From an optimization exercise on the open Yosys and OpenROAD flow, aimed at small area, a short achievable clock period and few clock cycles per item; shortcuts taken in it are not production practice.
Function was checked by simulation only, so behaviour that the tests miss may differ from the original.
Not every run is shown, and edits may drop behaviour that the tests do not exercise.

File: run.sh
#!/bin/bash
# synth_recipe.tcl (not shown) runs the flow's synth.tcl, then flattens the netlist and writes it again
# the make line also repeats each setting of config.mk as NAME=value (left out here)
make -C /OpenROAD-flow-scripts/flow DESIGN_CONFIG=/design/flow/config.mk WORK_HOME=/design/flow/orfs CLKGATE_MAP_FILE= SYNTH_SCRIPT=/design/flow/synth_recipe.tcl finish
File: config.mk
export PLATFORM = sky130hd
export DESIGN_NAME = mdc
export DESIGN_NICKNAME = mdc
export VERILOG_FILES = /design/flow/design.v
export SDC_FILE = /design/flow/constraint.sdc
export NUM_CORES = 4
export LEC_CHECK = 0
export CAP_MARGIN = 20
export CORE_MARGIN = 2
export CORE_UTILIZATION = 40
export CTS_BUF_LIST = sky130_fd_sc_hd__clkbuf_16
export SLEW_MARGIN = 20
File: constraint.sdc
create_clock -name core_clock -period 4.0 [get_ports {clk}]
set_input_delay 0.8000 -clock core_clock [delete_from_list [all_inputs] [get_ports {clk}]]
set_output_delay 0.8000 -clock core_clock [all_outputs]
set_load 0.01 [all_outputs]
File: design.v
module mdc (clk, rst_n, start, A, B, out, done);
input clk, rst_n, start;
input [7:0] A, B;
output reg [7:0] out;
output reg done;
reg [1:0] state;
reg [7:0] A_aux, B_aux;
localparam IDLE = 2'b00;
localparam SUBTRACT = 2'b01;
localparam FINISHED = 2'b10;
always @(posedge clk or negedge rst_n) begin
    if (!rst_n) begin
        state <= IDLE;
        out <= 0;
        done <= 0;
    end else begin
        done <= 0;
        case (state)
            IDLE: begin
                state <= IDLE;
                if (start) begin
                    state <= SUBTRACT;
                    A_aux <= A;
                    B_aux <= B;
                end
            end
            SUBTRACT: begin
                state <= SUBTRACT;
                if (A_aux > B_aux)
                    A_aux <= A_aux - B_aux;
                else if (B_aux > A_aux)
                    B_aux <= B_aux - A_aux;
                else
                    state <= FINISHED;
            end
            FINISHED: begin
                state <= IDLE;
                done <= 1;
                out <= A_aux;
            end
            default: state <= IDLE;
        endcase
    end
end
endmodule
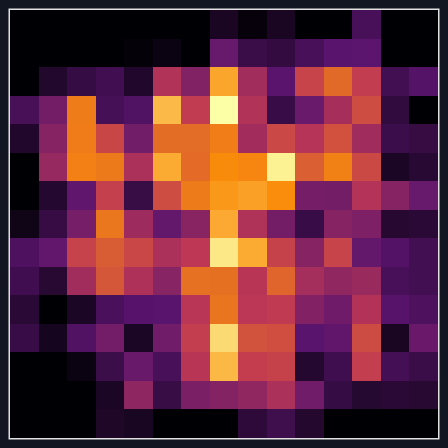
(run_1/metal_density.png)
The die is cut into 15 by 15 equal tiles; black is low, pale yellow is high, scaled to the fullest tile. Values are wire area over tile area, all layers added.
nearly empty tiles = 18%
densest ninth of the die = middle
emptiest ninth of the die = bottom left
fullest tile = 0.37
tiles over half the peak = 25%
Total Wirelength: 3950 um
via count: 1457
drt wl/cell: 14.0 um
global-route usage over all layers: 0.160

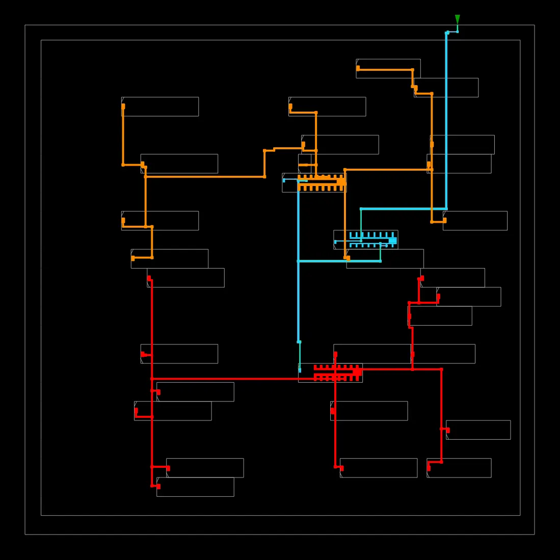
(run_1/clock_tree.png)
H-tree Lvls: 1
Clock Tree Root: clkbuf_16
CTS Buf Count: 3
Seq cells: 27
# clock sinks: 27

==> reports/qor.yml, run 1 <==
status:
  status: "no timing/DRC/antenna violations"
timing:
  holdWs_ns: 0.478
  final-max-slew-violation-count: 0
  fmax_ghz: 0.406
  worstMarginPinSlew_ns: 0.485
  finalSetupTns_ns: 0
  clock-skew-final_ns: 0.00336
  slew-limit-headroom: 0.677
  rsz0062_at_grt: "no"
critical_path:
  cp_cell_sequence: "ha_1, fa_1, nand2b_1, a21oi_2, a311oi_2, o41ai_2, buf_4"
  crit_buf_inv: 1
  critical_path.startpoint: "A_aux[0]$_DFFE_PP_"
  rr_worst_depth: 7
  endpoint_kind: "flip-flop"
  timing.rr.end: "B_aux[5]$_DFFE_PP_"
  regToRegStartpoint: "A_aux[0]$_DFFE_PP_"
finish:
  instances_no_fill: 283
  layout-drive-gt1-share: 0.0786
  diodes: 0
  final_common_cell: "nand2_1"
yosys:
  synthMuxAreaShare: 0.0105
  synth_cell_types: 43
  yosysMostFrequentCell: "nand2_1"
  ys_warn_count: 1
  netlist_top_cells_area: "edfxtp_1 25%, dfrtp_1 15%, ha_1 11%"
  synthArstFlopShare: 0.407
  synth_ff_type: "edfxtp_1"
  synth-compound-area-share: 0.204
  seq_area_frac_synth: 0.398
  synth_simple_gate_area_frac: 0.160
  synth.top_cells.by_count: "31 x nand2_1, 22 x o21ai_0, 19 x inv_1, 16 x edfxtp_1, 16 x ha_1"
clock_network:
  clk_pin_slew_worst_paths_ns: 0.07
  cts_buffer_depth: 2
  cts_hold_buf: 0
  tritoncts: "done"
placed_design:
  post_dp_cell_area_sq_um: 2210
  portBuffers: 27
  globalplace.congestion: 0.779
floorplanning:
  die_w_um: 72.9
  num_io_pins: 28
  start_util: 0.407
min_path:
  min_delay_path_depth: 2
route:
  drt_iter0_drc: 73
  dr_wl_met3_um: 128
  met1Wirelength_um: 1970
  drcViolationCount: 0
  dr.pass1.iters: 4
  highest_layer: "met4"
  dr_wl_met2_um: 1800
  ant_nets: 0
global_routing:
  grt_pass1_wl_um: 6470
  grt_antenna_before_repair: 0
  grt_pass1_vias: 1375
  grt_start_max_net_pins: 39
Testbench counts for the RTL of run 1, summed over its fixed seeds: cycles 57,280, items 2,400.
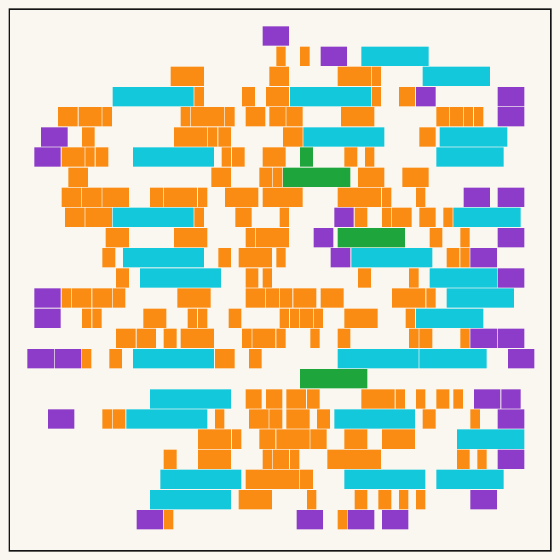
(run_1/placement_by_type.png)
purple -> other buffers and delay cells  # cells 32
green -> clock drivers and dummy loads  # cells 4
orange -> combinational and other logic  # cells 166
cyan -> flops  # cells 27
sequential portion of the cell area: 0.330
Core Footprint: 4660 sq um

[run 1: routing by layer]
layer | global-route usage | vias up
met2 | 0.260 | 28
met5 | 0 | -
met3 | 0.0180 | 5
met1 | 0.225 | 660
met4 | 0.0473 | 0
li1 | - | 764
[run 1: state kept, by name, indices dropped and copies added, names as in the netlist]
signal,count
out,8
state,2
A_aux,8
done,1
B_aux,8
[run 1: tightest hold or removal path, delay by kind of cell (launching register included)]
| kind | cells | cell delay (ns) |
|---|---|---|
| compound gates | 1 | 0.06 |
| flops | 1 | 0.34 |
| simple gates | 1 | 0.04 |
[run 1: area by class of cell]
cell class / instances / area [sq um] / share of cell area
multi-input cells: 146 / 1000 / 0.438
flip-flops and latches: 27 / 756 / 0.330
repair buffers: 32 / 308 / 0.134
clock buffers: 3 / 75.1 / 0.0328
inverters: 20 / 75.1 / 0.0328
well taps: 54 / 67.6 / 0.0295
clock inverters: 1 / 5.00 / 0.00219
==> run_1/logic_types.png <==
The bar under the picture is 20 um long.
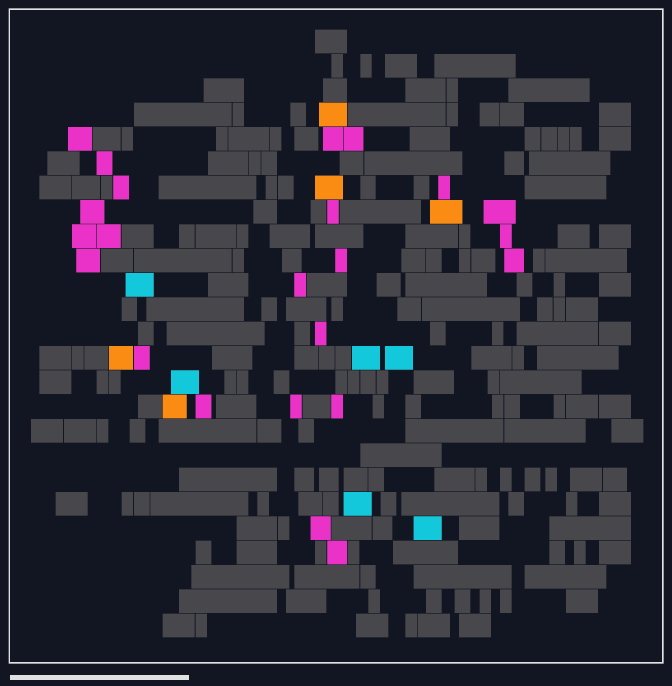

--- run 2 (diff from run 1) ---
==> design.v (replaced) <==
module mdc (clk, rst_n, start, A, B, out, done);
input clk, rst_n, start;
input [7:0] A, B;
output [7:0] out;
output done;
reg       busy;
reg [6:0] ah, bh;    
reg [2:0] k;
function [2:0] ctz8;
    input [7:0] v;
    begin
        casez (v)
            8'b???????1: ctz8 = 3'd0;
            8'b??????10: ctz8 = 3'd1;
            8'b?????100: ctz8 = 3'd2;
            8'b????1000: ctz8 = 3'd3;
            8'b???10000: ctz8 = 3'd4;
            8'b??100000: ctz8 = 3'd5;
            8'b?1000000: ctz8 = 3'd6;
            default:     ctz8 = 3'd7;
        endcase
    end
endfunction
function [6:0] oddh8;
    input [7:0] v;
    begin
        casez (v)
            8'b???????1: oddh8 = v[7:1];
            8'b??????10: oddh8 = {1'b0, v[7:2]};
            8'b?????100: oddh8 = {2'b0, v[7:3]};
            8'b????1000: oddh8 = {3'b0, v[7:4]};
            8'b???10000: oddh8 = {4'b0, v[7:5]};
            8'b??100000: oddh8 = {5'b0, v[7:6]};
            8'b?1000000: oddh8 = {6'b0, v[7]};
            default:     oddh8 = 7'd0;
        endcase
    end
endfunction
function [6:0] odds8;
    input [7:0] v;
    begin
        casez (v)
            8'b???????1: odds8 = v[7:1];
            8'b??????10: odds8 = {{1{v[7]}}, v[7:2]};
            8'b?????100: odds8 = {{2{v[7]}}, v[7:3]};
            8'b????1000: odds8 = {{3{v[7]}}, v[7:4]};
            8'b???10000: odds8 = {{4{v[7]}}, v[7:5]};
            8'b??100000: odds8 = {{5{v[7]}}, v[7:6]};
            8'b?1000000: odds8 = {{6{v[7]}}, v[7]};
            default:     odds8 = {7{v[7]}};
        endcase
    end
endfunction
wire [7:0] d  = {1'b0, ah} - {1'b0, bh};
wire       lt = d[7];
wire [6:0] s  = odds8(d);
wire [6:0] vh = lt ? ~s : s;
wire       fin = (ah == bh) | (ah == 7'd0) | (bh == 7'd0);
assign done = busy & fin;
wire [7:0] odd = {ah & {7{bh != 7'd0}}, 1'b1};
assign out = odd << k;
always @(posedge clk or negedge rst_n) begin
    if (!rst_n)
        busy <= 1'b0;
    else
        busy <= start | (busy & ~fin);
end
always @(posedge clk) begin
    if (start) begin
        ah <= oddh8(A);
        bh <= oddh8(B);
        k  <= ctz8(A | B);
    end else begin
        ah <= lt ? ah : bh;
        bh <= vh;
    end
end
endmodule
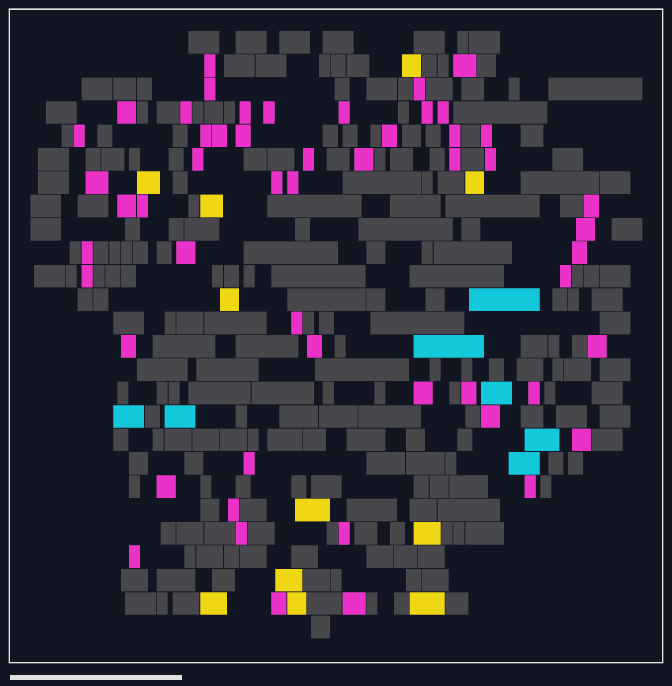
(run_2/logic_types.png)
The bar under the picture is 20 um long.
cyan -> multiplexers  # cells 7, most used mux2i_1
magenta -> NOR gates  # cells 53, most used nor2_1, where spread over the die
yellow -> AND and OR gates  # cells 11, most used and3_1
final std cells w/o fill: 359
most common cell after layout, fill and taps aside: nand2_1
multi-input gate share of total cell area: 0.595

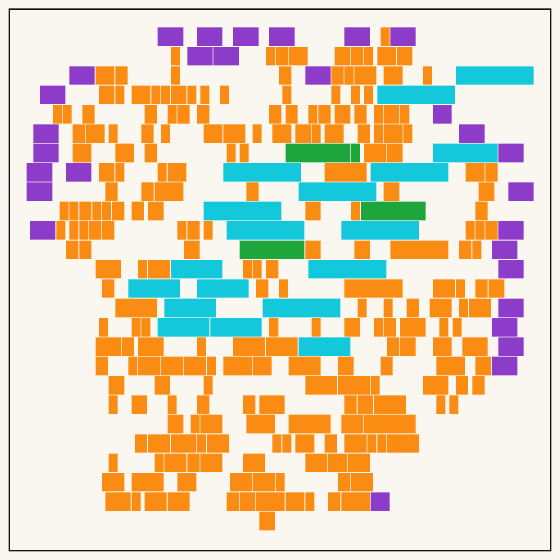
(run_2/placement_by_type.png)
cyan -> flops  # cells 18
green -> clock drivers and dummy loads  # cells 4
orange -> combinational and other logic  # cells 238
purple -> other buffers and delay cells  # cells 29
sequential portion of the cell area: 0.193
site row count: 26
fin util: 0.479
Core Footprint: 5040 sq um
Finished Cell Area: 2410 sq um

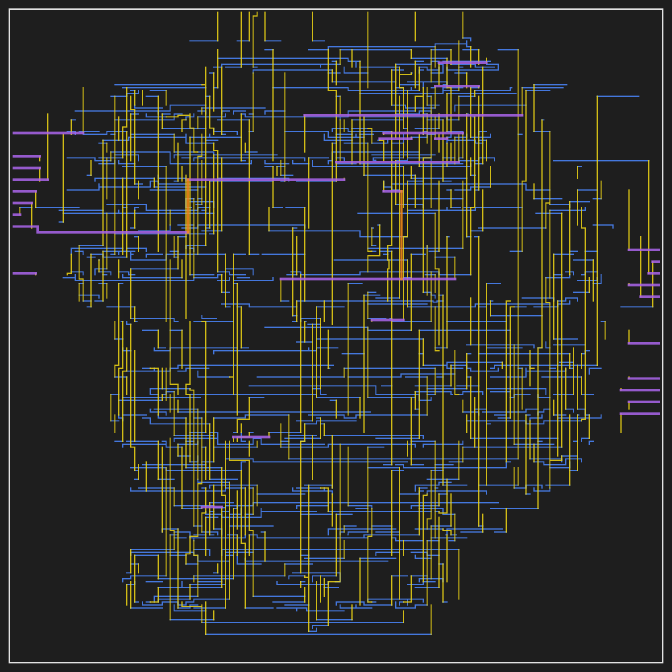
(run_2/wires.png)
purple -> metal 3  # wire length 192 um
blue -> metal 1  # wire length 2590 um
yellow -> metal 2  # wire length 2570 um
orange -> metal 4  # wire length 16.3 um
drt wl/cell: 14.9 um
global-route usage over all layers: 0.192
Total Wirelength: 5370 um

==> reports/qor.yml, run 2 <==
finish:
  nonClockInverterCount: 16
  largestRegisters: "ah x7, bh x7, k x3"
  diodes: 0
  n_all_buffers: 29
  multi_input_area_sq_um: 1440
  clk_share: 0.0326
  nMultiInputCombCells: 222
  clkbuf_count: 3
critical_path:
  endpoint_kind: "output port"
  rr_worst_depth: 11
  timing.rr.end: "bh[0]$_DFF_P_"
  regToRegStartpoint: "ah[0]$_DFFE_PP_"
timing:
  final-max-slew-violation-count: 0
  slew-limit-headroom: 0.538
  clock-skew-final_ns: 0.00149
  holdWs_ns: 0.469
  finalSetupTns_ns: 0
  rsz0062_at_grt: "no"
yosys:
  synthArstFlopShare: 0.0556
  synth-compound-area-share: 0.321
  seq_area_frac_synth: 0.225
  netlist_top_cells_area: "edfxtp_1 15%, dfxtp_1 6.8%, nand2_1 6.4%"
  synthMuxAreaShare: 0.0467
placed_design:
  globalplace.congestion: 0.851
  portBuffers: 27
clock_network:
  clk_pin_slew_worst_paths_ns: 0.05
  clock_sinks: 18
  cts_root_buf: "clkbuf_16"
  ctsHtreeMaxLevel: 1
  tritoncts: "done"
  cts_buffer_depth: 2
  cts_hold_buf: 0
global_routing:
  grt_start_max_net_pins: 18
  met3_usage: 0.0331
  grt_antenna_before_repair: 0
  use_met1: 0.274
  grt_pass1_wl_um: 8570
route:
  highest_layer: "met4"
  drcViolationCount: 0
  drt_iter0_drc: 196
  ant_nets: 0
  dr_wl_met2_um: 2570
floorplanning:
  num_io_pins: 28
  start_util: 0.409
  die_w_um: 75.8
status:
  status: "no timing/DRC/antenna violations"
Testbench counts for the RTL of run 2, summed over its fixed seeds: cycles 9,100, items 2,400.
==> run 2: cell types whose count changed after synthesis, sizes merged, moves of 5 or more <==
cell	previous run	this run
a21oi	10	24
dfxtp	0	7
ha	16	7
o21ai	26	17
edfxtp	16	10
nand3	0	7
dfrtp	11	1
clkbuf	4	16
a22o	0	5
nor2	8	31
o22ai	1	6
a31oi	0	5
==> run 2: critical path, stage by stage, from the launching register on <==
cell and delay [ns]:
edfxtp_1 0.46, ha_1 0.51, nand3_1 0.17, o21ai_0 0.19, a21oi_1 0.09, nor2b_1 0.12, clkdlybuf4s50_1 0.54
==> run 2: through the flow <==
step	std cells	setup slack, ns
after global routing	359	0.668
after detailed placement	355	1.04
final	359	0.863
after CTS	359	0.846
after global placement	355	1.06
after floorplan	275	1.51
==> run_2/metal_density.png <==
The die is cut into 15 by 15 equal tiles; black is low, pale yellow is high, scaled to the fullest tile. Values are wire area over tile area, all layers added.
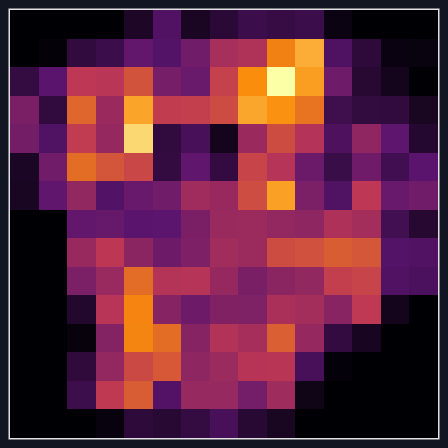

--- run 3 (diff from run 2) ---
==> flow/run.sh (new file) <==
#!/bin/bash
# Standard layout, with plain buf_1 cells as the port buffers.
set -euo pipefail
export BUFFER_PORTS_ARGS="-buffer_cell sky130_fd_sc_hd__buf_1"
bash standard.sh > standard.log 2>&1
==> standard.sh (new file) <==
#!/bin/bash
# synth_recipe.tcl (not shown) runs the flow's synth.tcl, then flattens the netlist and writes it again
# the make line also repeats each setting of config.mk as NAME=value (left out here)
make -C /OpenROAD-flow-scripts/flow DESIGN_CONFIG=/design/flow/config.mk WORK_HOME=/design/flow/orfs CLKGATE_MAP_FILE= SYNTH_SCRIPT=/design/flow/synth_recipe.tcl "${@:-finish}"
removed: run.sh
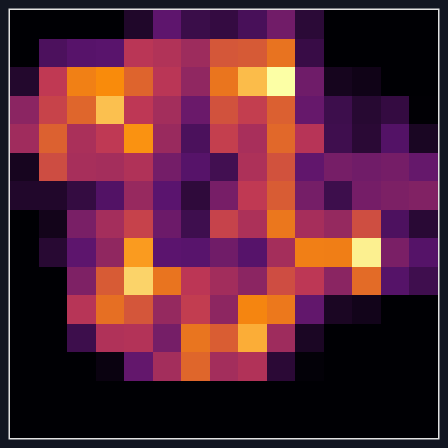
(run_3/metal_density.png)
The die is cut into 15 by 15 equal tiles; black is low, pale yellow is high, scaled to the fullest tile. Values are wire area over tile area, all layers added.
fullest tile = 0.49
emptiest ninth of the die = bottom right
nearly empty tiles = 30%
global-route usage over all layers: 0.183
Total Wirelength: 5030 um
via count: 2045
drt wl/cell: 14.1 um

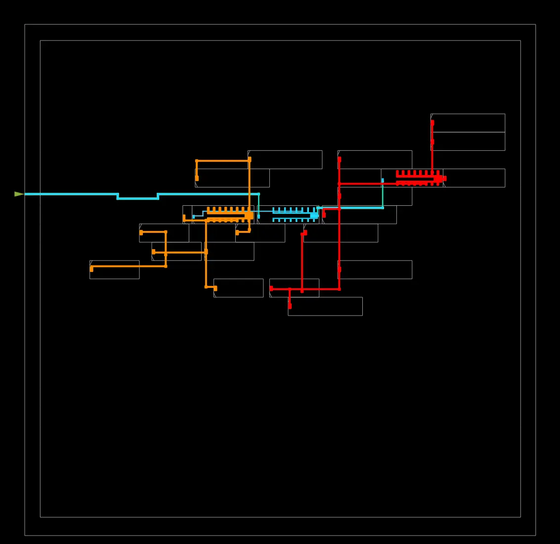
(run_3/clock_tree.png)
Seq cells: 18
# clock sinks: 18

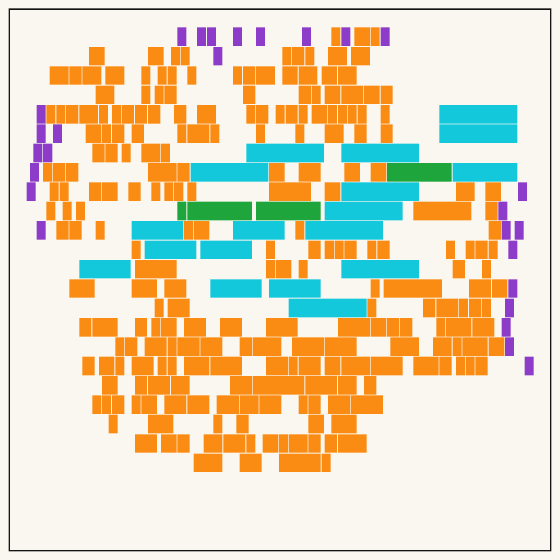
(run_3/placement_by_type.png)
orange -> combinational and other logic  # cells 238
green -> clock drivers and dummy loads  # cells 4
purple -> other buffers and delay cells  # cells 27
cyan -> flops  # cells 18
sequential portion of the cell area: 0.209
fin util: 0.442
Finished Cell Area: 2230 sq um

==> reports/qor.yml, run 3 <==
floorplanning:
  num_io_pins: 28
  start_util: 0.409
  die_w_um: 75.8
  placementRows: 26
placed_design:
  portBuffers: 27
  placed_cells: 353
route:
  drcViolationCount: 0
  drt_iter0_drc: 161
finish:
  largestRegisters: "ah x7, bh x7, k x3"
  instances_no_fill: 357
  final_common_cell: "nand2_1"
  layout-drive-gt1-share: 0.0592
  diodes: 0
timing:
  holdWs_ns: 0.309
  rsz0062_at_grt: "no"
  setup_slack_ns: 1.12
  final-max-slew-violation-count: 0
critical_path:
  regToRegStartpoint: "ah[0]$_DFFE_PP_"
  endpoint_kind: "flip-flop"
  crit_buf_inv: 2
  cpLargestDelayFamily: "compound AO/OA/AOI/OAI gates"
  max_stage_delay_ns: 0.53
  crit_path_top_delay_cell: "xnor2_1"
  path_depth: 9
  cp_cell_sequence: "inv_1, ha_1, inv_1, fa_1, xnor2_1, nand2_1, a21oi_2, a311oi_1, a221o_1"
clock_network:
  cts_buffer_depth: 2
  clk_pin_slew_worst_paths_ns: 0.05
  cts_root_buf: "clkbuf_16"
  tritoncts: "done"
global_routing:
  grt_antenna_before_repair: 0
yosys:
  synth.top_cells.by_count: "35 x nand2_1, 31 x nor2_1, 20 x a21oi_1, 16 x inv_1, 15 x clkbuf_1"
  netlist_top_cells_area: "edfxtp_1 15%, dfxtp_1 6.8%, nand2_1 6.4%"
  synth_cell_types: 62
  synth_ff_type: "edfxtp_1"
  synthMuxAreaShare: 0.0467
status:
  status: "no timing/DRC/antenna violations"
[run 3: cell count changes in the layout (fill, tap and decap cells not counted), sizes merged]
| cell | previous run | this run |
|---|---|---|
| clkdlybuf4s50 | 27 | 0 |
| buf | 2 | 27 |
[run 3: final cells by class]
class | instances | area (sq um)
fill | 521 | 2810
multi-input combinational | 222 | 1440
sequential | 18 | 465
timing repair buffer | 27 | 101
tap | 70 | 87.6
clock buffer | 3 | 75.1
inverter | 16 | 60.1
clock inverter | 1 | 3.75
[run 3: cells by family (layout without fill, tap and decap cells)]
logic type,count (synthesis),after routing
multiplexers,7,7
buffers and inverters,35,47
flip-flops,18,18
adder cells (fa/ha/maj),8,8
AND/OR/NAND/NOR,110,110
AO/OA/AOI/OAI,92,92
XOR/XNOR,5,5
[run 3: routing by layer]
metal | global-route usage | wire length, um
met1 | 0.275 | 2510
met5 | 0 | 0
met4 | 0.0117 | 0
met3 | 0.0357 | 230
met2 | 0.282 | 2300
==> run_3/wires.png <==
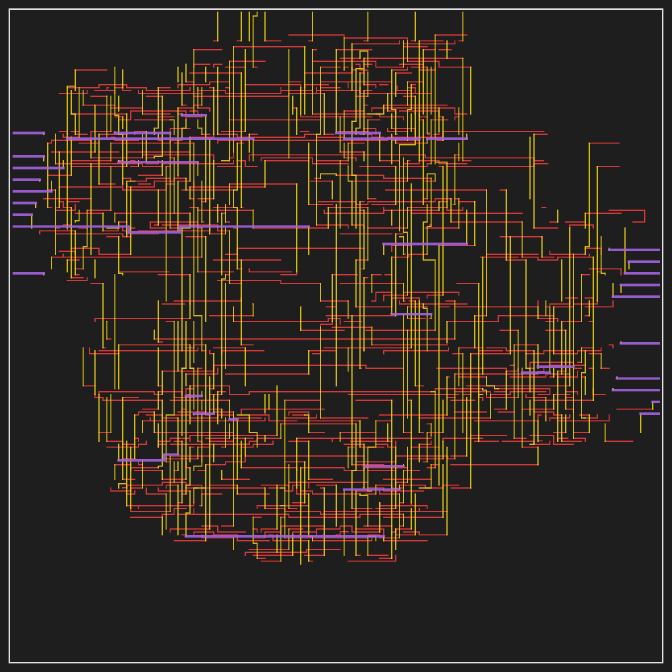

--- run 4 (diff from run 3) ---
--- a/config.mk
+++ b/config.mk
@@ -11,2 +11,3 @@
 export CTS_BUF_LIST = sky130_fd_sc_hd__clkbuf_16
+export SETUP_SLACK_MARGIN = 1.5
 export SLEW_MARGIN = 20
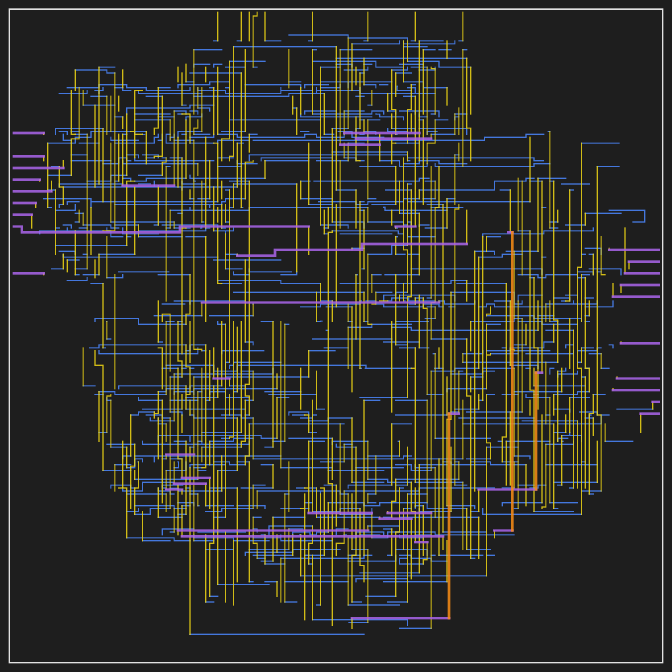
(run_4/wires.png)
blue -> metal 1  # wire length 2630 um
purple -> metal 3  # wire length 296 um
orange -> metal 4  # wire length 72.1 um
yellow -> metal 2  # wire length 3060 um
drt wl/cell: 15.7 um
via count: 2215
Total Wirelength: 6060 um

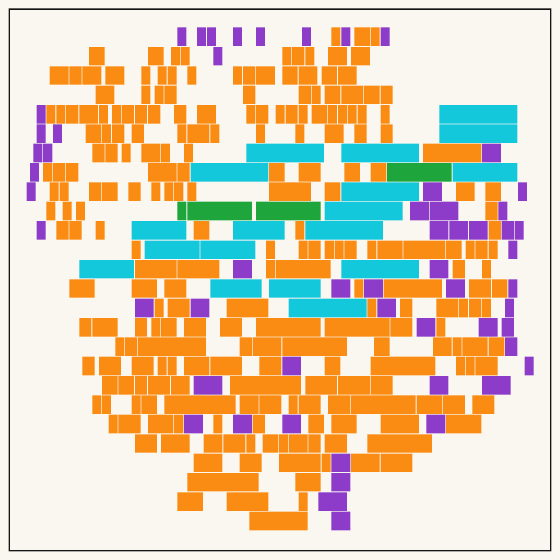
(run_4/placement_by_type.png)
cyan -> flops  # cells 18
green -> clock drivers and dummy loads  # cells 4
purple -> other buffers and delay cells  # cells 56
orange -> combinational and other logic  # cells 238
Finished Cell Area: 2740 sq um
sequential portion of the cell area: 0.172
fin util: 0.543

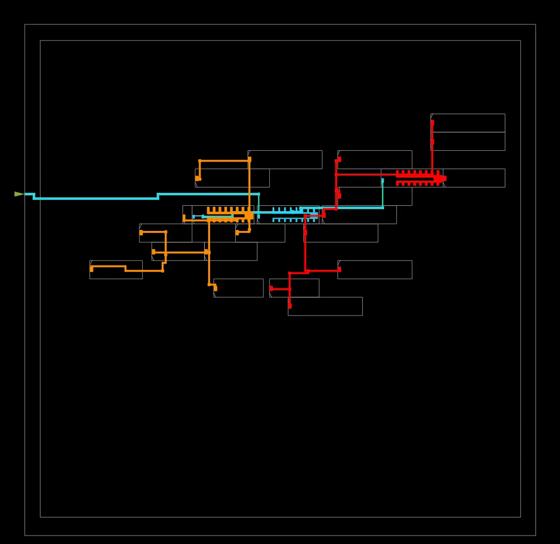
(run_4/clock_tree.png)

==> reports/qor.yml, run 4 <==
timing:
  clock-skew-final_ns: 0.00133
  finalSetupTns_ns: 0
  worstMarginPinSlew_ns: 1.04
  fmax_ghz: 0.396
  holdWs_ns: 0.309
  final-max-slew-violation-count: 0
critical_path:
  path_depth: 4
  cp_cell_sequence: "buf_4, mux4_2, a22o_1, buf_1"
  timing.rr.end: "bh[0]$_DFF_P_"
  endpoint_kind: "output port"
  critical_path.startpoint: "k[0]$_DFFE_PP_"
  crit_buf_inv: 2
global_routing:
  grt_pass1_vias: 1858
  grt_start_max_net_pins: 22
  grt_pass1_wl_um: 8780
route:
  drt_iter0_drc: 158
  drcViolationCount: 0
  dr.pass1.iters: 4
clock_network:
  clock_sinks: 18
  ctsHtreeMaxLevel: 1
placed_design:
  place_ws_ns: 1.16
  placed_cells: 353
  portBuffers: 27
yosys:
  ys_warn_count: 1
  synth_ff_type: "edfxtp_1"
status:
  status: "no timing/DRC/antenna violations"
floorplanning:
  core_area_sq_um: 5040
finish:
  diodes: 0
  instances_no_fill: 386
[run 4: cells by family (layout without fill, tap and decap cells)]
group,after synthesis,in the layout,synth area share
buf+inv,35,76,0.0782
compound gates,92,92,0.321
fa+ha+maj,8,8,0.0521
simple gates,110,110,0.256
xor+xnor,5,5,0.0212
mux,7,7,0.0467
flops,18,18,0.225
[run 4: layout make-up]
cell class | count | area [sq um]
Multi-Input combinational cell | 222 | 1700
Clock buffer | 3 | 75.1
Timing Repair Buffer | 56 | 338
Clock inverter | 1 | 3.75
Inverter | 16 | 60.1
Sequential cell | 18 | 470
Fill cell | 479 | 2310
Tap cell | 70 | 87.6
[run 4: layer usage]
metal / share of wire / routed length, um
met5: 0 / 0
met4: 0.012 / 72
met3: 0.049 / 295
met2: 0.50 / 3060
met1: 0.43 / 2630
--- run 5 (diff from run 4) ---
--- a/config.mk
+++ b/config.mk
@@ -7,2 +7,3 @@
 export LEC_CHECK = 0
+export ABC_CLOCK_PERIOD_IN_PS = 2000
 export CAP_MARGIN = 20
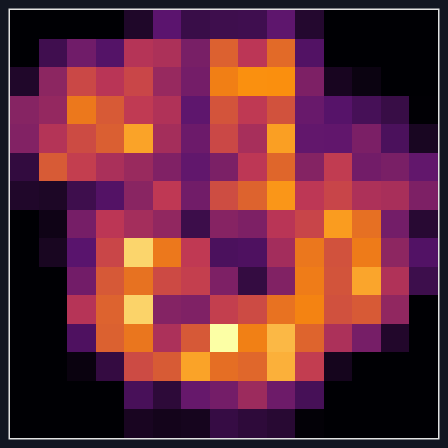
(run_5/metal_density.png)
The die is cut into 15 by 15 equal tiles; black is low, pale yellow is high, scaled to the fullest tile. Values are wire area over tile area, all layers added.
fullest tile = 0.51
tiles over half the peak = 29%
nearly empty tiles = 21%
emptiest ninth of the die = top right
global-route usage over all layers: 0.195

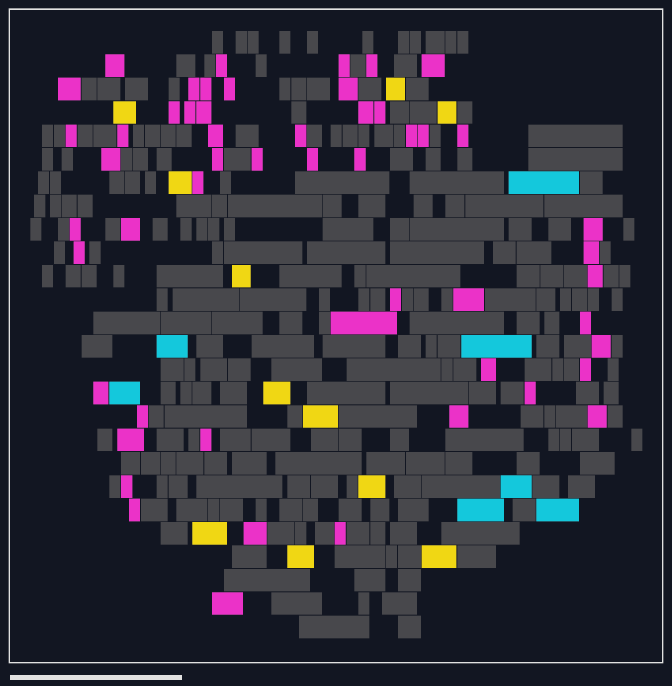
(run_5/logic_types.png)
The bar under the picture is 20 um long.
cyan -> multiplexers  # cells 7, most used mux2i_1
magenta -> NOR gates  # cells 53, most used nor2_1
yellow -> AND and OR gates  # cells 11
multi-input gate share of total cell area: 0.622
final std cells w/o fill: 386

==> reports/qor.yml, run 5 <==
clock_network:
  cts_hold_buf: 0
  cts_buffer_depth: 2
  clock_sinks: 18
placed_design:
  place_ws_ns: 1.16
  post_dp_cell_area_sq_um: 2150
yosys:
  synthArstFlopShare: 0.0556
  yosysMostFrequentCell: "nand2_1"
  ys_warn_count: 1
route:
  drt_iter0_drc: 158
  wire_per_inst_um: 15.7
  dr.pass1.iters: 4
floorplanning:
  num_io_pins: 28
finish:
  n_fill_cell: 479
  final_common_cell: "nand2_1"
  final_area_sq_um: 2740
  layout-drive-gt1-share: 0.269
global_routing:
  grt_antenna_before_repair: 0
  grt_pass1_wl_um: 8780
critical_path:
  endpoint_kind: "output port"
  rr_worst_depth: 9
  path_depth: 4
  critical_path.startpoint: "k[0]$_DFFE_PP_"
  timing.rr.end: "bh[0]$_DFF_P_"
status:
  status: "no timing/DRC/antenna violations"
## run 5: cell counts after synthesis
Identical to the previous run, type by type.
## run 5: cells by family (layout without fill, tap and decap cells)
group                      Yosys count  after routing  synth area share
buffers and inverters               35             76            0.0782
muxes                                7              7            0.0467
DFF                                 18             18             0.225
and+or+nand+nor                    110            110             0.256
xor gates and xnor gates             5              5            0.0212
AOI/OAI and AO/OA                   92             92             0.321
adders and majority gates            8              8            0.0521
## run 5: timing repair
action | CTS | global route
resized for setup | 25 | 36
setup buffers | 11 | 18
pin swaps | 3 | 12
setup endpoints to repair | 14 | 13
## run 5: per-layer routing
layer	share of wire	global-route usage	vias up
met5	0	0	-
met4	0.012	0.0234	0
met3	0.049	0.0370	6
met2	0.50	0.309	63
met1	0.43	0.284	1038
li1	-	-	1108
## run 5: cell type report
class | instances | area, sq um | share of cell area
multi-input combinational | 222 | 1700 | 0.622
clock inverter | 1 | 3.75 | 0.00137
timing repair buffer | 56 | 338 | 0.123
inverter | 16 | 60.1 | 0.0219
clock buffer | 3 | 75.1 | 0.0274
tap | 70 | 87.6 | 0.0320
sequential | 18 | 470 | 0.172
--- run 6 (diff from run 5) ---
--- a/config.mk
+++ b/config.mk
@@ -7,3 +7,2 @@
 export LEC_CHECK = 0
-export ABC_CLOCK_PERIOD_IN_PS = 2000
 export CAP_MARGIN = 20
@@ -11,4 +10,3 @@
 export CORE_UTILIZATION = 40
-export CTS_BUF_LIST = sky130_fd_sc_hd__clkbuf_16
-export SETUP_SLACK_MARGIN = 1.5
+export CTS_BUF_LIST = sky130_fd_sc_hd__clkbuf_4
 export SLEW_MARGIN = 20
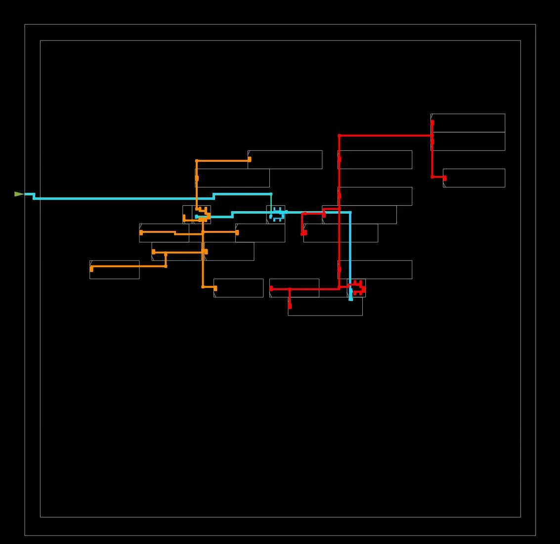
(run_6/clock_tree.png)
Clock Tree Root: clkbuf_4

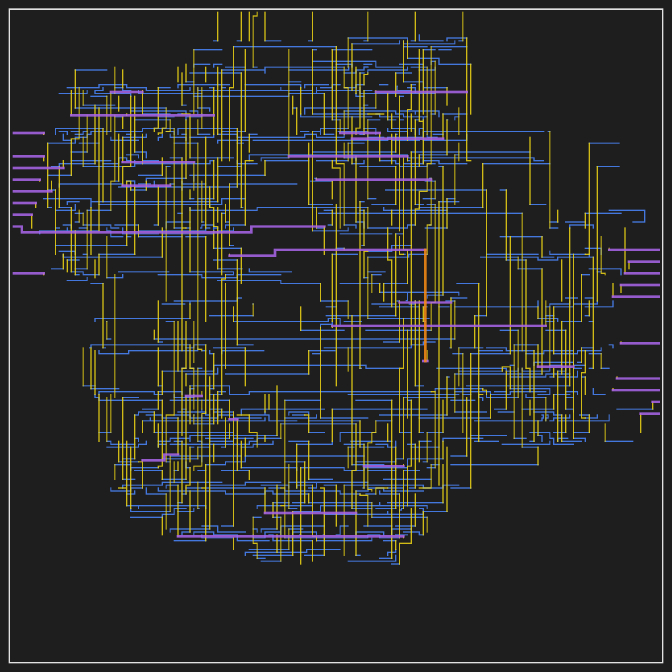
(run_6/wires.png)
blue -> metal 1  # wire length 2450 um
orange -> metal 4  # wire length 12.9 um
yellow -> metal 2  # wire length 2270 um
purple -> metal 3  # wire length 300 um
Total Wirelength: 5030 um
drt wl/cell: 14.1 um
via count: 2031
global-route usage over all layers: 0.183

==> reports/qor.yml, run 6 <==
timing:
  slew-limit-headroom: 0.389
  rsz0062_at_grt: "no"
  worstMarginPinSlew_ns: 0.916
critical_path:
  regToRegStartpoint: "ah[0]$_DFFE_PP_"
  timing.rr.end: "bh[4]$_DFF_P_"
  max_stage_delay_ns: 0.54
  cpLargestDelayFamily: "compound AO/OA/AOI/OAI gates"
  endpoint_kind: "flip-flop"
floorplanning:
  n_tap_cell: 70
  placementRows: 26
finish:
  seq_cell_count: 18
  nMultiInputCombCells: 222
  nonClockInverterCount: 16
  largestClassByArea: "multi-input gates"
  multi_input_area_share: 0.660
  diodes: 0
  n_fill_cell: 528
  final_common_cell: "nand2_1"
clock_network:
  tritoncts: "done"
  clk_pin_slew_worst_paths_ns: 0.10
  cts_buffers: 3
  post_cts_resized: 0
route:
  ant_nets: 0
yosys:
  synth.top_cells.by_count: "35 x nand2_1, 31 x nor2_1, 20 x a21oi_1, 16 x inv_1, 15 x clkbuf_1"
status:
  status: "no timing/DRC/antenna violations"
placed_design:
  globalplace.congestion: 0.823
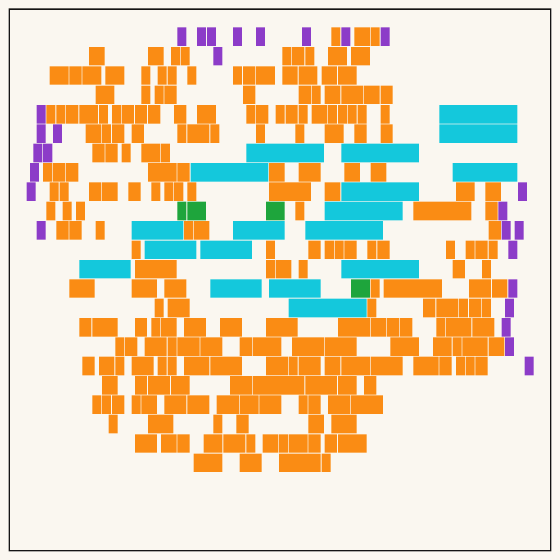
(run_6/placement_by_type.png)
cyan -> flops  # cells 18
orange -> combinational and other logic  # cells 238
purple -> other buffers and delay cells  # cells 27
green -> clock drivers and dummy loads  # cells 4
sequential portion of the cell area: 0.214
Finished Cell Area: 2180 sq um
fin util: 0.432

[run 6: cell counts after synthesis]
Identical to the previous run, type by type.
[run 6: stage by stage]
| step | cell area (sq um) | util | hold slack (ns) | setup WS, ns |
|---|---|---|---|---|
| 5_1_grt | 2180 | 0.432 | 0.220 | 0.858 |
| 3_3_place_gp | 2150 | 0.427 | 0.454 | 1.28 |
| 2_1_floorplan | 2060 | - | 0.442 | 1.51 |
| 3_5_place_dp | 2150 | 0.427 | 0.461 | 1.16 |
| 6_report | 2180 | 0.432 | 0.244 | 1.11 |
| 4_1_cts | 2180 | 0.432 | 0.241 | 1.13 |
[run 6: logic make-up after synthesis]
group / Yosys count / synth area share
and+or+nand+nor: 110 / 0.256
AOI/OAI and AO/OA: 92 / 0.321
buffers and inverters: 35 / 0.0782
DFF: 18 / 0.225
adders and majority gates: 8 / 0.0521
muxes: 7 / 0.0467
xor gates and xnor gates: 5 / 0.0212
[run 6: layer usage]
layer	GRT usage	vias up	routed length, um
met5	0	-	0
met4	0.0117	0	12
met3	0.0357	2	300
met2	0.281	63	2270
met1	0.278	914	2450
li1	-	1052	-
--- run 7 (diff from run 6) ---
--- a/config.mk
+++ b/config.mk
@@ -11,2 +11,3 @@
 export CTS_BUF_LIST = sky130_fd_sc_hd__clkbuf_4
+export SETUP_SLACK_MARGIN = 0.6
 export SLEW_MARGIN = 20
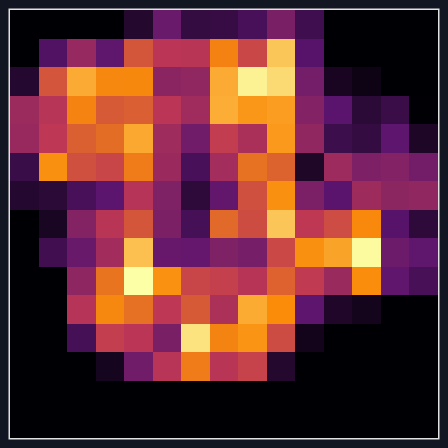
(run_7/metal_density.png)
The die is cut into 15 by 15 equal tiles; black is low, pale yellow is high, scaled to the fullest tile. Values are wire area over tile area, all layers added.
tiles over half the peak = 28%
emptiest ninth of the die = bottom right
fullest tile = 0.44
mean over tiles = 0.14
densest ninth of the die = top middle

==> reports/qor.yml, run 7 <==
status:
  status: "no timing/DRC/antenna violations"
finish:
  layout-drive-gt1-share: 0.0592
  largestRegisters: "ah x7, bh x7, k x3"
  final_area_sq_um: 2180
  final_util: 0.432
  diodes: 0
clock_network:
  cts_hold_buf: 0
  post_cts_resized: 0
  clk_pin_slew_worst_paths_ns: 0.10
  post-cts-setup-buffer-count: 0
  cts_buffer_depth: 2
  cts_root_buf: "clkbuf_4"
  tritoncts: "done"
  clock_sinks: 18
  ctsHtreeMaxLevel: 1
global_routing:
  top_usage_layer: "met2"
  grt_antenna_before_repair: 0
  grt_util_met2: 0.281
  grt_start_max_net_pins: 22
  met3_usage: 0.0357
  grt_pass1_vias: 1754
  grt_pass1_wl_um: 8250
  use_met1: 0.278
critical_path:
  crit_buf_inv: 2
  endpoint_kind: "flip-flop"
  path_depth: 9
  crit_path_top_delay_cell: "xnor2_1"
  rr_worst_depth: 9
  cpLargestDelayFamily: "compound AO/OA/AOI/OAI gates"
  cp_cell_sequence: "inv_1, ha_1, inv_1, fa_1, xnor2_1, nand2_1, a21oi_2, a311oi_1, a221o_1"
floorplanning:
  die_w_um: 75.8
  start_util: 0.409
  core_area_sq_um: 5040
  placementRows: 26
route:
  highest_layer: "met4"
  wl_um: 5030
  dr.pass1.iters: 4
  dr_wl_met2_um: 2270
  ant_nets: 0
  met1Wirelength_um: 2450
  dr_wl_met3_um: 300
  wire_per_inst_um: 14.1
  drt_iter0_drc: 168
yosys:
  synthMuxAreaShare: 0.0467
  netlist_top_cells_area: "edfxtp_1 15%, dfxtp_1 6.8%, nand2_1 6.4%"
  synth-compound-area-share: 0.321
  synth_ff_type: "edfxtp_1"
  synth.top_cells.by_count: "35 x nand2_1, 31 x nor2_1, 20 x a21oi_1, 16 x inv_1, 15 x clkbuf_1"
  synth_top_family_by_area: "compound AO/OA/AOI/OAI gates"
  seq_area_frac_synth: 0.225
  synthArstFlopShare: 0.0556
  synthXorXnorAreaFrac: 0.0212
timing:
  rsz0062_at_grt: "no"
  holdWs_ns: 0.244
  worstMarginPinSlew_ns: 0.916
  final-max-slew-violation-count: 0
placed_design:
  place_ws_ns: 1.16
  post_dp_cell_area_sq_um: 2150
  globalplace.congestion: 0.823
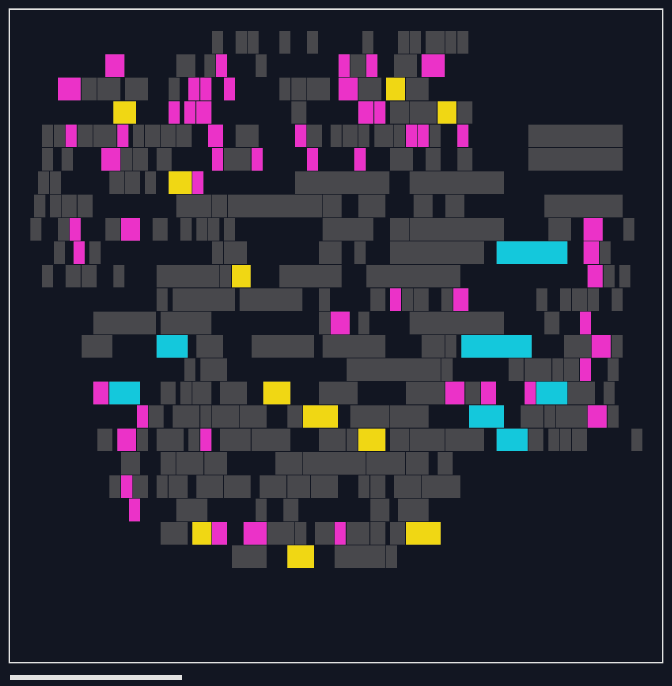
(run_7/logic_types.png)
The bar under the picture is 20 um long.
yellow -> AND and OR gates  # cells 11, most used and3_1
magenta -> NOR gates  # cells 53, most used nor2_1
cyan -> multiplexers  # cells 7, most used mux2i_1
multi-input gate share of total cell area: 0.660
final std cells w/o fill: 357

[run 7: cell counts after synthesis]
No cell type changed its count.
[run 7: area by class of cell]
type / instances / area [sq um]
repair buffers: 27 / 101
multi-input cells: 222 / 1440
clock inverters: 1 / 3.75
flip-flops and latches: 18 / 465
clock buffers: 3 / 22.5
fillers: 528 / 2860
well taps: 70 / 87.6
inverters: 16 / 60.1
[run 7: worst min-delay path by stage]
stage / startpoint / to / slack, ns / cells after the start
4_1_cts: rst_n / busy$_DFF_PN0_ / 0.24 / 1
2_1_floorplan: busy$_DFF_PN0_ / busy$_DFF_PN0_ / 0.44 / 1
5_1_grt: rst_n / busy$_DFF_PN0_ / 0.22 / 1
6_report: rst_n / busy$_DFF_PN0_ / 0.24 / 1
3_5_place_dp: busy$_DFF_PN0_ / busy$_DFF_PN0_ / 0.46 / 1
3_3_place_gp: busy$_DFF_PN0_ / busy$_DFF_PN0_ / 0.45 / 1
--- run 8 (diff from run 7) ---
--- a/design.v
+++ b/design.v
@@ -38,21 +38,5 @@
 endfunction
-function [6:0] odds8;
-    input [7:0] v;
-    begin
-        casez (v)
-            8'b???????1: odds8 = v[7:1];
-            8'b??????10: odds8 = {{1{v[7]}}, v[7:2]};
-            8'b?????100: odds8 = {{2{v[7]}}, v[7:3]};
-            8'b????1000: odds8 = {{3{v[7]}}, v[7:4]};
-            8'b???10000: odds8 = {{4{v[7]}}, v[7:5]};
-            8'b??100000: odds8 = {{5{v[7]}}, v[7:6]};
-            8'b?1000000: odds8 = {{6{v[7]}}, v[7]};
-            default:     odds8 = {7{v[7]}};
-        endcase
-    end
-endfunction
-wire [7:0] d  = {1'b0, ah} - {1'b0, bh};
-wire       lt = d[7];
-wire [6:0] s  = odds8(d);
-wire [6:0] vh = lt ? ~s : s;
+wire       gt  = ah > bh;
+wire [6:0] dh  = gt ? ah - bh : bh - ah;
+wire [6:0] vh  = oddh8({1'b0, dh});
 wire       fin = (ah == bh) | (ah == 7'd0) | (bh == 7'd0);
@@ -73,3 +57,3 @@
     end else begin
-        ah <= lt ? ah : bh;
+        ah <= gt ? bh : ah;
         bh <= vh;
==> run.sh (new file) <==
#!/bin/bash
# synth_recipe.tcl (not shown) runs the flow's synth.tcl, then flattens the netlist and writes it again
# the make line also repeats each setting of config.mk as NAME=value (left out here)
make -C /OpenROAD-flow-scripts/flow DESIGN_CONFIG=/design/flow/config.mk WORK_HOME=/design/flow/orfs CLKGATE_MAP_FILE= SYNTH_SCRIPT=/design/flow/synth_recipe.tcl finish
--- a/config.mk
+++ b/config.mk
@@ -10,4 +10,3 @@
 export CORE_UTILIZATION = 40
-export CTS_BUF_LIST = sky130_fd_sc_hd__clkbuf_4
-export SETUP_SLACK_MARGIN = 0.6
+export CTS_BUF_LIST = sky130_fd_sc_hd__clkbuf_16
 export SLEW_MARGIN = 20
removed: flow/run.sh
removed: standard.sh
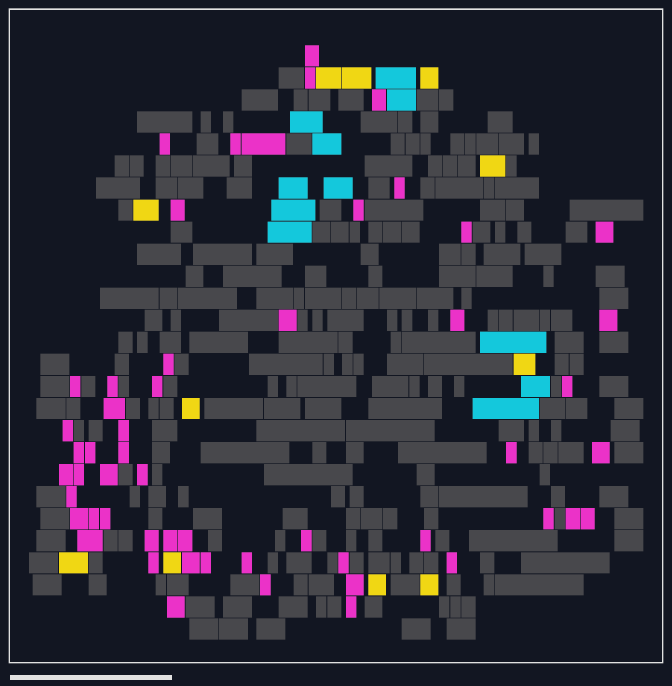
(run_8/logic_types.png)
The bar under the picture is 20 um long.
cyan -> multiplexers  # cells 11, most used mux2i_1
magenta -> NOR gates  # cells 54, most used nor2_1, where spread over the die
yellow -> AND and OR gates  # cells 11, most used and3_1
most common cell after layout, fill and taps aside: a21oi_1
multi-input gate share of total cell area: 0.631

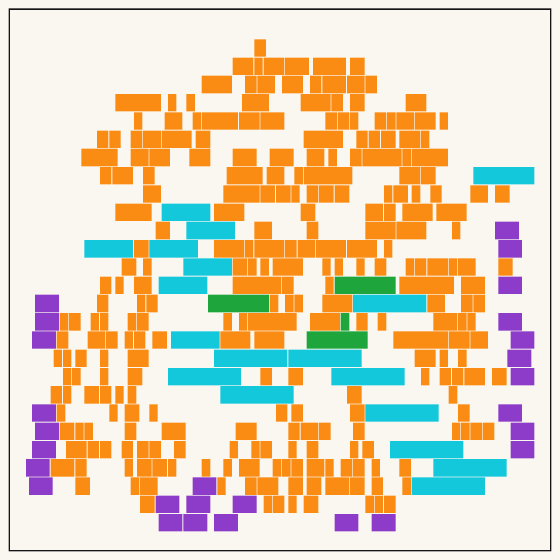
(run_8/placement_by_type.png)
green -> clock drivers and dummy loads  # cells 4
purple -> other buffers and delay cells  # cells 27
orange -> combinational and other logic  # cells 267
cyan -> flops  # cells 18
Finished Cell Area: 2680 sq um
fin util: 0.481
site row count: 27
Core Footprint: 5570 sq um

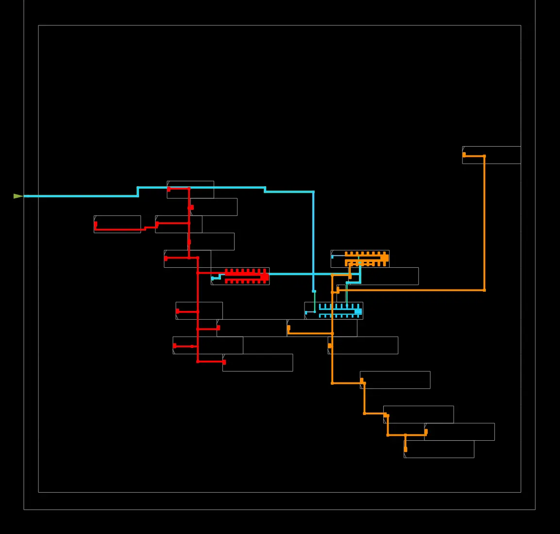
(run_8/clock_tree.png)
Clock Tree Root: clkbuf_16

==> reports/qor.yml, run 8 <==
status:
  status: "no timing/DRC/antenna violations"
floorplanning:
  die_w_um: 80.5
  start_util: 0.420
global_routing:
  use_met1: 0.272
  grt_antenna_before_repair: 0
  top_usage_layer: "met2"
  met3_usage: 0.0449
  grt_pass1_wl_um: 10200
  grt_usage: 0.201
  grt_start_max_net_pins: 23
clock_network:
  post-cts-setup-buffer-count: 0
  cts_buffers: 3
  clk_pin_slew_worst_paths_ns: 0.05
  cts_buffer_depth: 2
placed_design:
  placed_cells: 384
critical_path:
  path_depth: 7
  rr_worst_depth: 12
  regToRegStartpoint: "ah[0]$_DFFE_PP_"
  max_stage_delay_ns: 0.58
  endpoint_kind: "output port"
route:
  wire_per_inst_um: 15.5
  met1Wirelength_um: 2860
  highest_layer: "met4"
  drt_iter0_drc: 161
  dr_wl_met2_um: 2860
timing:
  setup_slack_ns: 0.649
  slew-limit-headroom: 0.443
  final-max-slew-violation-count: 0
  fmax_ghz: 0.298
  finalSetupTns_ns: 0
min_path:
  min_delay_path_depth: 1
  worstHoldStart: "busy$_DFF_PN0_"
  whs_endpoint: "busy$_DFF_PN0_"
yosys:
  synth_cell_types: 66
  yosysMostFrequentCell: "a21oi_1"
  synthArstFlopShare: 0.0556
  synth_ff_type: "edfxtp_1"
  seq_area_frac_synth: 0.199
finish:
  largestRegisters: "ah x7, bh x7, k x3"
  layout-drive-gt1-share: 0.0759
  n_fill_cell: 554
  instances_no_fill: 388
Testbench counts for the RTL of run 8, summed over its fixed seeds: cycles 9,100, items 2,400.
-- run 8: cell count changes in the layout (fill, tap and decap cells not counted), sizes merged, moves of 4 or more --
| cell | before | now |
|---|---|---|
| o21bai | 0 | 4 |
| nand2 | 35 | 29 |
| clkdlybuf4s50 | 0 | 27 |
| buf | 27 | 0 |
| a21oi | 24 | 38 |
| ha | 7 | 14 |
| a31oi | 5 | 0 |
| o22ai | 6 | 11 |
| inv | 16 | 22 |
-- run 8: kinds of logic (layout without fill, tap and decap cells) --
family / after synthesis / in the layout / synth area share
simple gates: 109 / 109 / 0.238
flops: 18 / 18 / 0.199
xor+xnor: 3 / 3 / 0.0144
buf+inv: 43 / 53 / 0.0776
fa+ha+maj: 16 / 16 / 0.0920
mux: 11 / 11 / 0.0642
compound gates: 106 / 106 / 0.315
-- run 8: final cells by class --
class,count,share of cell area
clock inverter,1,0.00140
tap,72,0.0336
multi-input combinational,245,0.631
timing repair buffer,27,0.101
inverter,22,0.0308
sequential,18,0.174
clock buffer,3,0.0280
-- run 8: worst max path at each step --
stage	to
detailed placement	done
CTS	done
global route	done
finish	done
global placement	done
floorplan	bh[1]$_DFF_P_
==> run_8/metal_density.png <==
The die is cut into 16 by 16 equal tiles; black is low, pale yellow is high, scaled to the fullest tile. Values are wire area over tile area, all layers added.
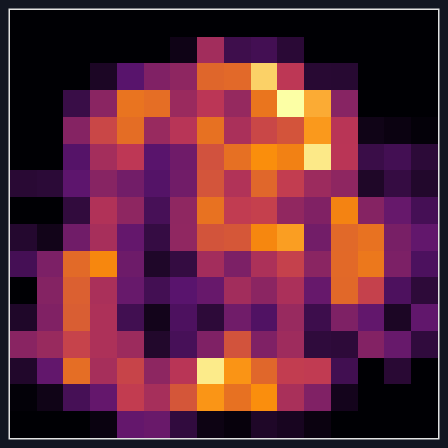

--- run 9 (diff from run 8) ---
--- a/design.v
+++ b/design.v
@@ -38,5 +38,21 @@
 endfunction
-wire       gt  = ah > bh;
-wire [6:0] dh  = gt ? ah - bh : bh - ah;
-wire [6:0] vh  = oddh8({1'b0, dh});
+function [6:0] odds8;
+    input [7:0] v;
+    begin
+        casez (v)
+            8'b???????1: odds8 = v[7:1];
+            8'b??????10: odds8 = {{1{v[7]}}, v[7:2]};
+            8'b?????100: odds8 = {{2{v[7]}}, v[7:3]};
+            8'b????1000: odds8 = {{3{v[7]}}, v[7:4]};
+            8'b???10000: odds8 = {{4{v[7]}}, v[7:5]};
+            8'b??100000: odds8 = {{5{v[7]}}, v[7:6]};
+            8'b?1000000: odds8 = {{6{v[7]}}, v[7]};
+            default:     odds8 = {7{v[7]}};
+        endcase
+    end
+endfunction
+wire [7:0] d  = {1'b0, ah} - {1'b0, bh};
+wire       lt = d[7];
+wire [6:0] s  = odds8(d);
+wire [6:0] vh = lt ? ~s : s;
 wire       fin = (ah == bh) | (ah == 7'd0) | (bh == 7'd0);
@@ -57,3 +73,3 @@
     end else begin
-        ah <= gt ? bh : ah;
+        ah <= lt ? ah : bh;
         bh <= vh;
==> flow/run.sh (new file) <==
#!/bin/bash
# The standard layout (standard.sh) with two changes:
#  - the port buffers are plain buf_1 cells;
#  - synthesis maps the logic with the ABC script in flow/abc.script instead of
#    ORFS's speed script. Everything else in synthesis (synth_recipe.tcl) is kept.
# Each tool's output goes to the ORFS logs; make's own output goes to standard.log.
set -euo pipefail
W=$(pwd)
export BUFFER_PORTS_ARGS="-buffer_cell sky130_fd_sc_hd__buf_1"
export MY_ABC_SCRIPT="$W/flow/abc.script"
{ sed -n 1p synth_recipe.tcl; cat flow/abc_override.tcl; sed -n '2,$p' synth_recipe.tcl; } > synth_own.tcl
sed "s#SYNTH_SCRIPT=[^ ]*#SYNTH_SCRIPT=$W/synth_own.tcl#" standard.sh > standard_own.sh
bash standard_own.sh > standard.log 2>&1
==> flow/abc.script (new file) <==
strash
dch
map -a
topo
stime -c
==> flow/abc_override.tcl (new file) <==
# Run ABC with the script in MY_ABC_SCRIPT in place of the one ORFS chose.
proc abc {args} {
  set i [lsearch -exact $args -script]
  if { $i >= 0 } {
    set args [lreplace $args [expr {$i + 1}] [expr {$i + 1}] $::env(MY_ABC_SCRIPT)]
  }
  yosys abc {*}$args
}
==> standard.sh (new file) <==
#!/bin/bash
# synth_recipe.tcl (not shown) runs the flow's synth.tcl, then flattens the netlist and writes it again
# the make line also repeats each setting of config.mk as NAME=value (left out here)
make -C /OpenROAD-flow-scripts/flow DESIGN_CONFIG=/design/flow/config.mk WORK_HOME=/design/flow/orfs CLKGATE_MAP_FILE= SYNTH_SCRIPT=/design/flow/synth_recipe.tcl "${@:-finish}"
--- a/config.mk
+++ b/config.mk
@@ -10,3 +10,3 @@
 export CORE_UTILIZATION = 40
-export CTS_BUF_LIST = sky130_fd_sc_hd__clkbuf_16
+export CTS_BUF_LIST = sky130_fd_sc_hd__clkbuf_4
 export SLEW_MARGIN = 20
removed: run.sh
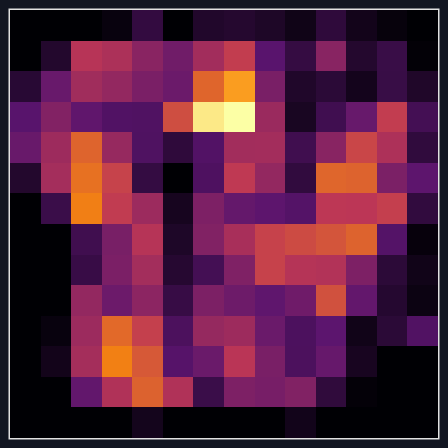
(run_9/metal_density.png)
The die is cut into 14 by 14 equal tiles; black is low, pale yellow is high, scaled to the fullest tile. Values are wire area over tile area, all layers added.
mean over tiles = 0.15
fullest tile = 0.58
emptiest ninth of the die = bottom right
nearly empty tiles = 19%
tiles over half the peak = 14%
global-route usage over all layers: 0.199
via count: 2054
Total Wirelength: 4880 um
drt wl/cell: 13.1 um

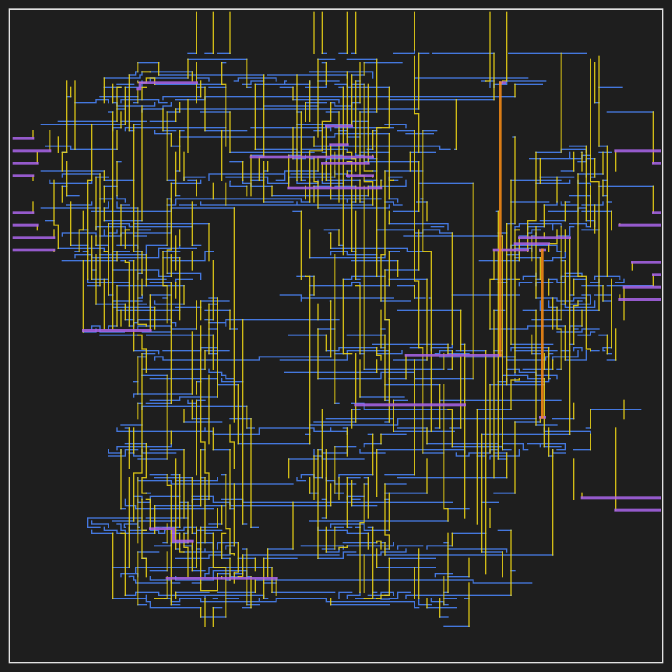
(run_9/wires.png)
yellow -> metal 2  # wire length 2300 um
purple -> metal 3  # wire length 164 um
blue -> metal 1  # wire length 2370 um
orange -> metal 4  # wire length 48.3 um

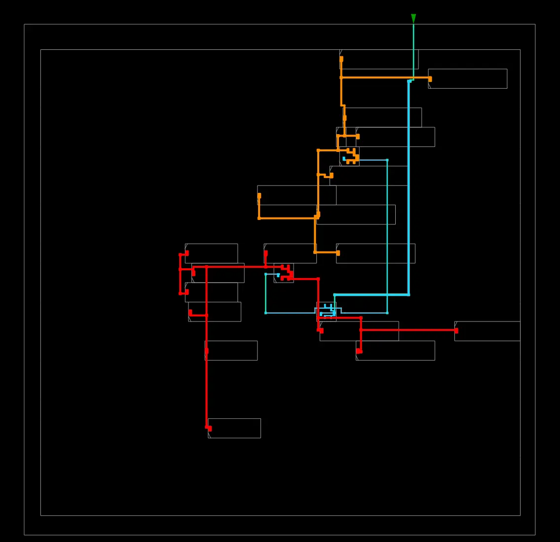
(run_9/clock_tree.png)
Clock Tree Root: clkbuf_4

==> reports/qor.yml, run 9 <==
critical_path:
  rr_worst_depth: 15
  crit_path_top_delay_cell: "nand4_1"
  endpoint_kind: "output port"
clock_network:
  cts_buffers: 3
  post-cts-setup-buffer-count: 0
  tritoncts: "done"
  clock_sinks: 18
placed_design:
  globalplace.congestion: 0.917
  post_dp_cell_area_sq_um: 2000
  place_ws_ns: 1.19
  portBuffers: 27
finish:
  largestRegisters: "ah x7, bh x7, k x3"
  n_fill_cell: 488
  layout-drive-gt1-share: 0.0156
  final_area_sq_um: 2030
floorplanning:
  start_util: 0.416
  die_w_um: 71.6
  num_io_pins: 28
  core_area_sq_um: 4380
yosys:
  synthAdderAreaFrac: 0.0589
  ys_warn_count: 1
  synthArstFlopShare: 0.0556
  synth_ff_type: "edfxtp_1"
  netlist_top_cells_area: "edfxtp_1 16%, clkinv_1 13%, nor2_1 9.0%"
  yosysMostFrequentCell: "clkinv_1"
  synthMuxAreaShare: 0
status:
  status: "no timing/DRC/antenna violations"
route:
  ant_nets: 0
  dr_wl_met3_um: 163
  drt_iter0_drc: 79
  highest_layer: "met4"
timing:
  worstMarginPinSlew_ns: 0.455
  finalSetupTns_ns: 0
  holdWs_ns: 0.233
  fmax_ghz: 0.328
global_routing:
  use_met1: 0.275
  grt_antenna_before_repair: 0
  grt_pass1_vias: 1870
Testbench counts for the RTL of run 9, summed over its fixed seeds: cycles 9,100, items 2,400.
## run 9: worst max-delay path: cells and delay by family, from the launching register on
kind	cells	cell delay (ns)
AO/OA/AOI/OAI	3	0.38
AND/OR/NAND/NOR	5	1.11
flip-flops	1	0.33
buffers and inverters	1	0.13
## run 9: how the worst max path moves through the flow
stage / slack [ns] / depth (start not counted) / endpoint
2_1_floorplan: 1.56 / 15 / bh[1]$_DFF_P_
3_3_place_gp: 1.17 / 15 / bh[1]$_DFF_P_
3_5_place_dp: 1.19 / 15 / bh[1]$_DFF_P_
4_1_cts: 1.0 / 9 / out[7]
5_1_grt: 0.62 / 9 / out[7]
6_report: 0.95 / 9 / out[7]
## run 9: cell type report
cell class | instances | area, sq um | share of cell area
inverter | 61 | 229 | 0.113
sequential | 18 | 465 | 0.230
multi-input combinational | 209 | 1130 | 0.558
clock buffer | 3 | 22.5 | 0.0111
tap | 52 | 65.1 | 0.0321
clock inverter | 1 | 3.75 | 0.00185
timing repair buffer | 28 | 109 | 0.0537
## run 9: cells by family after synthesis
family | after synthesis
XOR/XNOR | 3
flip-flops | 18
adder cells (fa/ha/maj) | 8
AND/OR/NAND/NOR | 117
buffers and inverters | 61
AO/OA/AOI/OAI | 81
==> run_9/placement_by_type.png <==
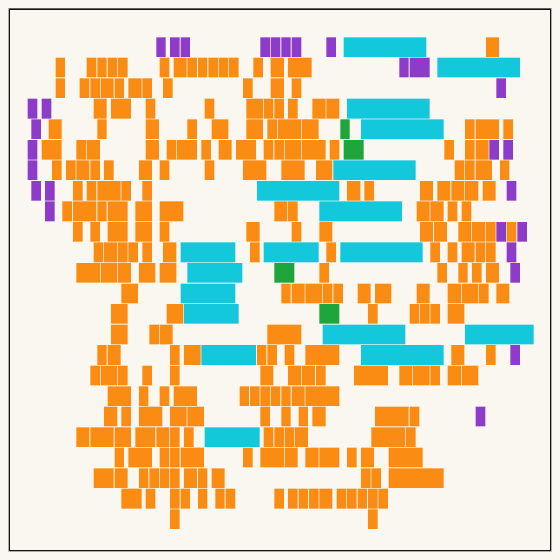

--- run 10 (diff from run 9) ---
==> flow/abc.script (replaced) <==
strash
dch
map -D 1500
topo
stime -c
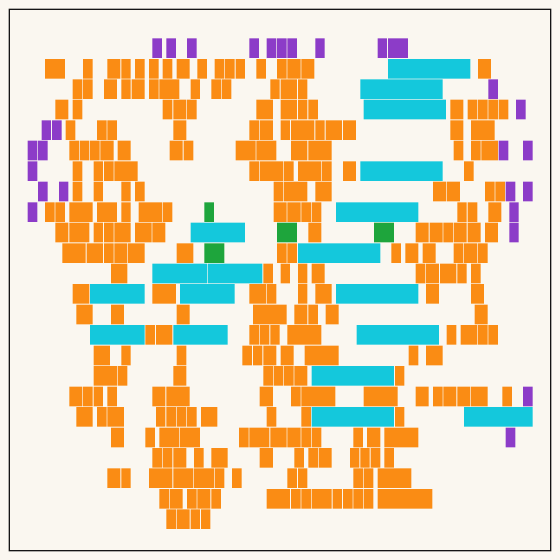
(run_10/placement_by_type.png)
green -> clock drivers and dummy loads  # cells 4
purple -> other buffers and delay cells  # cells 28
orange -> combinational and other logic  # cells 272
cyan -> flops  # cells 18
sequential portion of the cell area: 0.229
Finished Cell Area: 2030 sq um
site row count: 24

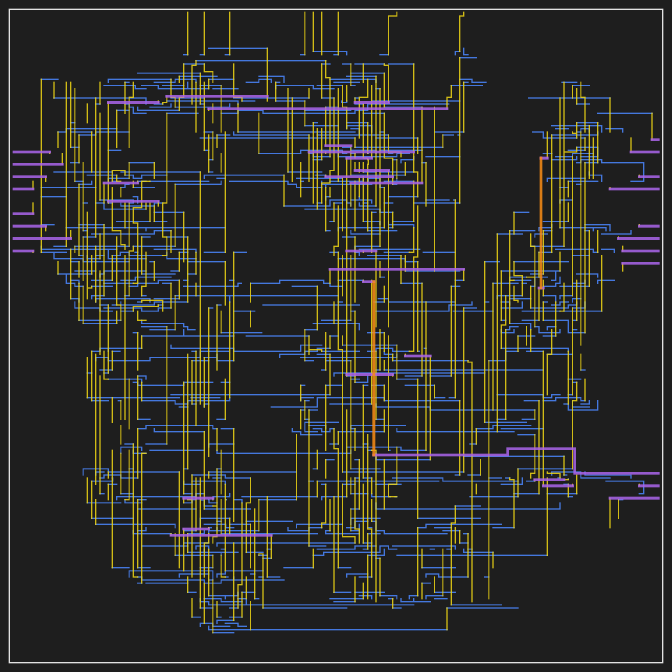
(run_10/wires.png)
yellow -> metal 2  # wire length 2370 um
blue -> metal 1  # wire length 2260 um
orange -> metal 4  # wire length 33.3 um
purple -> metal 3  # wire length 239 um
via count: 2113
Total Wirelength: 4900 um
drt wl/cell: 13.1 um

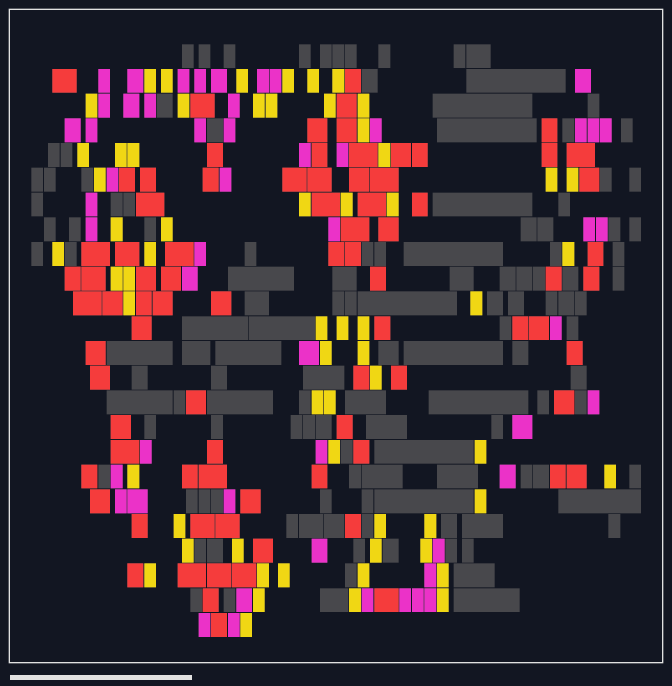
(run_10/logic_types.png)
The bar under the picture is 20 um long.
magenta -> NOR gates  # cells 52, most used nor2_1, where spread over the die
red -> inverting AOI/OAI gates  # cells 82, most used o21ai_0
yellow -> inverters  # cells 61, most used clkinv_1
final std cells w/o fill: 374
most common cell after layout, fill and taps aside: clkinv_1
multi-input gate share of total cell area: 0.560

==> reports/qor.yml, run 10 <==
floorplanning:
  die_w_um: 71.7
  core_area_sq_um: 4380
clock_network:
  clock_sinks: 18
  tritoncts: "done"
  cts_buffer_depth: 2
  ctsHtreeMaxLevel: 1
  clk_pin_slew_worst_paths_ns: 0.11
  post_cts_resized: 0
  cts_buffers: 3
finish:
  largestRegisters: "ah x7, bh x7, k x3"
  diodes: 0
  final_util: 0.464
global_routing:
  grt_usage: 0.206
  grt_antenna_before_repair: 0
  grt_util_met2: 0.358
  met3_usage: 0.0338
  grt_start_max_net_pins: 17
  top_usage_layer: "met2"
  grt_pass1_vias: 1903
yosys:
  yosysMostFrequentCell: "clkinv_1"
  synth_ff_type: "edfxtp_1"
  netlist_top_cells_area: "edfxtp_1 16%, clkinv_1 12%, nand2_1 9.0%"
  synthArstFlopShare: 0.0556
  seq_area_frac_synth: 0.254
route:
  highest_layer: "met4"
  drcViolationCount: 0
  met1Wirelength_um: 2260
  dr_wl_met2_um: 2370
  ant_nets: 0
  dr.pass1.iters: 5
timing:
  rsz0062_at_grt: "no"
  fmax_ghz: 0.325
  holdWs_ns: 0.236
  worstMarginPinSlew_ns: 0.515
  final-max-slew-violation-count: 0
  setup_slack_ns: 0.925
placed_design:
  globalplace.congestion: 0.872
  place_ws_ns: 1.28
  placed_cells: 370
critical_path:
  regToRegStartpoint: "ah[1]$_DFFE_PP_"
  crit_path_end: "out[7]"
  path_depth: 9
  critical_path.startpoint: "bh[5]$_DFF_P_"
  cp_cell_sequence: "nor4_1, nand4_1, nand2_1, nor2_1, a31oi_1, nand2_1, o21ai_0, o21ai_0, buf_1"
  crit_buf_inv: 1
  endpoint_kind: "output port"
  crit_path_top_delay_cell: "nand4_1"
status:
  status: "no timing/DRC/antenna violations"
run 10: cell types whose count changed after synthesis, sizes merged, moves of 2 or more:
cell / previous run / this run
nor2: 44 / 40
o211ai: 1 / 3
nand2: 40 / 44
o21ai: 21 / 23
run 10: logic make-up after synthesis:
| group | after synthesis | share of synthesized area |
|---|---|---|
| flip-flops | 18 | 0.254 |
| AND/OR/NAND/NOR | 119 | 0.272 |
| buffers and inverters | 61 | 0.125 |
| XOR/XNOR | 2 | 0.00955 |
| AO/OA/AOI/OAI | 82 | 0.281 |
| adder cells (fa/ha/maj) | 8 | 0.0587 |
run 10: area by class of cell:
class | instances | area (sq um) | share of cell area
multi-input combinational | 211 | 1140 | 0.560
sequential | 18 | 465 | 0.229
inverter | 61 | 229 | 0.113
timing repair buffer | 28 | 109 | 0.0535
tap | 52 | 65.1 | 0.0320
clock buffer | 3 | 22.5 | 0.0111
clock inverter | 1 | 3.75 | 0.00185
==> run_10/metal_density.png <==
The die is cut into 14 by 14 equal tiles; black is low, pale yellow is high, scaled to the fullest tile. Values are wire area over tile area, all layers added.
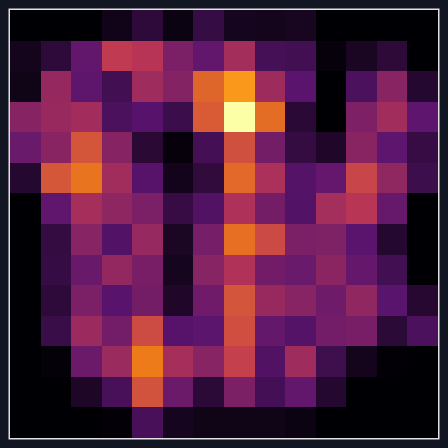

--- run 11 (diff from run 10) ---
==> flow/abc.script (replaced) <==
strash
&get -n
&dch
&nf -R 1000
&put
topo
stime -c
--- a/config.mk
+++ b/config.mk
@@ -11,2 +11,4 @@
 export CTS_BUF_LIST = sky130_fd_sc_hd__clkbuf_4
+export CTS_CLUSTER_DIAMETER = 200
+export CTS_CLUSTER_SIZE = 30
 export SLEW_MARGIN = 20
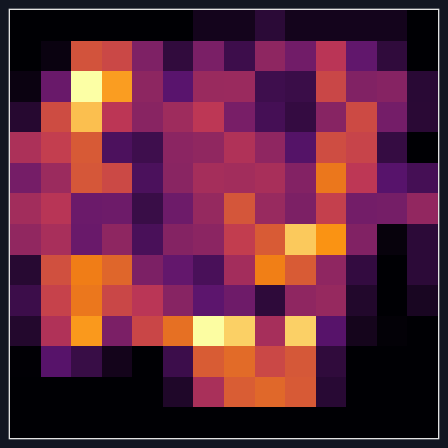
(run_11/metal_density.png)
The die is cut into 14 by 14 equal tiles; black is low, pale yellow is high, scaled to the fullest tile. Values are wire area over tile area, all layers added.
fullest tile = 0.49
mean over tiles = 0.15
nearly empty tiles = 21%
drt wl/cell: 14.6 um
via count: 1875
global-route usage over all layers: 0.192

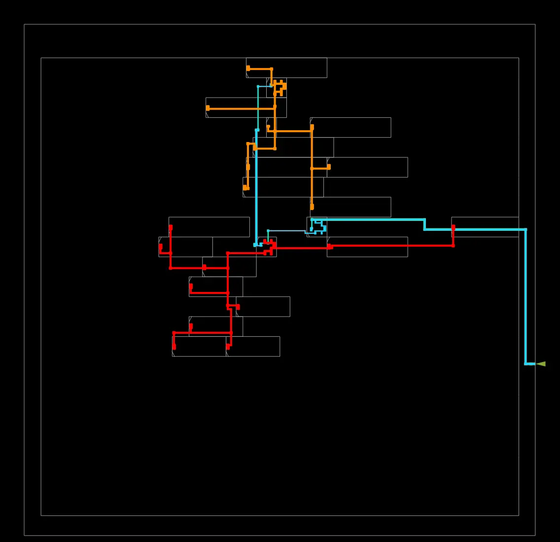
(run_11/clock_tree.png)

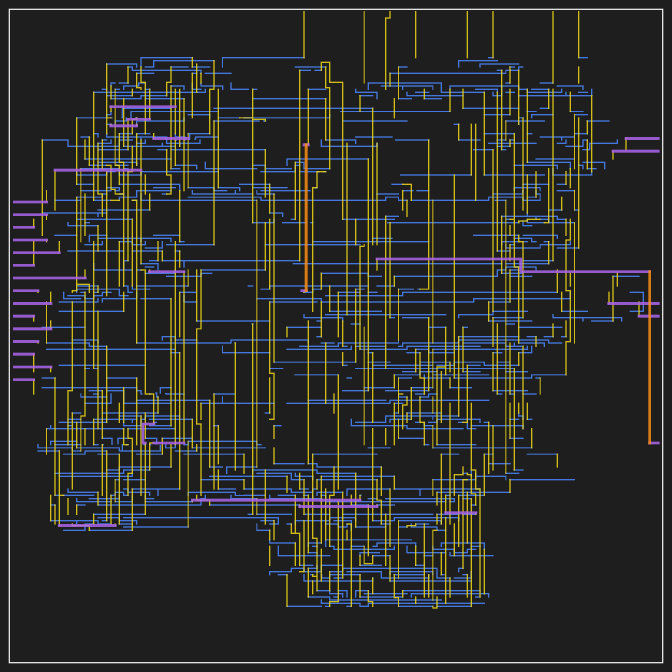
(run_11/wires.png)
orange -> metal 4  # wire length 34.0 um
purple -> metal 3  # wire length 168 um
blue -> metal 1  # wire length 2320 um
yellow -> metal 2  # wire length 2060 um
Total Wirelength: 4580 um

==> reports/qor.yml, run 11 <==
timing:
  slew-limit-headroom: 0.496
  rsz0062_at_grt: "no"
route:
  ant_nets: 0
  highest_layer: "met4"
  dr_wl_met2_um: 2060
floorplanning:
  die_w_um: 69.9
  num_io_pins: 28
critical_path:
  cpLargestDelayFamily: "simple AND/OR/NAND/NOR gates"
  max_stage_delay_ns: 0.38
  endpoint_kind: "output port"
clock_network:
  post-cts-setup-buffer-count: 0
  clk_pin_slew_worst_paths_ns: 0.10
  clock_sinks: 18
yosys:
  synth_cell_types: 45
placed_design:
  portBuffers: 27
  place_ws_ns: 1.07
global_routing:
  grt_start_max_net_pins: 20
  grt_pass1_wl_um: 7740
finish:
  final_util: 0.473
  n_fill_cell: 439
  nonClkBufAreaFrac: 0.0563
status:
  status: "no timing/DRC/antenna violations"
==> run 11: cell types whose count changed after synthesis, sizes merged, moves of 6 or more <==
cell,delta
nand3,-12
nand2,-14
nor2,-13
nor2b,+7
a21oi,+9
o22ai,-11
xnor2,+6
clkinv,-50
==> run 11: logic make-up (layout without fill, tap and decap cells) <==
group           count (synthesis)  in the layout  synth area share
simple gates                  103            103             0.281
compound gates                 82             82             0.311
flops                          18             18             0.268
buf+inv                        11             43            0.0238
fa+ha+maj                       8              8            0.0620
xor+xnor                        7              7            0.0353
mux                             3              3            0.0180
==> run 11: worst max-delay path by stage <==
stage	start	endpoint	slack (ns)	cells past startpoint
final	bh[3]$_DFF_P_	out[4]	1.01	9
after global routing	bh[3]$_DFF_P_	out[4]	0.69	9
after CTS	bh[3]$_DFF_P_	out[4]	1.02	9
after detailed placement	ah[2]$_DFFE_PP_	bh[1]$_DFF_P_	1.07	8
after global placement	ah[0]$_DFFE_PP_	bh[1]$_DFF_P_	1.13	13
after floorplan	ah[2]$_DFFE_PP_	bh[1]$_DFF_P_	1.41	8
==> run 11: routing by layer <==
layer	global-route usage	up-vias
met5	0	-
met4	0.0385	0
met3	0.0231	4
met2	0.306	46
met1	0.279	859
li1	-	966
==> run_11/logic_types.png <==
The bar under the picture is 20 um long.
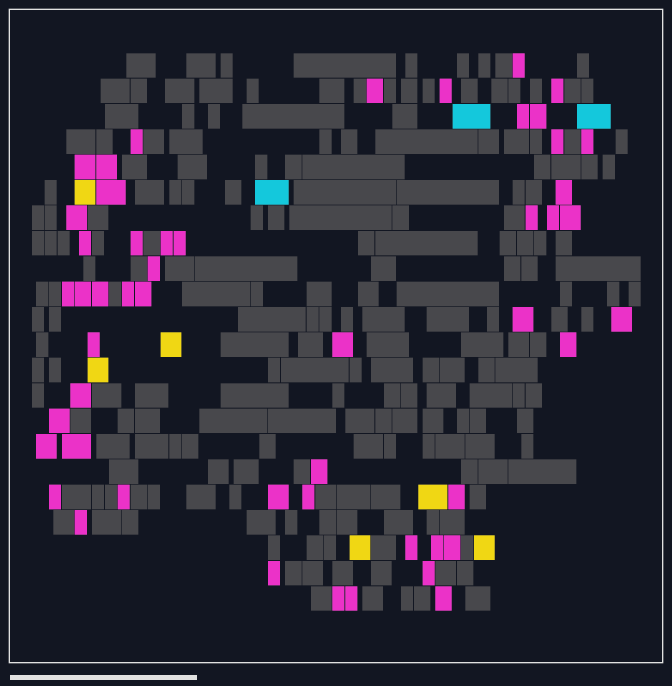

--- run 12 (diff from run 11) ---
--- a/config.mk
+++ b/config.mk
@@ -10,3 +10,3 @@
 export CORE_UTILIZATION = 40
-export CTS_BUF_LIST = sky130_fd_sc_hd__clkbuf_4
+export CTS_BUF_LIST = sky130_fd_sc_hd__clkbuf_8
 export CTS_CLUSTER_DIAMETER = 200
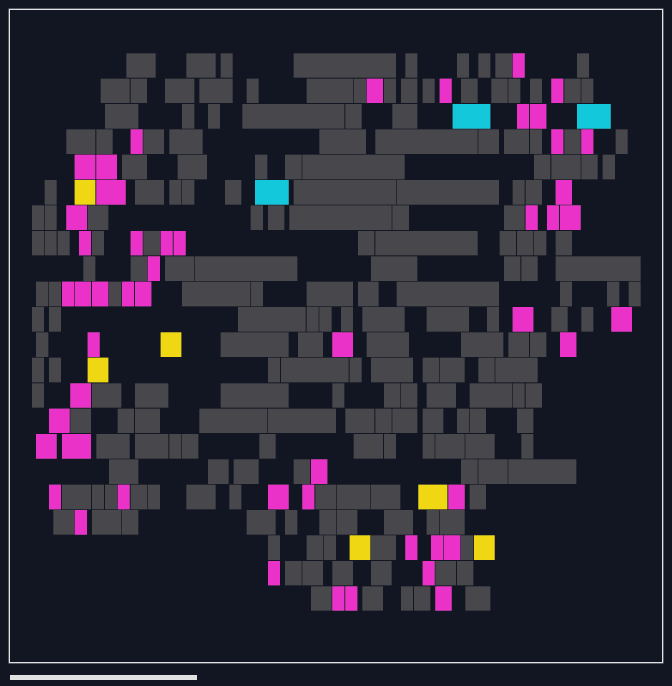
(run_12/logic_types.png)
The bar under the picture is 20 um long.
cyan -> multiplexers  # cells 3, most used mux2i_1
magenta -> NOR gates  # cells 51, most used nor2_1, where spread over the die
yellow -> AND and OR gates  # cells 6, most used and2_0
final std cells w/o fill: 314
most common cell after layout, fill and taps aside: nand2_1
multi-input gate share of total cell area: 0.626

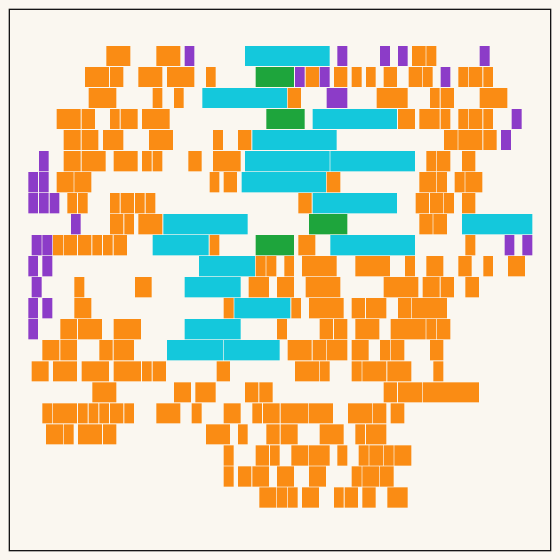
(run_12/placement_by_type.png)
orange -> combinational and other logic  # cells 214
cyan -> flops  # cells 18
green -> clock drivers and dummy loads  # cells 4
purple -> other buffers and delay cells  # cells 28
sequential portion of the cell area: 0.237
Finished Cell Area: 1960 sq um

==> reports/qor.yml, run 12 <==
clock_network:
  clock_sinks: 18
  clk_pin_slew_worst_paths_ns: 0.07
  tritoncts: "done"
  post_cts_resized: 0
  ctsHtreeMaxLevel: 1
  cts_buffer_depth: 2
  post-cts-setup-buffer-count: 0
  cts_buffers: 3
timing:
  setup_slack_ns: 1.05
  finalSetupTns_ns: 0
  slew-limit-headroom: 0.498
  holdWs_ns: 0.293
  final-max-slew-violation-count: 0
  worstMarginPinSlew_ns: 0.747
  rsz0062_at_grt: "no"
yosys:
  synth.top_cells.by_count: "30 x nand2_1, 27 x nor2_1, 21 x a21oi_1, 18 x o21ai_0"
  yosysMostFrequentCell: "nand2_1"
  seq_area_frac_synth: 0.268
  synth_cell_types: 45
  synth_ff_type: "edfxtp_1"
  netlist_top_cells_area: "edfxtp_1 17%, dfxtp_1 8.1%, nand2_1 6.5%"
  synthArstFlopShare: 0.0556
  ys_warn_count: 1
critical_path:
  endpoint_kind: "flip-flop"
  critical_path.startpoint: "ah[2]$_DFFE_PP_"
  crit_path_end: "bh[1]$_DFF_P_"
  regToRegStartpoint: "ah[2]$_DFFE_PP_"
  rr_worst_depth: 8
  crit_path_top_delay_cell: "xnor2_1"
  cp_cell_sequence: "ha_1, nand2_1, o21ai_0, a31oi_1, xnor2_1, o22ai_1, or3_1, a32o_1"
finish:
  largestRegisters: "ah x7, bh x7, k x3"
  final_util: 0.480
  layout-drive-gt1-share: 0.0189
  n_fill_cell: 434
global_routing:
  grt_pass1_vias: 1601
  grt_usage: 0.192
  grt_start_max_net_pins: 20
route:
  dr.pass1.iters: 6
  ant_nets: 0
floorplanning:
  start_util: 0.425
  placementRows: 23
  num_io_pins: 28
  die_w_um: 69.9
  core_area_sq_um: 4090
placed_design:
  place_ws_ns: 1.07
  post_dp_cell_area_sq_um: 1910
status:
  status: "no timing/DRC/antenna violations"
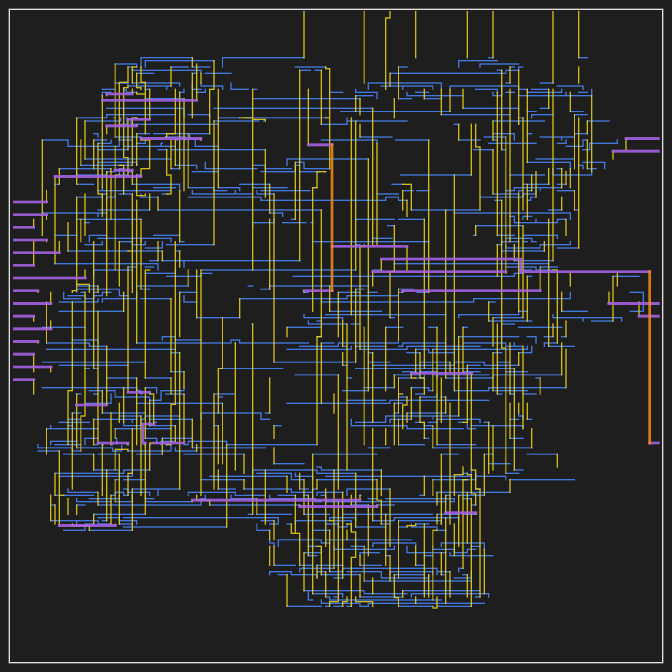
(run_12/wires.png)
purple -> metal 3  # wire length 232 um
yellow -> metal 2  # wire length 2040 um
orange -> metal 4  # wire length 34.0 um
blue -> metal 1  # wire length 2270 um
drt wl/cell: 14.6 um
Total Wirelength: 4580 um

-- run 12: worst max-delay path: cells and delay by family (launching register included) --
kind,cells,cell delay [ns]
AOI/OAI and AO/OA,4,1.02
xor gates and xnor gates,1,0.54
adders and majority gates,1,0.40
DFF,1,0.44
and+or+nand+nor,2,0.43
-- run 12: layer usage --
layer	GRT usage	share of wire	wire, um	up-vias
met1	0.279	0.50	2270	866
met5	0	0	0	-
met3	0.0274	0.051	232	5
li1	-	-	-	965
met2	0.305	0.45	2040	61
met4	0.0385	0.0074	34	0
-- run 12: cell type report --
| cell class | instances | area (sq um) | area share |
|---|---|---|---|
| multi-input combinational | 203 | 1230 | 0.626 |
| sequential | 18 | 465 | 0.237 |
| timing repair buffer | 28 | 109 | 0.0555 |
| tap | 50 | 62.6 | 0.0319 |
| clock buffer | 4 | 55.1 | 0.0281 |
| inverter | 11 | 41.3 | 0.0210 |
-- run 12: cells by family (layout without fill, tap and decap cells) --
kind of cell,after synthesis,in the layout,synth area share
and+or+nand+nor,103,103,0.281
AOI/OAI and AO/OA,82,82,0.311
DFF,18,18,0.268
buffers and inverters,11,43,0.0238
adders and majority gates,8,8,0.0620
xor gates and xnor gates,7,7,0.0353
muxes,3,3,0.0180
==> run_12/clock_tree.png <==
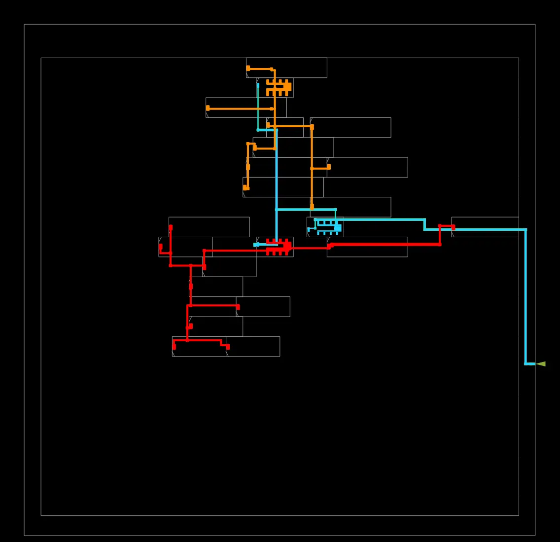

--- run 13 (diff from run 12) ---
--- a/config.mk
+++ b/config.mk
@@ -10,5 +10,4 @@
 export CORE_UTILIZATION = 40
-export CTS_BUF_LIST = sky130_fd_sc_hd__clkbuf_8
-export CTS_CLUSTER_DIAMETER = 200
-export CTS_CLUSTER_SIZE = 30
+export CTS_BUF_LIST = sky130_fd_sc_hd__clkbuf_4
+export SETUP_SLACK_MARGIN = 1.2
 export SLEW_MARGIN = 20
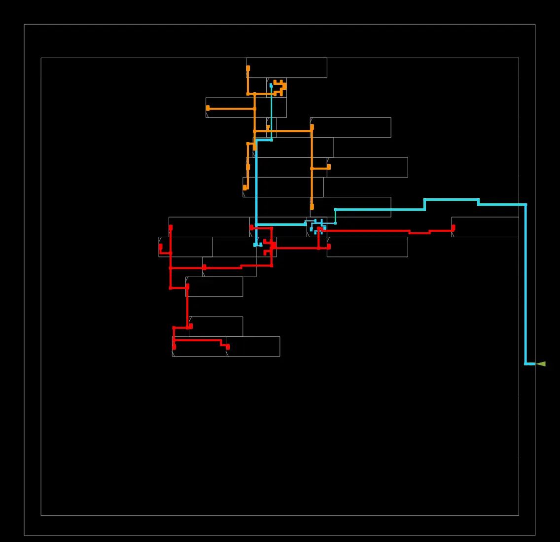
(run_13/clock_tree.png)

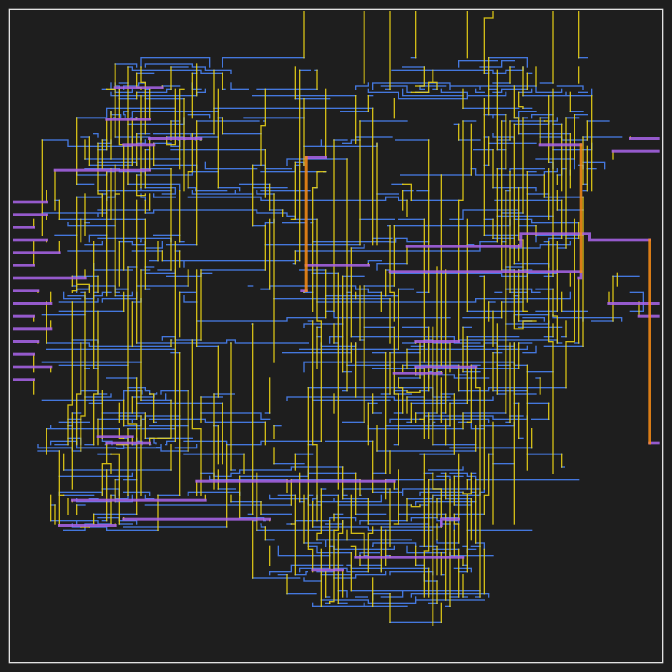
(run_13/wires.png)
purple -> metal 3  # wire length 256 um
orange -> metal 4  # wire length 49.6 um
blue -> metal 1  # wire length 2380 um
yellow -> metal 2  # wire length 2310 um
Total Wirelength: 4990 um
drt wl/cell: 15.2 um
via count: 1965
global-route usage over all layers: 0.194

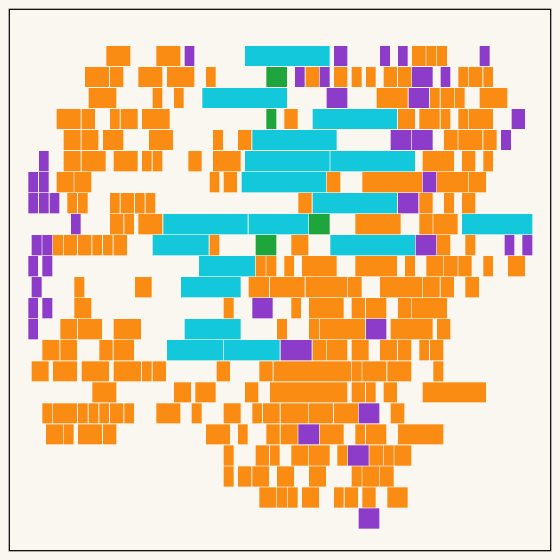
(run_13/placement_by_type.png)
cyan -> flops  # cells 18
purple -> other buffers and delay cells  # cells 42
green -> clock drivers and dummy loads  # cells 4
orange -> combinational and other logic  # cells 214
Finished Cell Area: 2170 sq um
sequential portion of the cell area: 0.216
fin util: 0.530
Core Footprint: 4090 sq um
site row count: 23

==> reports/qor.yml, run 13 <==
status:
  status: "no timing/DRC/antenna violations"
timing:
  rsz0062_at_grt: "yes"
  fmax_ghz: 0.355
  final-max-slew-violation-count: 0
  holdWs_ns: 0.240
  slew-limit-headroom: 0.495
route:
  drcViolationCount: 0
  highest_layer: "met4"
  dr_wl_met3_um: 255
  met1Wirelength_um: 2380
  dr_wl_met2_um: 2310
  drt_iter0_drc: 216
global_routing:
  grt_pass1_vias: 1622
  grt_start_max_net_pins: 20
  met3_usage: 0.0231
  grt_antenna_before_repair: 0
  use_met1: 0.279
  grt_pass1_wl_um: 7800
yosys:
  synthMuxAreaShare: 0.0180
  netlist_top_cells_area: "edfxtp_1 17%, dfxtp_1 8.1%, nand2_1 6.5%"
  yosysMostFrequentCell: "nand2_1"
  synth_cell_types: 45
  ys_warn_count: 1
  synth_ff_type: "edfxtp_1"
  synthXorXnorAreaFrac: 0.0353
  synthAdderAreaFrac: 0.0620
  synth.top_cells.by_count: "30 x nand2_1, 27 x nor2_1, 21 x a21oi_1, 18 x o21ai_0"
  synth-compound-area-share: 0.311
  seq_area_frac_synth: 0.268
  synthArstFlopShare: 0.0556
  synth_simple_gate_area_frac: 0.281
finish:
  instances_no_fill: 328
  final_common_cell: "nand2_1"
  n_fill_cell: 408
  layout-drive-gt1-share: 0.144
floorplanning:
  die_w_um: 69.9
  num_io_pins: 28
critical_path:
  cp_cell_sequence: "nor4_2, nand4_1, buf_6, a21oi_1, a21oi_1, a221oi_1, a21oi_1, buf_1"
  regToRegStartpoint: "ah[2]$_DFFE_PP_"
  cpLargestDelayFamily: "compound AO/OA/AOI/OAI gates"
  cp_common_cell: "a21oi_1"
  crit_path_top_delay_cell: "dfxtp_2"
  crit_buf_inv: 2
  critical_path.startpoint: "bh[1]$_DFF_P_"
placed_design:
  placed_cells: 310
  post_dp_cell_area_sq_um: 1910
  portBuffers: 27
clock_network:
  cts_buffers: 3
  cts_hold_buf: 0
  tritoncts: "done"
  cts_root_buf: "clkbuf_4"
  clk_pin_slew_worst_paths_ns: 0.10
==> run 13: final timing paths <==
kind	cells after the start	slack [ns]	endpoint
hold reg to reg	2	0.49	busy$_DFF_PN0_
setup / recovery	8	1.18	out[7]
min in group core_clock	2	0.49	busy$_DFF_PN0_
setup reg to reg	8	1.29	bh[1]$_DFF_P_
hold / removal	1	0.24	busy$_DFF_PN0_
max in group asynchronous	1	3.67	busy$_DFF_PN0_
==> run 13: final cells by class <==
class / instances / area, sq um / area share
Tap cell: 50 / 62.6 / 0.0289
Inverter: 11 / 41.3 / 0.0191
Clock inverter: 1 / 3.75 / 0.00173
Sequential cell: 18 / 468 / 0.216
Timing Repair Buffer: 42 / 218 / 0.100
Multi-Input combinational cell: 203 / 1350 / 0.624
Clock buffer: 3 / 22.5 / 0.0104
==> run 13: repair_timing <==
action	CTS	global route
setup buffers	2	11
setup endpoints to repair	18	20
resized for setup	4	29
pin swaps	1	6
gates cloned	0	1
==> run_13/metal_density.png <==
The die is cut into 14 by 14 equal tiles; black is low, pale yellow is high, scaled to the fullest tile. Values are wire area over tile area, all layers added.
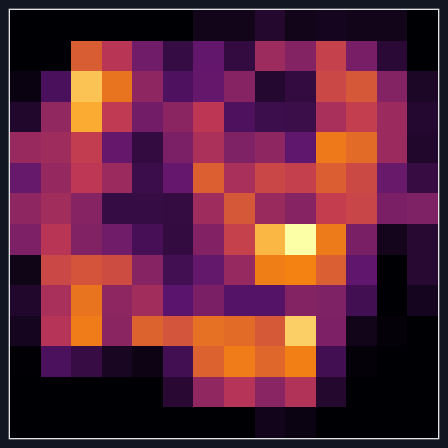

--- run 14 (diff from run 13) ---
--- a/config.mk
+++ b/config.mk
@@ -11,3 +11,3 @@
 export CTS_BUF_LIST = sky130_fd_sc_hd__clkbuf_4
-export SETUP_SLACK_MARGIN = 1.2
+export SETUP_SLACK_MARGIN = 1.4
 export SLEW_MARGIN = 20
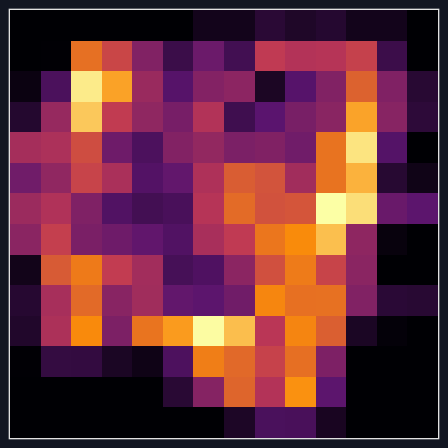
(run_14/metal_density.png)
The die is cut into 14 by 14 equal tiles; black is low, pale yellow is high, scaled to the fullest tile. Values are wire area over tile area, all layers added.
mean over tiles = 0.17
fullest tile = 0.51
nearly empty tiles = 19%
tiles over half the peak = 26%
global-route usage over all layers: 0.197
via count: 1994
Total Wirelength: 5120 um
drt wl/cell: 15.5 um

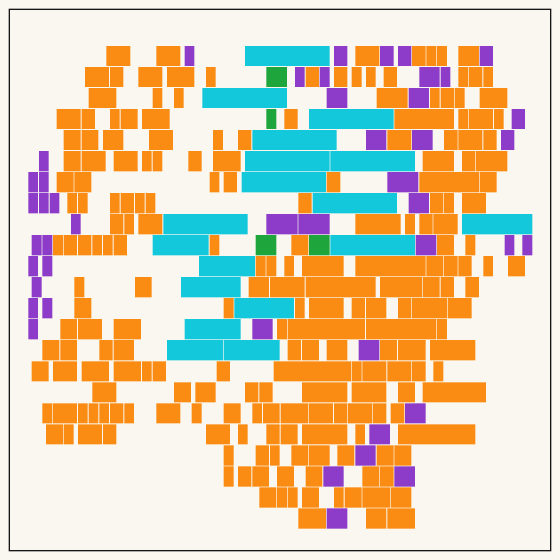
(run_14/placement_by_type.png)
green -> clock drivers and dummy loads  # cells 4
cyan -> flops  # cells 18
orange -> combinational and other logic  # cells 214
purple -> other buffers and delay cells  # cells 45
sequential portion of the cell area: 0.200
fin util: 0.572

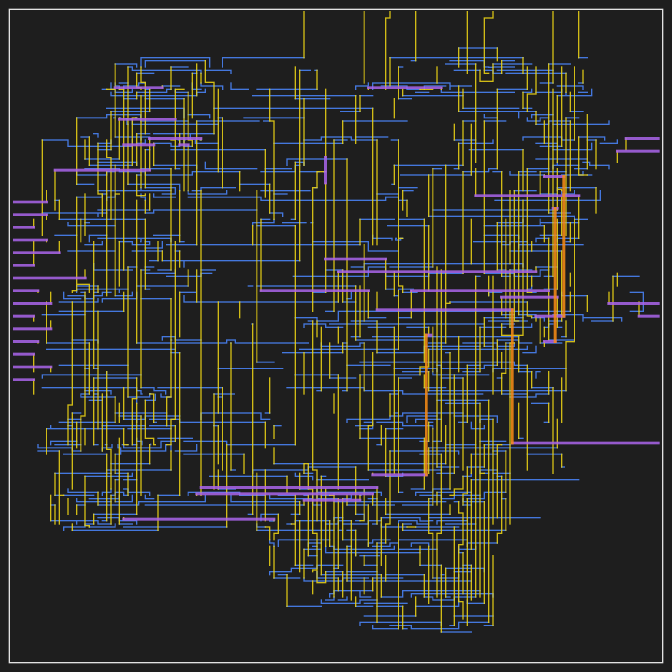
(run_14/wires.png)
yellow -> metal 2  # wire length 2390 um
purple -> metal 3  # wire length 280 um
orange -> metal 4  # wire length 58.5 um
blue -> metal 1  # wire length 2390 um

==> reports/qor.yml, run 14 <==
status:
  status: "no timing/DRC/antenna violations"
finish:
  seq_cell_count: 18
  largestRegisters: "ah x7, bh x7, k x3"
  layout-drive-gt1-share: 0.235
  nonClkBufAreaFrac: 0.109
  diodes: 0
  nonClockInverterCount: 11
  multi_input_area_share: 0.635
  instances_no_fill: 331
  largestClassByArea: "multi-input gates"
  clkbuf_count: 3
global_routing:
  top_usage_layer: "met2"
  grt_antenna_before_repair: 0
  grt_pass1_vias: 1646
  grt_pass1_wl_um: 7910
  use_met1: 0.280
placed_design:
  globalplace.congestion: 0.783
  place_ws_ns: 1.07
yosys:
  synth_cell_types: 45
  seq_area_frac_synth: 0.268
  synthArstFlopShare: 0.0556
  synth.top_cells.by_count: "30 x nand2_1, 27 x nor2_1, 21 x a21oi_1, 18 x o21ai_0"
  yosysMostFrequentCell: "nand2_1"
  synth_ff_type: "edfxtp_1"
critical_path:
  cp_common_cell: "a21oi_1"
  crit_buf_inv: 2
  endpoint_kind: "output port"
  cp_cell_sequence: "nor4_2, nand4_1, buf_6, a21oi_1, a21oi_1, a221oi_1, a21oi_1, clkbuf_2"
  crit_path_top_delay_cell: "dfxtp_2"
clock_network:
  post-cts-setup-buffer-count: 6
  ctsHtreeMaxLevel: 1
  cts_buffer_depth: 2
  cts_hold_buf: 0
  clock_sinks: 18
  post_cts_resized: 16
timing:
  rsz0062_at_grt: "yes"
  final-max-slew-violation-count: 0
  finalSetupTns_ns: 0
  holdWs_ns: 0.243
  slew-limit-headroom: 0.488
route:
  dr_wl_met2_um: 2390
  dr.pass1.iters: 5
floorplanning:
  core_area_sq_um: 4090
-- run 14: cell counts after synthesis --
Identical to the previous run, type by type.
-- run 14: kinds of logic after synthesis --
| logic type | synth area share |
|---|---|
| and+or+nand+nor | 0.281 |
| adders and majority gates | 0.0620 |
| DFF | 0.268 |
| AOI/OAI and AO/OA | 0.311 |
| xor gates and xnor gates | 0.0353 |
| buffers and inverters | 0.0238 |
| muxes | 0.0180 |
-- run 14: per-stage QoR --
| step | util |
|---|---|
| finish | 0.572 |
| global route | 0.572 |
| CTS | 0.502 |
| detailed placement | 0.467 |
| global placement | 0.467 |
| floorplan | - |
-- run 14: worst paths after layout --
path                                  from        endpoint  slack [ns]  cells past startpoint
max                          bh[1]$_DFF_P_          out[7]        1.24                      8
min reg2reg                 busy$_DFF_PN0_  busy$_DFF_PN0_        0.48                      2
min in group core_clock     busy$_DFF_PN0_  busy$_DFF_PN0_        0.48                      2
min                                  rst_n  busy$_DFF_PN0_        0.24                      1
max reg2reg                ah[2]$_DFFE_PP_   bh[0]$_DFF_P_        1.32                     10
max in group asynchronous            rst_n  busy$_DFF_PN0_        3.66                      1
--- run 15 (diff from run 14) ---
--- a/config.mk
+++ b/config.mk
@@ -11,3 +11,2 @@
 export CTS_BUF_LIST = sky130_fd_sc_hd__clkbuf_4
-export SETUP_SLACK_MARGIN = 1.4
 export SLEW_MARGIN = 20
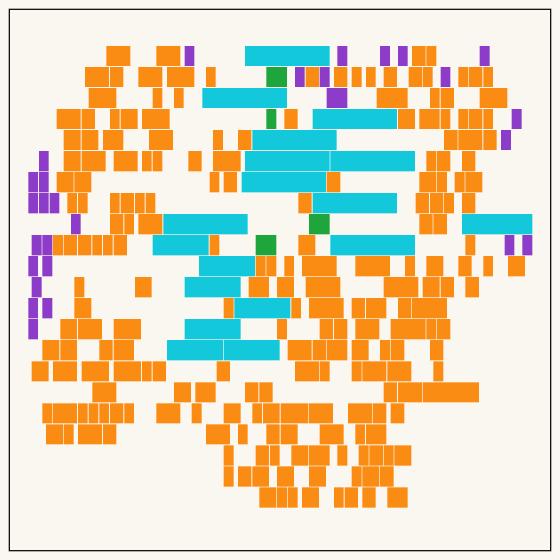
(run_15/placement_by_type.png)
cyan -> flops  # cells 18
orange -> combinational and other logic  # cells 214
green -> clock drivers and dummy loads  # cells 4
purple -> other buffers and delay cells  # cells 28
Finished Cell Area: 1930 sq um
sequential portion of the cell area: 0.241
fin util: 0.473

==> reports/qor.yml, run 15 <==
yosys:
  synth_ff_type: "edfxtp_1"
  synthArstFlopShare: 0.0556
  netlist_top_cells_area: "edfxtp_1 17%, dfxtp_1 8.1%, nand2_1 6.5%"
  yosysMostFrequentCell: "nand2_1"
timing:
  final-max-slew-violation-count: 0
  finalSetupTns_ns: 0
  rsz0062_at_grt: "no"
route:
  drcViolationCount: 0
  wl_um: 4580
finish:
  largestClassByArea: "multi-input gates"
  clk_share: 0.0136
  multi_input_area_share: 0.636
  nMultiInputCombCells: 203
  multi_input_area_sq_um: 1230
global_routing:
  grt_pass1_vias: 1607
  grt_pass1_wl_um: 7740
  grt_usage: 0.192
clock_network:
  cts_buffers: 3
  post-cts-setup-buffer-count: 0
  tritoncts: "done"
  post_cts_resized: 0
  cts_root_buf: "clkbuf_4"
  clock_sinks: 18
placed_design:
  globalplace.congestion: 0.783
  portBuffers: 27
floorplanning:
  core_area_sq_um: 4090
  start_util: 0.425
  placementRows: 23
status:
  status: "no timing/DRC/antenna violations"
critical_path:
  endpoint_kind: "output port"
==> run 15: cell counts after synthesis <==
No cell type changed its count.
==> run 15: metrics by stage <==
stage	setup slack (ns)	util	instance area [sq um]
finish	1.01	0.473	1930
global route	0.686	0.473	1930
CTS	1.02	0.473	1930
detailed placement	1.07	0.467	1910
global placement	1.13	0.467	1910
floorplan	1.41	-	1740
==> run 15: critical path, stage by stage, from the launching register on <==
cell	delay, ns
dfxtp_1	0.33
nor4_1	0.28
nand4_1	0.38
nand2_1	0.22
nor2_1	0.05
a31oi_1	0.21
nor2_1	0.07
a21oi_1	0.12
o21ai_0	0.09
buf_1	0.14
==> run 15: cells by family (layout without fill, tap and decap cells) <==
| family | Yosys count | after routing | synth area share |
|---|---|---|---|
| AO/OA/AOI/OAI | 82 | 82 | 0.311 |
| XOR/XNOR | 7 | 7 | 0.0353 |
| adder cells (fa/ha/maj) | 8 | 8 | 0.0620 |
| buffers and inverters | 11 | 43 | 0.0238 |
| flip-flops | 18 | 18 | 0.268 |
| multiplexers | 3 | 3 | 0.0180 |
| AND/OR/NAND/NOR | 103 | 103 | 0.281 |
--- run 16 (diff from run 15) ---
==> flow/abc.script (replaced) <==
strash
&get -n
&dch -f
&nf -R 1000
&put
strash
&get -n
&dch -f
&nf -R 1000
&put
topo
stime -c
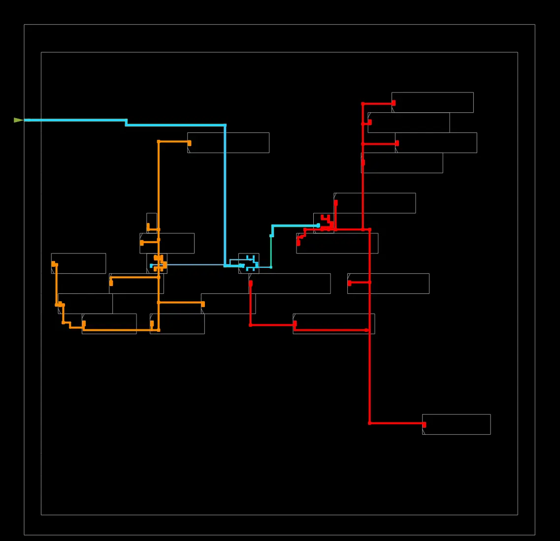
(run_16/clock_tree.png)

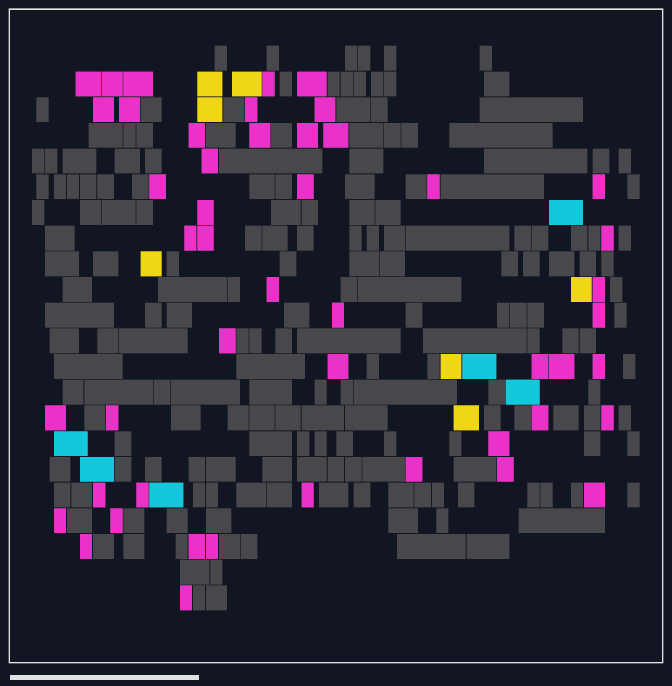
(run_16/logic_types.png)
The bar under the picture is 20 um long.
yellow -> AND and OR gates  # cells 7, most used or4_1
cyan -> multiplexers  # cells 6, most used mux2i_1
magenta -> NOR gates  # cells 48, most used nor2_1, where spread over the die
multi-input gate share of total cell area: 0.631
most common cell after layout, fill and taps aside: buf_1
final std cells w/o fill: 300

==> reports/qor.yml, run 16 <==
finish:
  diodes: 0
  largestRegisters: "ah x7, bh x7, k x3"
  nonClockInverterCount: 9
  clkbuf_count: 3
  final_util: 0.469
  clk_share: 0.0139
  multi_input_area_sq_um: 1190
timing:
  setup_slack_ns: 0.975
  final-max-slew-violation-count: 0
  fmax_ghz: 0.331
  rsz0062_at_grt: "no"
  finalSetupTns_ns: 0
  worstMarginPinSlew_ns: 0.768
placed_design:
  place_ws_ns: 0.996
  post_dp_cell_area_sq_um: 1860
  globalplace.congestion: 0.825
  placed_cells: 296
route:
  ant_nets: 0
  dr.pass1.iters: 4
  drcViolationCount: 0
  wire_per_inst_um: 14.6
critical_path:
  max_stage_delay_ns: 0.45
  crit_path_top_delay_cell: "edfxtp_1"
  cp_cell_sequence: "clkinv_1, ha_1, clkinv_1, fa_1, a21o_1, a21oi_1, nor2_1, a211oi_1, xor2_1, nand2_1, nand2_1, o221ai_1, a21oi_1, xnor2_1, o21ai_0"
  cpLargestDelayFamily: "compound AO/OA/AOI/OAI gates"
  endpoint_kind: "flip-flop"
  crit_buf_inv: 2
global_routing:
  grt_usage: 0.179
  grt_antenna_before_repair: 0
  grt_pass1_wl_um: 7200
  grt_pass1_vias: 1503
yosys:
  ys_warn_count: 1
  seq_area_frac_synth: 0.275
  synthArstFlopShare: 0.0556
  synth_ff_type: "edfxtp_1"
  netlist_top_cells_area: "edfxtp_1 18%, dfxtp_1 8.3%, o21ai_0 5.6%"
  synth.top_cells.by_count: "21 x nand2_1, 21 x nor2_1, 19 x o21ai_0, 15 x a21oi_1, 13 x nand3_1"
clock_network:
  cts_buffer_depth: 2
  clock_sinks: 18
  clk_pin_slew_worst_paths_ns: 0.11
  cts_hold_buf: 0
  post_cts_resized: 0
floorplanning:
  die_w_um: 69.0
  start_util: 0.420
  core_area_sq_um: 4030
  num_io_pins: 28
  n_tap_cell: 50
status:
  status: "no timing/DRC/antenna violations"
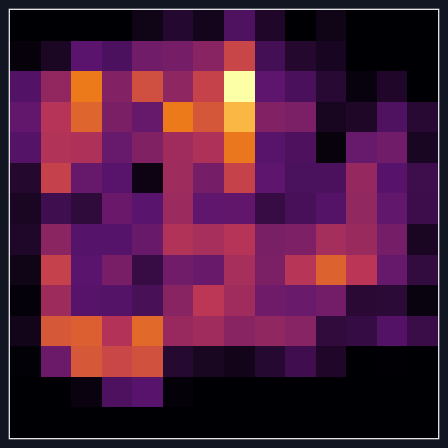
(run_16/metal_density.png)
The die is cut into 14 by 14 equal tiles; black is low, pale yellow is high, scaled to the fullest tile. Values are wire area over tile area, all layers added.
mean over tiles = 0.15
nearly empty tiles = 22%
fullest tile = 0.63
via count: 1801
Total Wirelength: 4370 um

## run 16: cells by family after synthesis
family                   Yosys count  share of synthesized area
adder cells (fa/ha/maj)            8                     0.0636
buffers and inverters              9                     0.0200
AND/OR/NAND/NOR                   93                      0.273
AO/OA/AOI/OAI                     78                      0.302
flip-flops                        18                      0.275
multiplexers                       6                     0.0355
XOR/XNOR                           6                     0.0311
## run 16: path summary, 6_finish.rpt
kind | endpoint | cells after the start | slack, ns | start
setup reg to reg | bh[0]$_DFF_P_ | 15 | 0.98 | ah[0]$_DFFE_PP_
hold / removal | busy$_DFF_PN0_ | 1 | 0.24 | rst_n
setup / recovery | bh[0]$_DFF_P_ | 15 | 0.98 | ah[0]$_DFFE_PP_
hold reg to reg | busy$_DFF_PN0_ | 2 | 0.48 | busy$_DFF_PN0_
max in group asynchronous | busy$_DFF_PN0_ | 1 | 3.67 | rst_n
min in group core_clock | busy$_DFF_PN0_ | 2 | 0.48 | busy$_DFF_PN0_
## run 16: routing by layer
layer  track usage  part of all wire  vias up
li1              -                 -      927
met1         0.264              0.47      809
met2         0.278              0.46       63
met3        0.0322             0.060        2
met4        0.0261            0.0044        0
met5             0                 0        -
==> run_16/wires.png <==
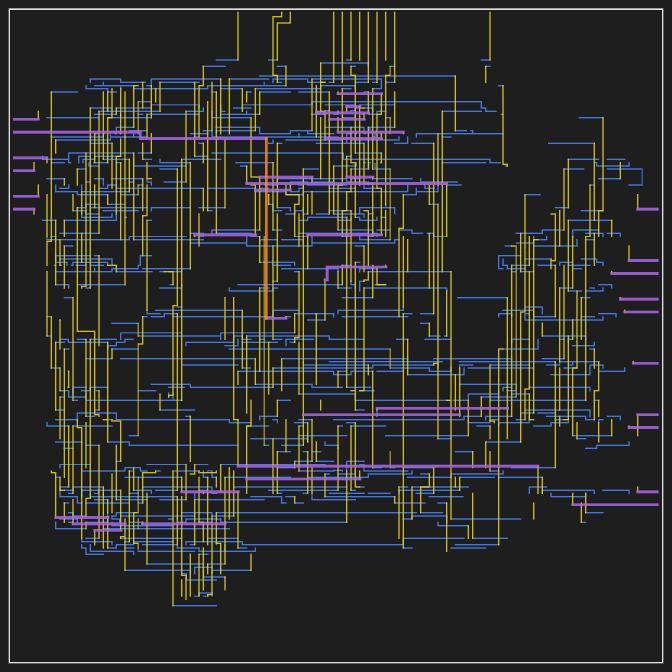

--- run 17 (diff from run 16) ---
--- a/flow/abc.script
+++ b/flow/abc.script
@@ -1 +1,6 @@
+strash
+&get -n
+&dch -f
+&nf -R 1000
+&put
 strash
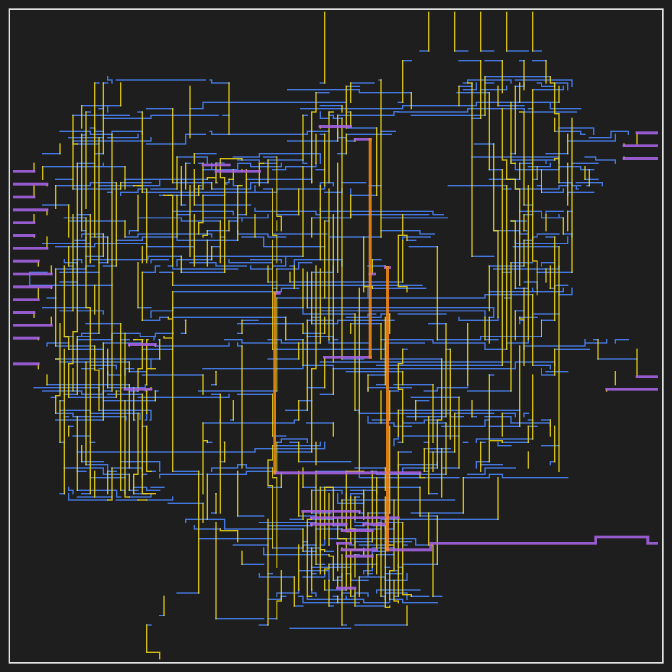
(run_17/wires.png)
purple -> metal 3  # wire length 162 um
yellow -> metal 2  # wire length 1890 um
blue -> metal 1  # wire length 2140 um
orange -> metal 4  # wire length 72.1 um
global-route usage over all layers: 0.188
drt wl/cell: 14.2 um
via count: 1804
Total Wirelength: 4270 um

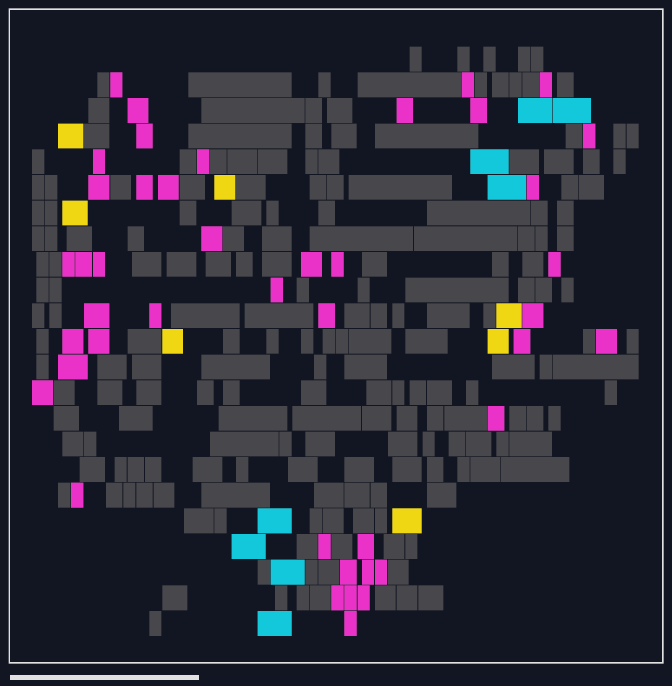
(run_17/logic_types.png)
The bar under the picture is 20 um long.
magenta -> NOR gates  # cells 43, most used nor2_1, where spread over the die
yellow -> AND and OR gates  # cells 7, most used or4_1
cyan -> multiplexers  # cells 8, most used mux2i_1
final std cells w/o fill: 301
multi-input gate share of total cell area: 0.626

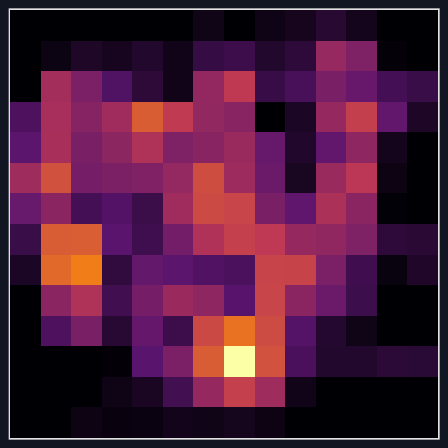
(run_17/metal_density.png)
The die is cut into 14 by 14 equal tiles; black is low, pale yellow is high, scaled to the fullest tile. Values are wire area over tile area, all layers added.
emptiest ninth of the die = bottom right
nearly empty tiles = 21%
densest ninth of the die = middle
fullest tile = 0.62
mean over tiles = 0.14
tiles over half the peak = 12%

==> reports/qor.yml, run 17 <==
yosys:
  seq_area_frac_synth: 0.274
  synth_ff_type: "edfxtp_1"
  synthArstFlopShare: 0.0556
  synth.top_cells.by_count: "26 x nand2_1, 21 x nor2_1, 13 x a21oi_1, 13 x nand3_1, 12 x o21ai_0"
  synthAdderAreaFrac: 0.0634
floorplanning:
  num_io_pins: 28
critical_path:
  crit_path_top_delay_cell: "nor4_1"
  max_stage_delay_ns: 0.46
  regToRegStartpoint: "ah[0]$_DFFE_PP_"
  cp_common_cell: "nand2_1"
placed_design:
  portBuffers: 27
  globalplace.congestion: 0.840
timing:
  worstMarginPinSlew_ns: 0.678
  clock-skew-final_ns: 0.000798
finish:
  final_area_sq_um: 1900
  final_util: 0.472
  largestRegisters: "ah x7, bh x7, k x3"
status:
  status: "no timing/DRC/antenna violations"
clock_network:
  cts_root_buf: "clkbuf_4"
  cts_buffer_depth: 2
  post_cts_resized: 0
  ctsHtreeMaxLevel: 1
global_routing:
  use_met1: 0.272
  grt_pass1_vias: 1556
  grt_start_max_net_pins: 21
  grt_pass1_wl_um: 7420
route:
  dr_wl_met3_um: 162
  ant_nets: 0
run 17: cell count changes after synthesis, moves of 3 or more:
| cell | change |
|---|---|
| a221oi_1 | +3 |
| a222oi_1 | -3 |
| a22o_1 | +3 |
| mux2_1 | +3 |
| nand2_1 | +5 |
| nand4_1 | +3 |
| o21ai_0 | -7 |
run 17: worst reg2reg max path, stage by stage (launching register included):
cell	delay, ns
edfxtp_1	0.44
clkinv_1	0.07
ha_1	0.16
clkinv_1	0.08
fa_1	0.40
a21o_1	0.17
a21oi_1	0.21
o21ai_0	0.15
xnor2_1	0.44
a211oi_1	0.14
a211o_1	0.30
xnor2_1	0.12
a22o_1	0.17
run 17: cell type report:
| type | instances | area [sq um] |
|---|---|---|
| Multi-Input combinational cell | 189 | 1190 |
| Clock buffer | 3 | 22.5 |
| Inverter | 11 | 41.3 |
| Timing Repair Buffer | 29 | 116 |
| Tap cell | 50 | 62.6 |
| Clock inverter | 1 | 3.75 |
| Fill cell | 428 | 2130 |
| Sequential cell | 18 | 465 |

[what the ideal ports hide]
How much do the figures lean on ideal ports? The routed layouts below were timed once more, with nothing changed but the port constraints. Step 1 (the two cells are an assumption about what drives the block):
set clk [get_ports {clk}]
set_driving_cell -lib_cell sky130_fd_sc_hd__clkbuf_16 $clk
set_driving_cell -lib_cell sky130_fd_sc_hd__buf_2 [delete_from_list [all_inputs] $clk]
Step 2 moves the port delays by t, midway between the first and last clock arrival at a register: inputs arrive t later, outputs are due t later. That takes back most of the time a late clock gives input paths. Three values: ideal, step 1, step 2; two values: the first two.
run	shift t [ns]	setup WS [ns]	worst setup path at the end	worst data-port slew with drivers (ns)
run 1	0.291	1.539 / 1.539 / 1.516	input to register	0.04
run 2	0.278	0.863 / 0.833 / 1.023	input to register	0.04
run 3	0.270	1.123 / 1.123 / 1.123	register to register	0.03
run 4	0.272	1.473 / 1.446 / 1.417	input to register	0.03
run 5	0.272	1.473 / 1.446 / 1.417	input to register	0.03
run 6	0.314	1.112 / 1.111 / 1.111	register to register	0.03
run 7	0.314	1.112 / 1.111 / 1.111	register to register	0.03
run 8	0.280	0.649 / 0.616 / 0.895	register to register	0.04
run 9	0.321	0.951 / 0.928 / 1.157	register to register	0.03
run 10	0.316	0.925 / 0.900 / 1.216	register to output	0.03
run 11	0.312	1.015 / 0.993 / 1.052	register to register	0.03
run 12	0.275	1.053 / 1.053 / 1.053	register to register	0.03
run 13	0.315	1.183 / 1.160 / 1.285	register to register	0.03
run 14	0.310	1.239 / 1.217 / 1.318	register to register	0.03
run 15	0.312	1.015 / 0.993 / 1.052	register to register	0.03
run 16	0.314	0.975 / 0.975 / 0.975	register to register	0.03
run 17	0.320	1.045 / 1.020 / 1.059	register to register	0.03
After both steps every run listed still meets setup and hold.
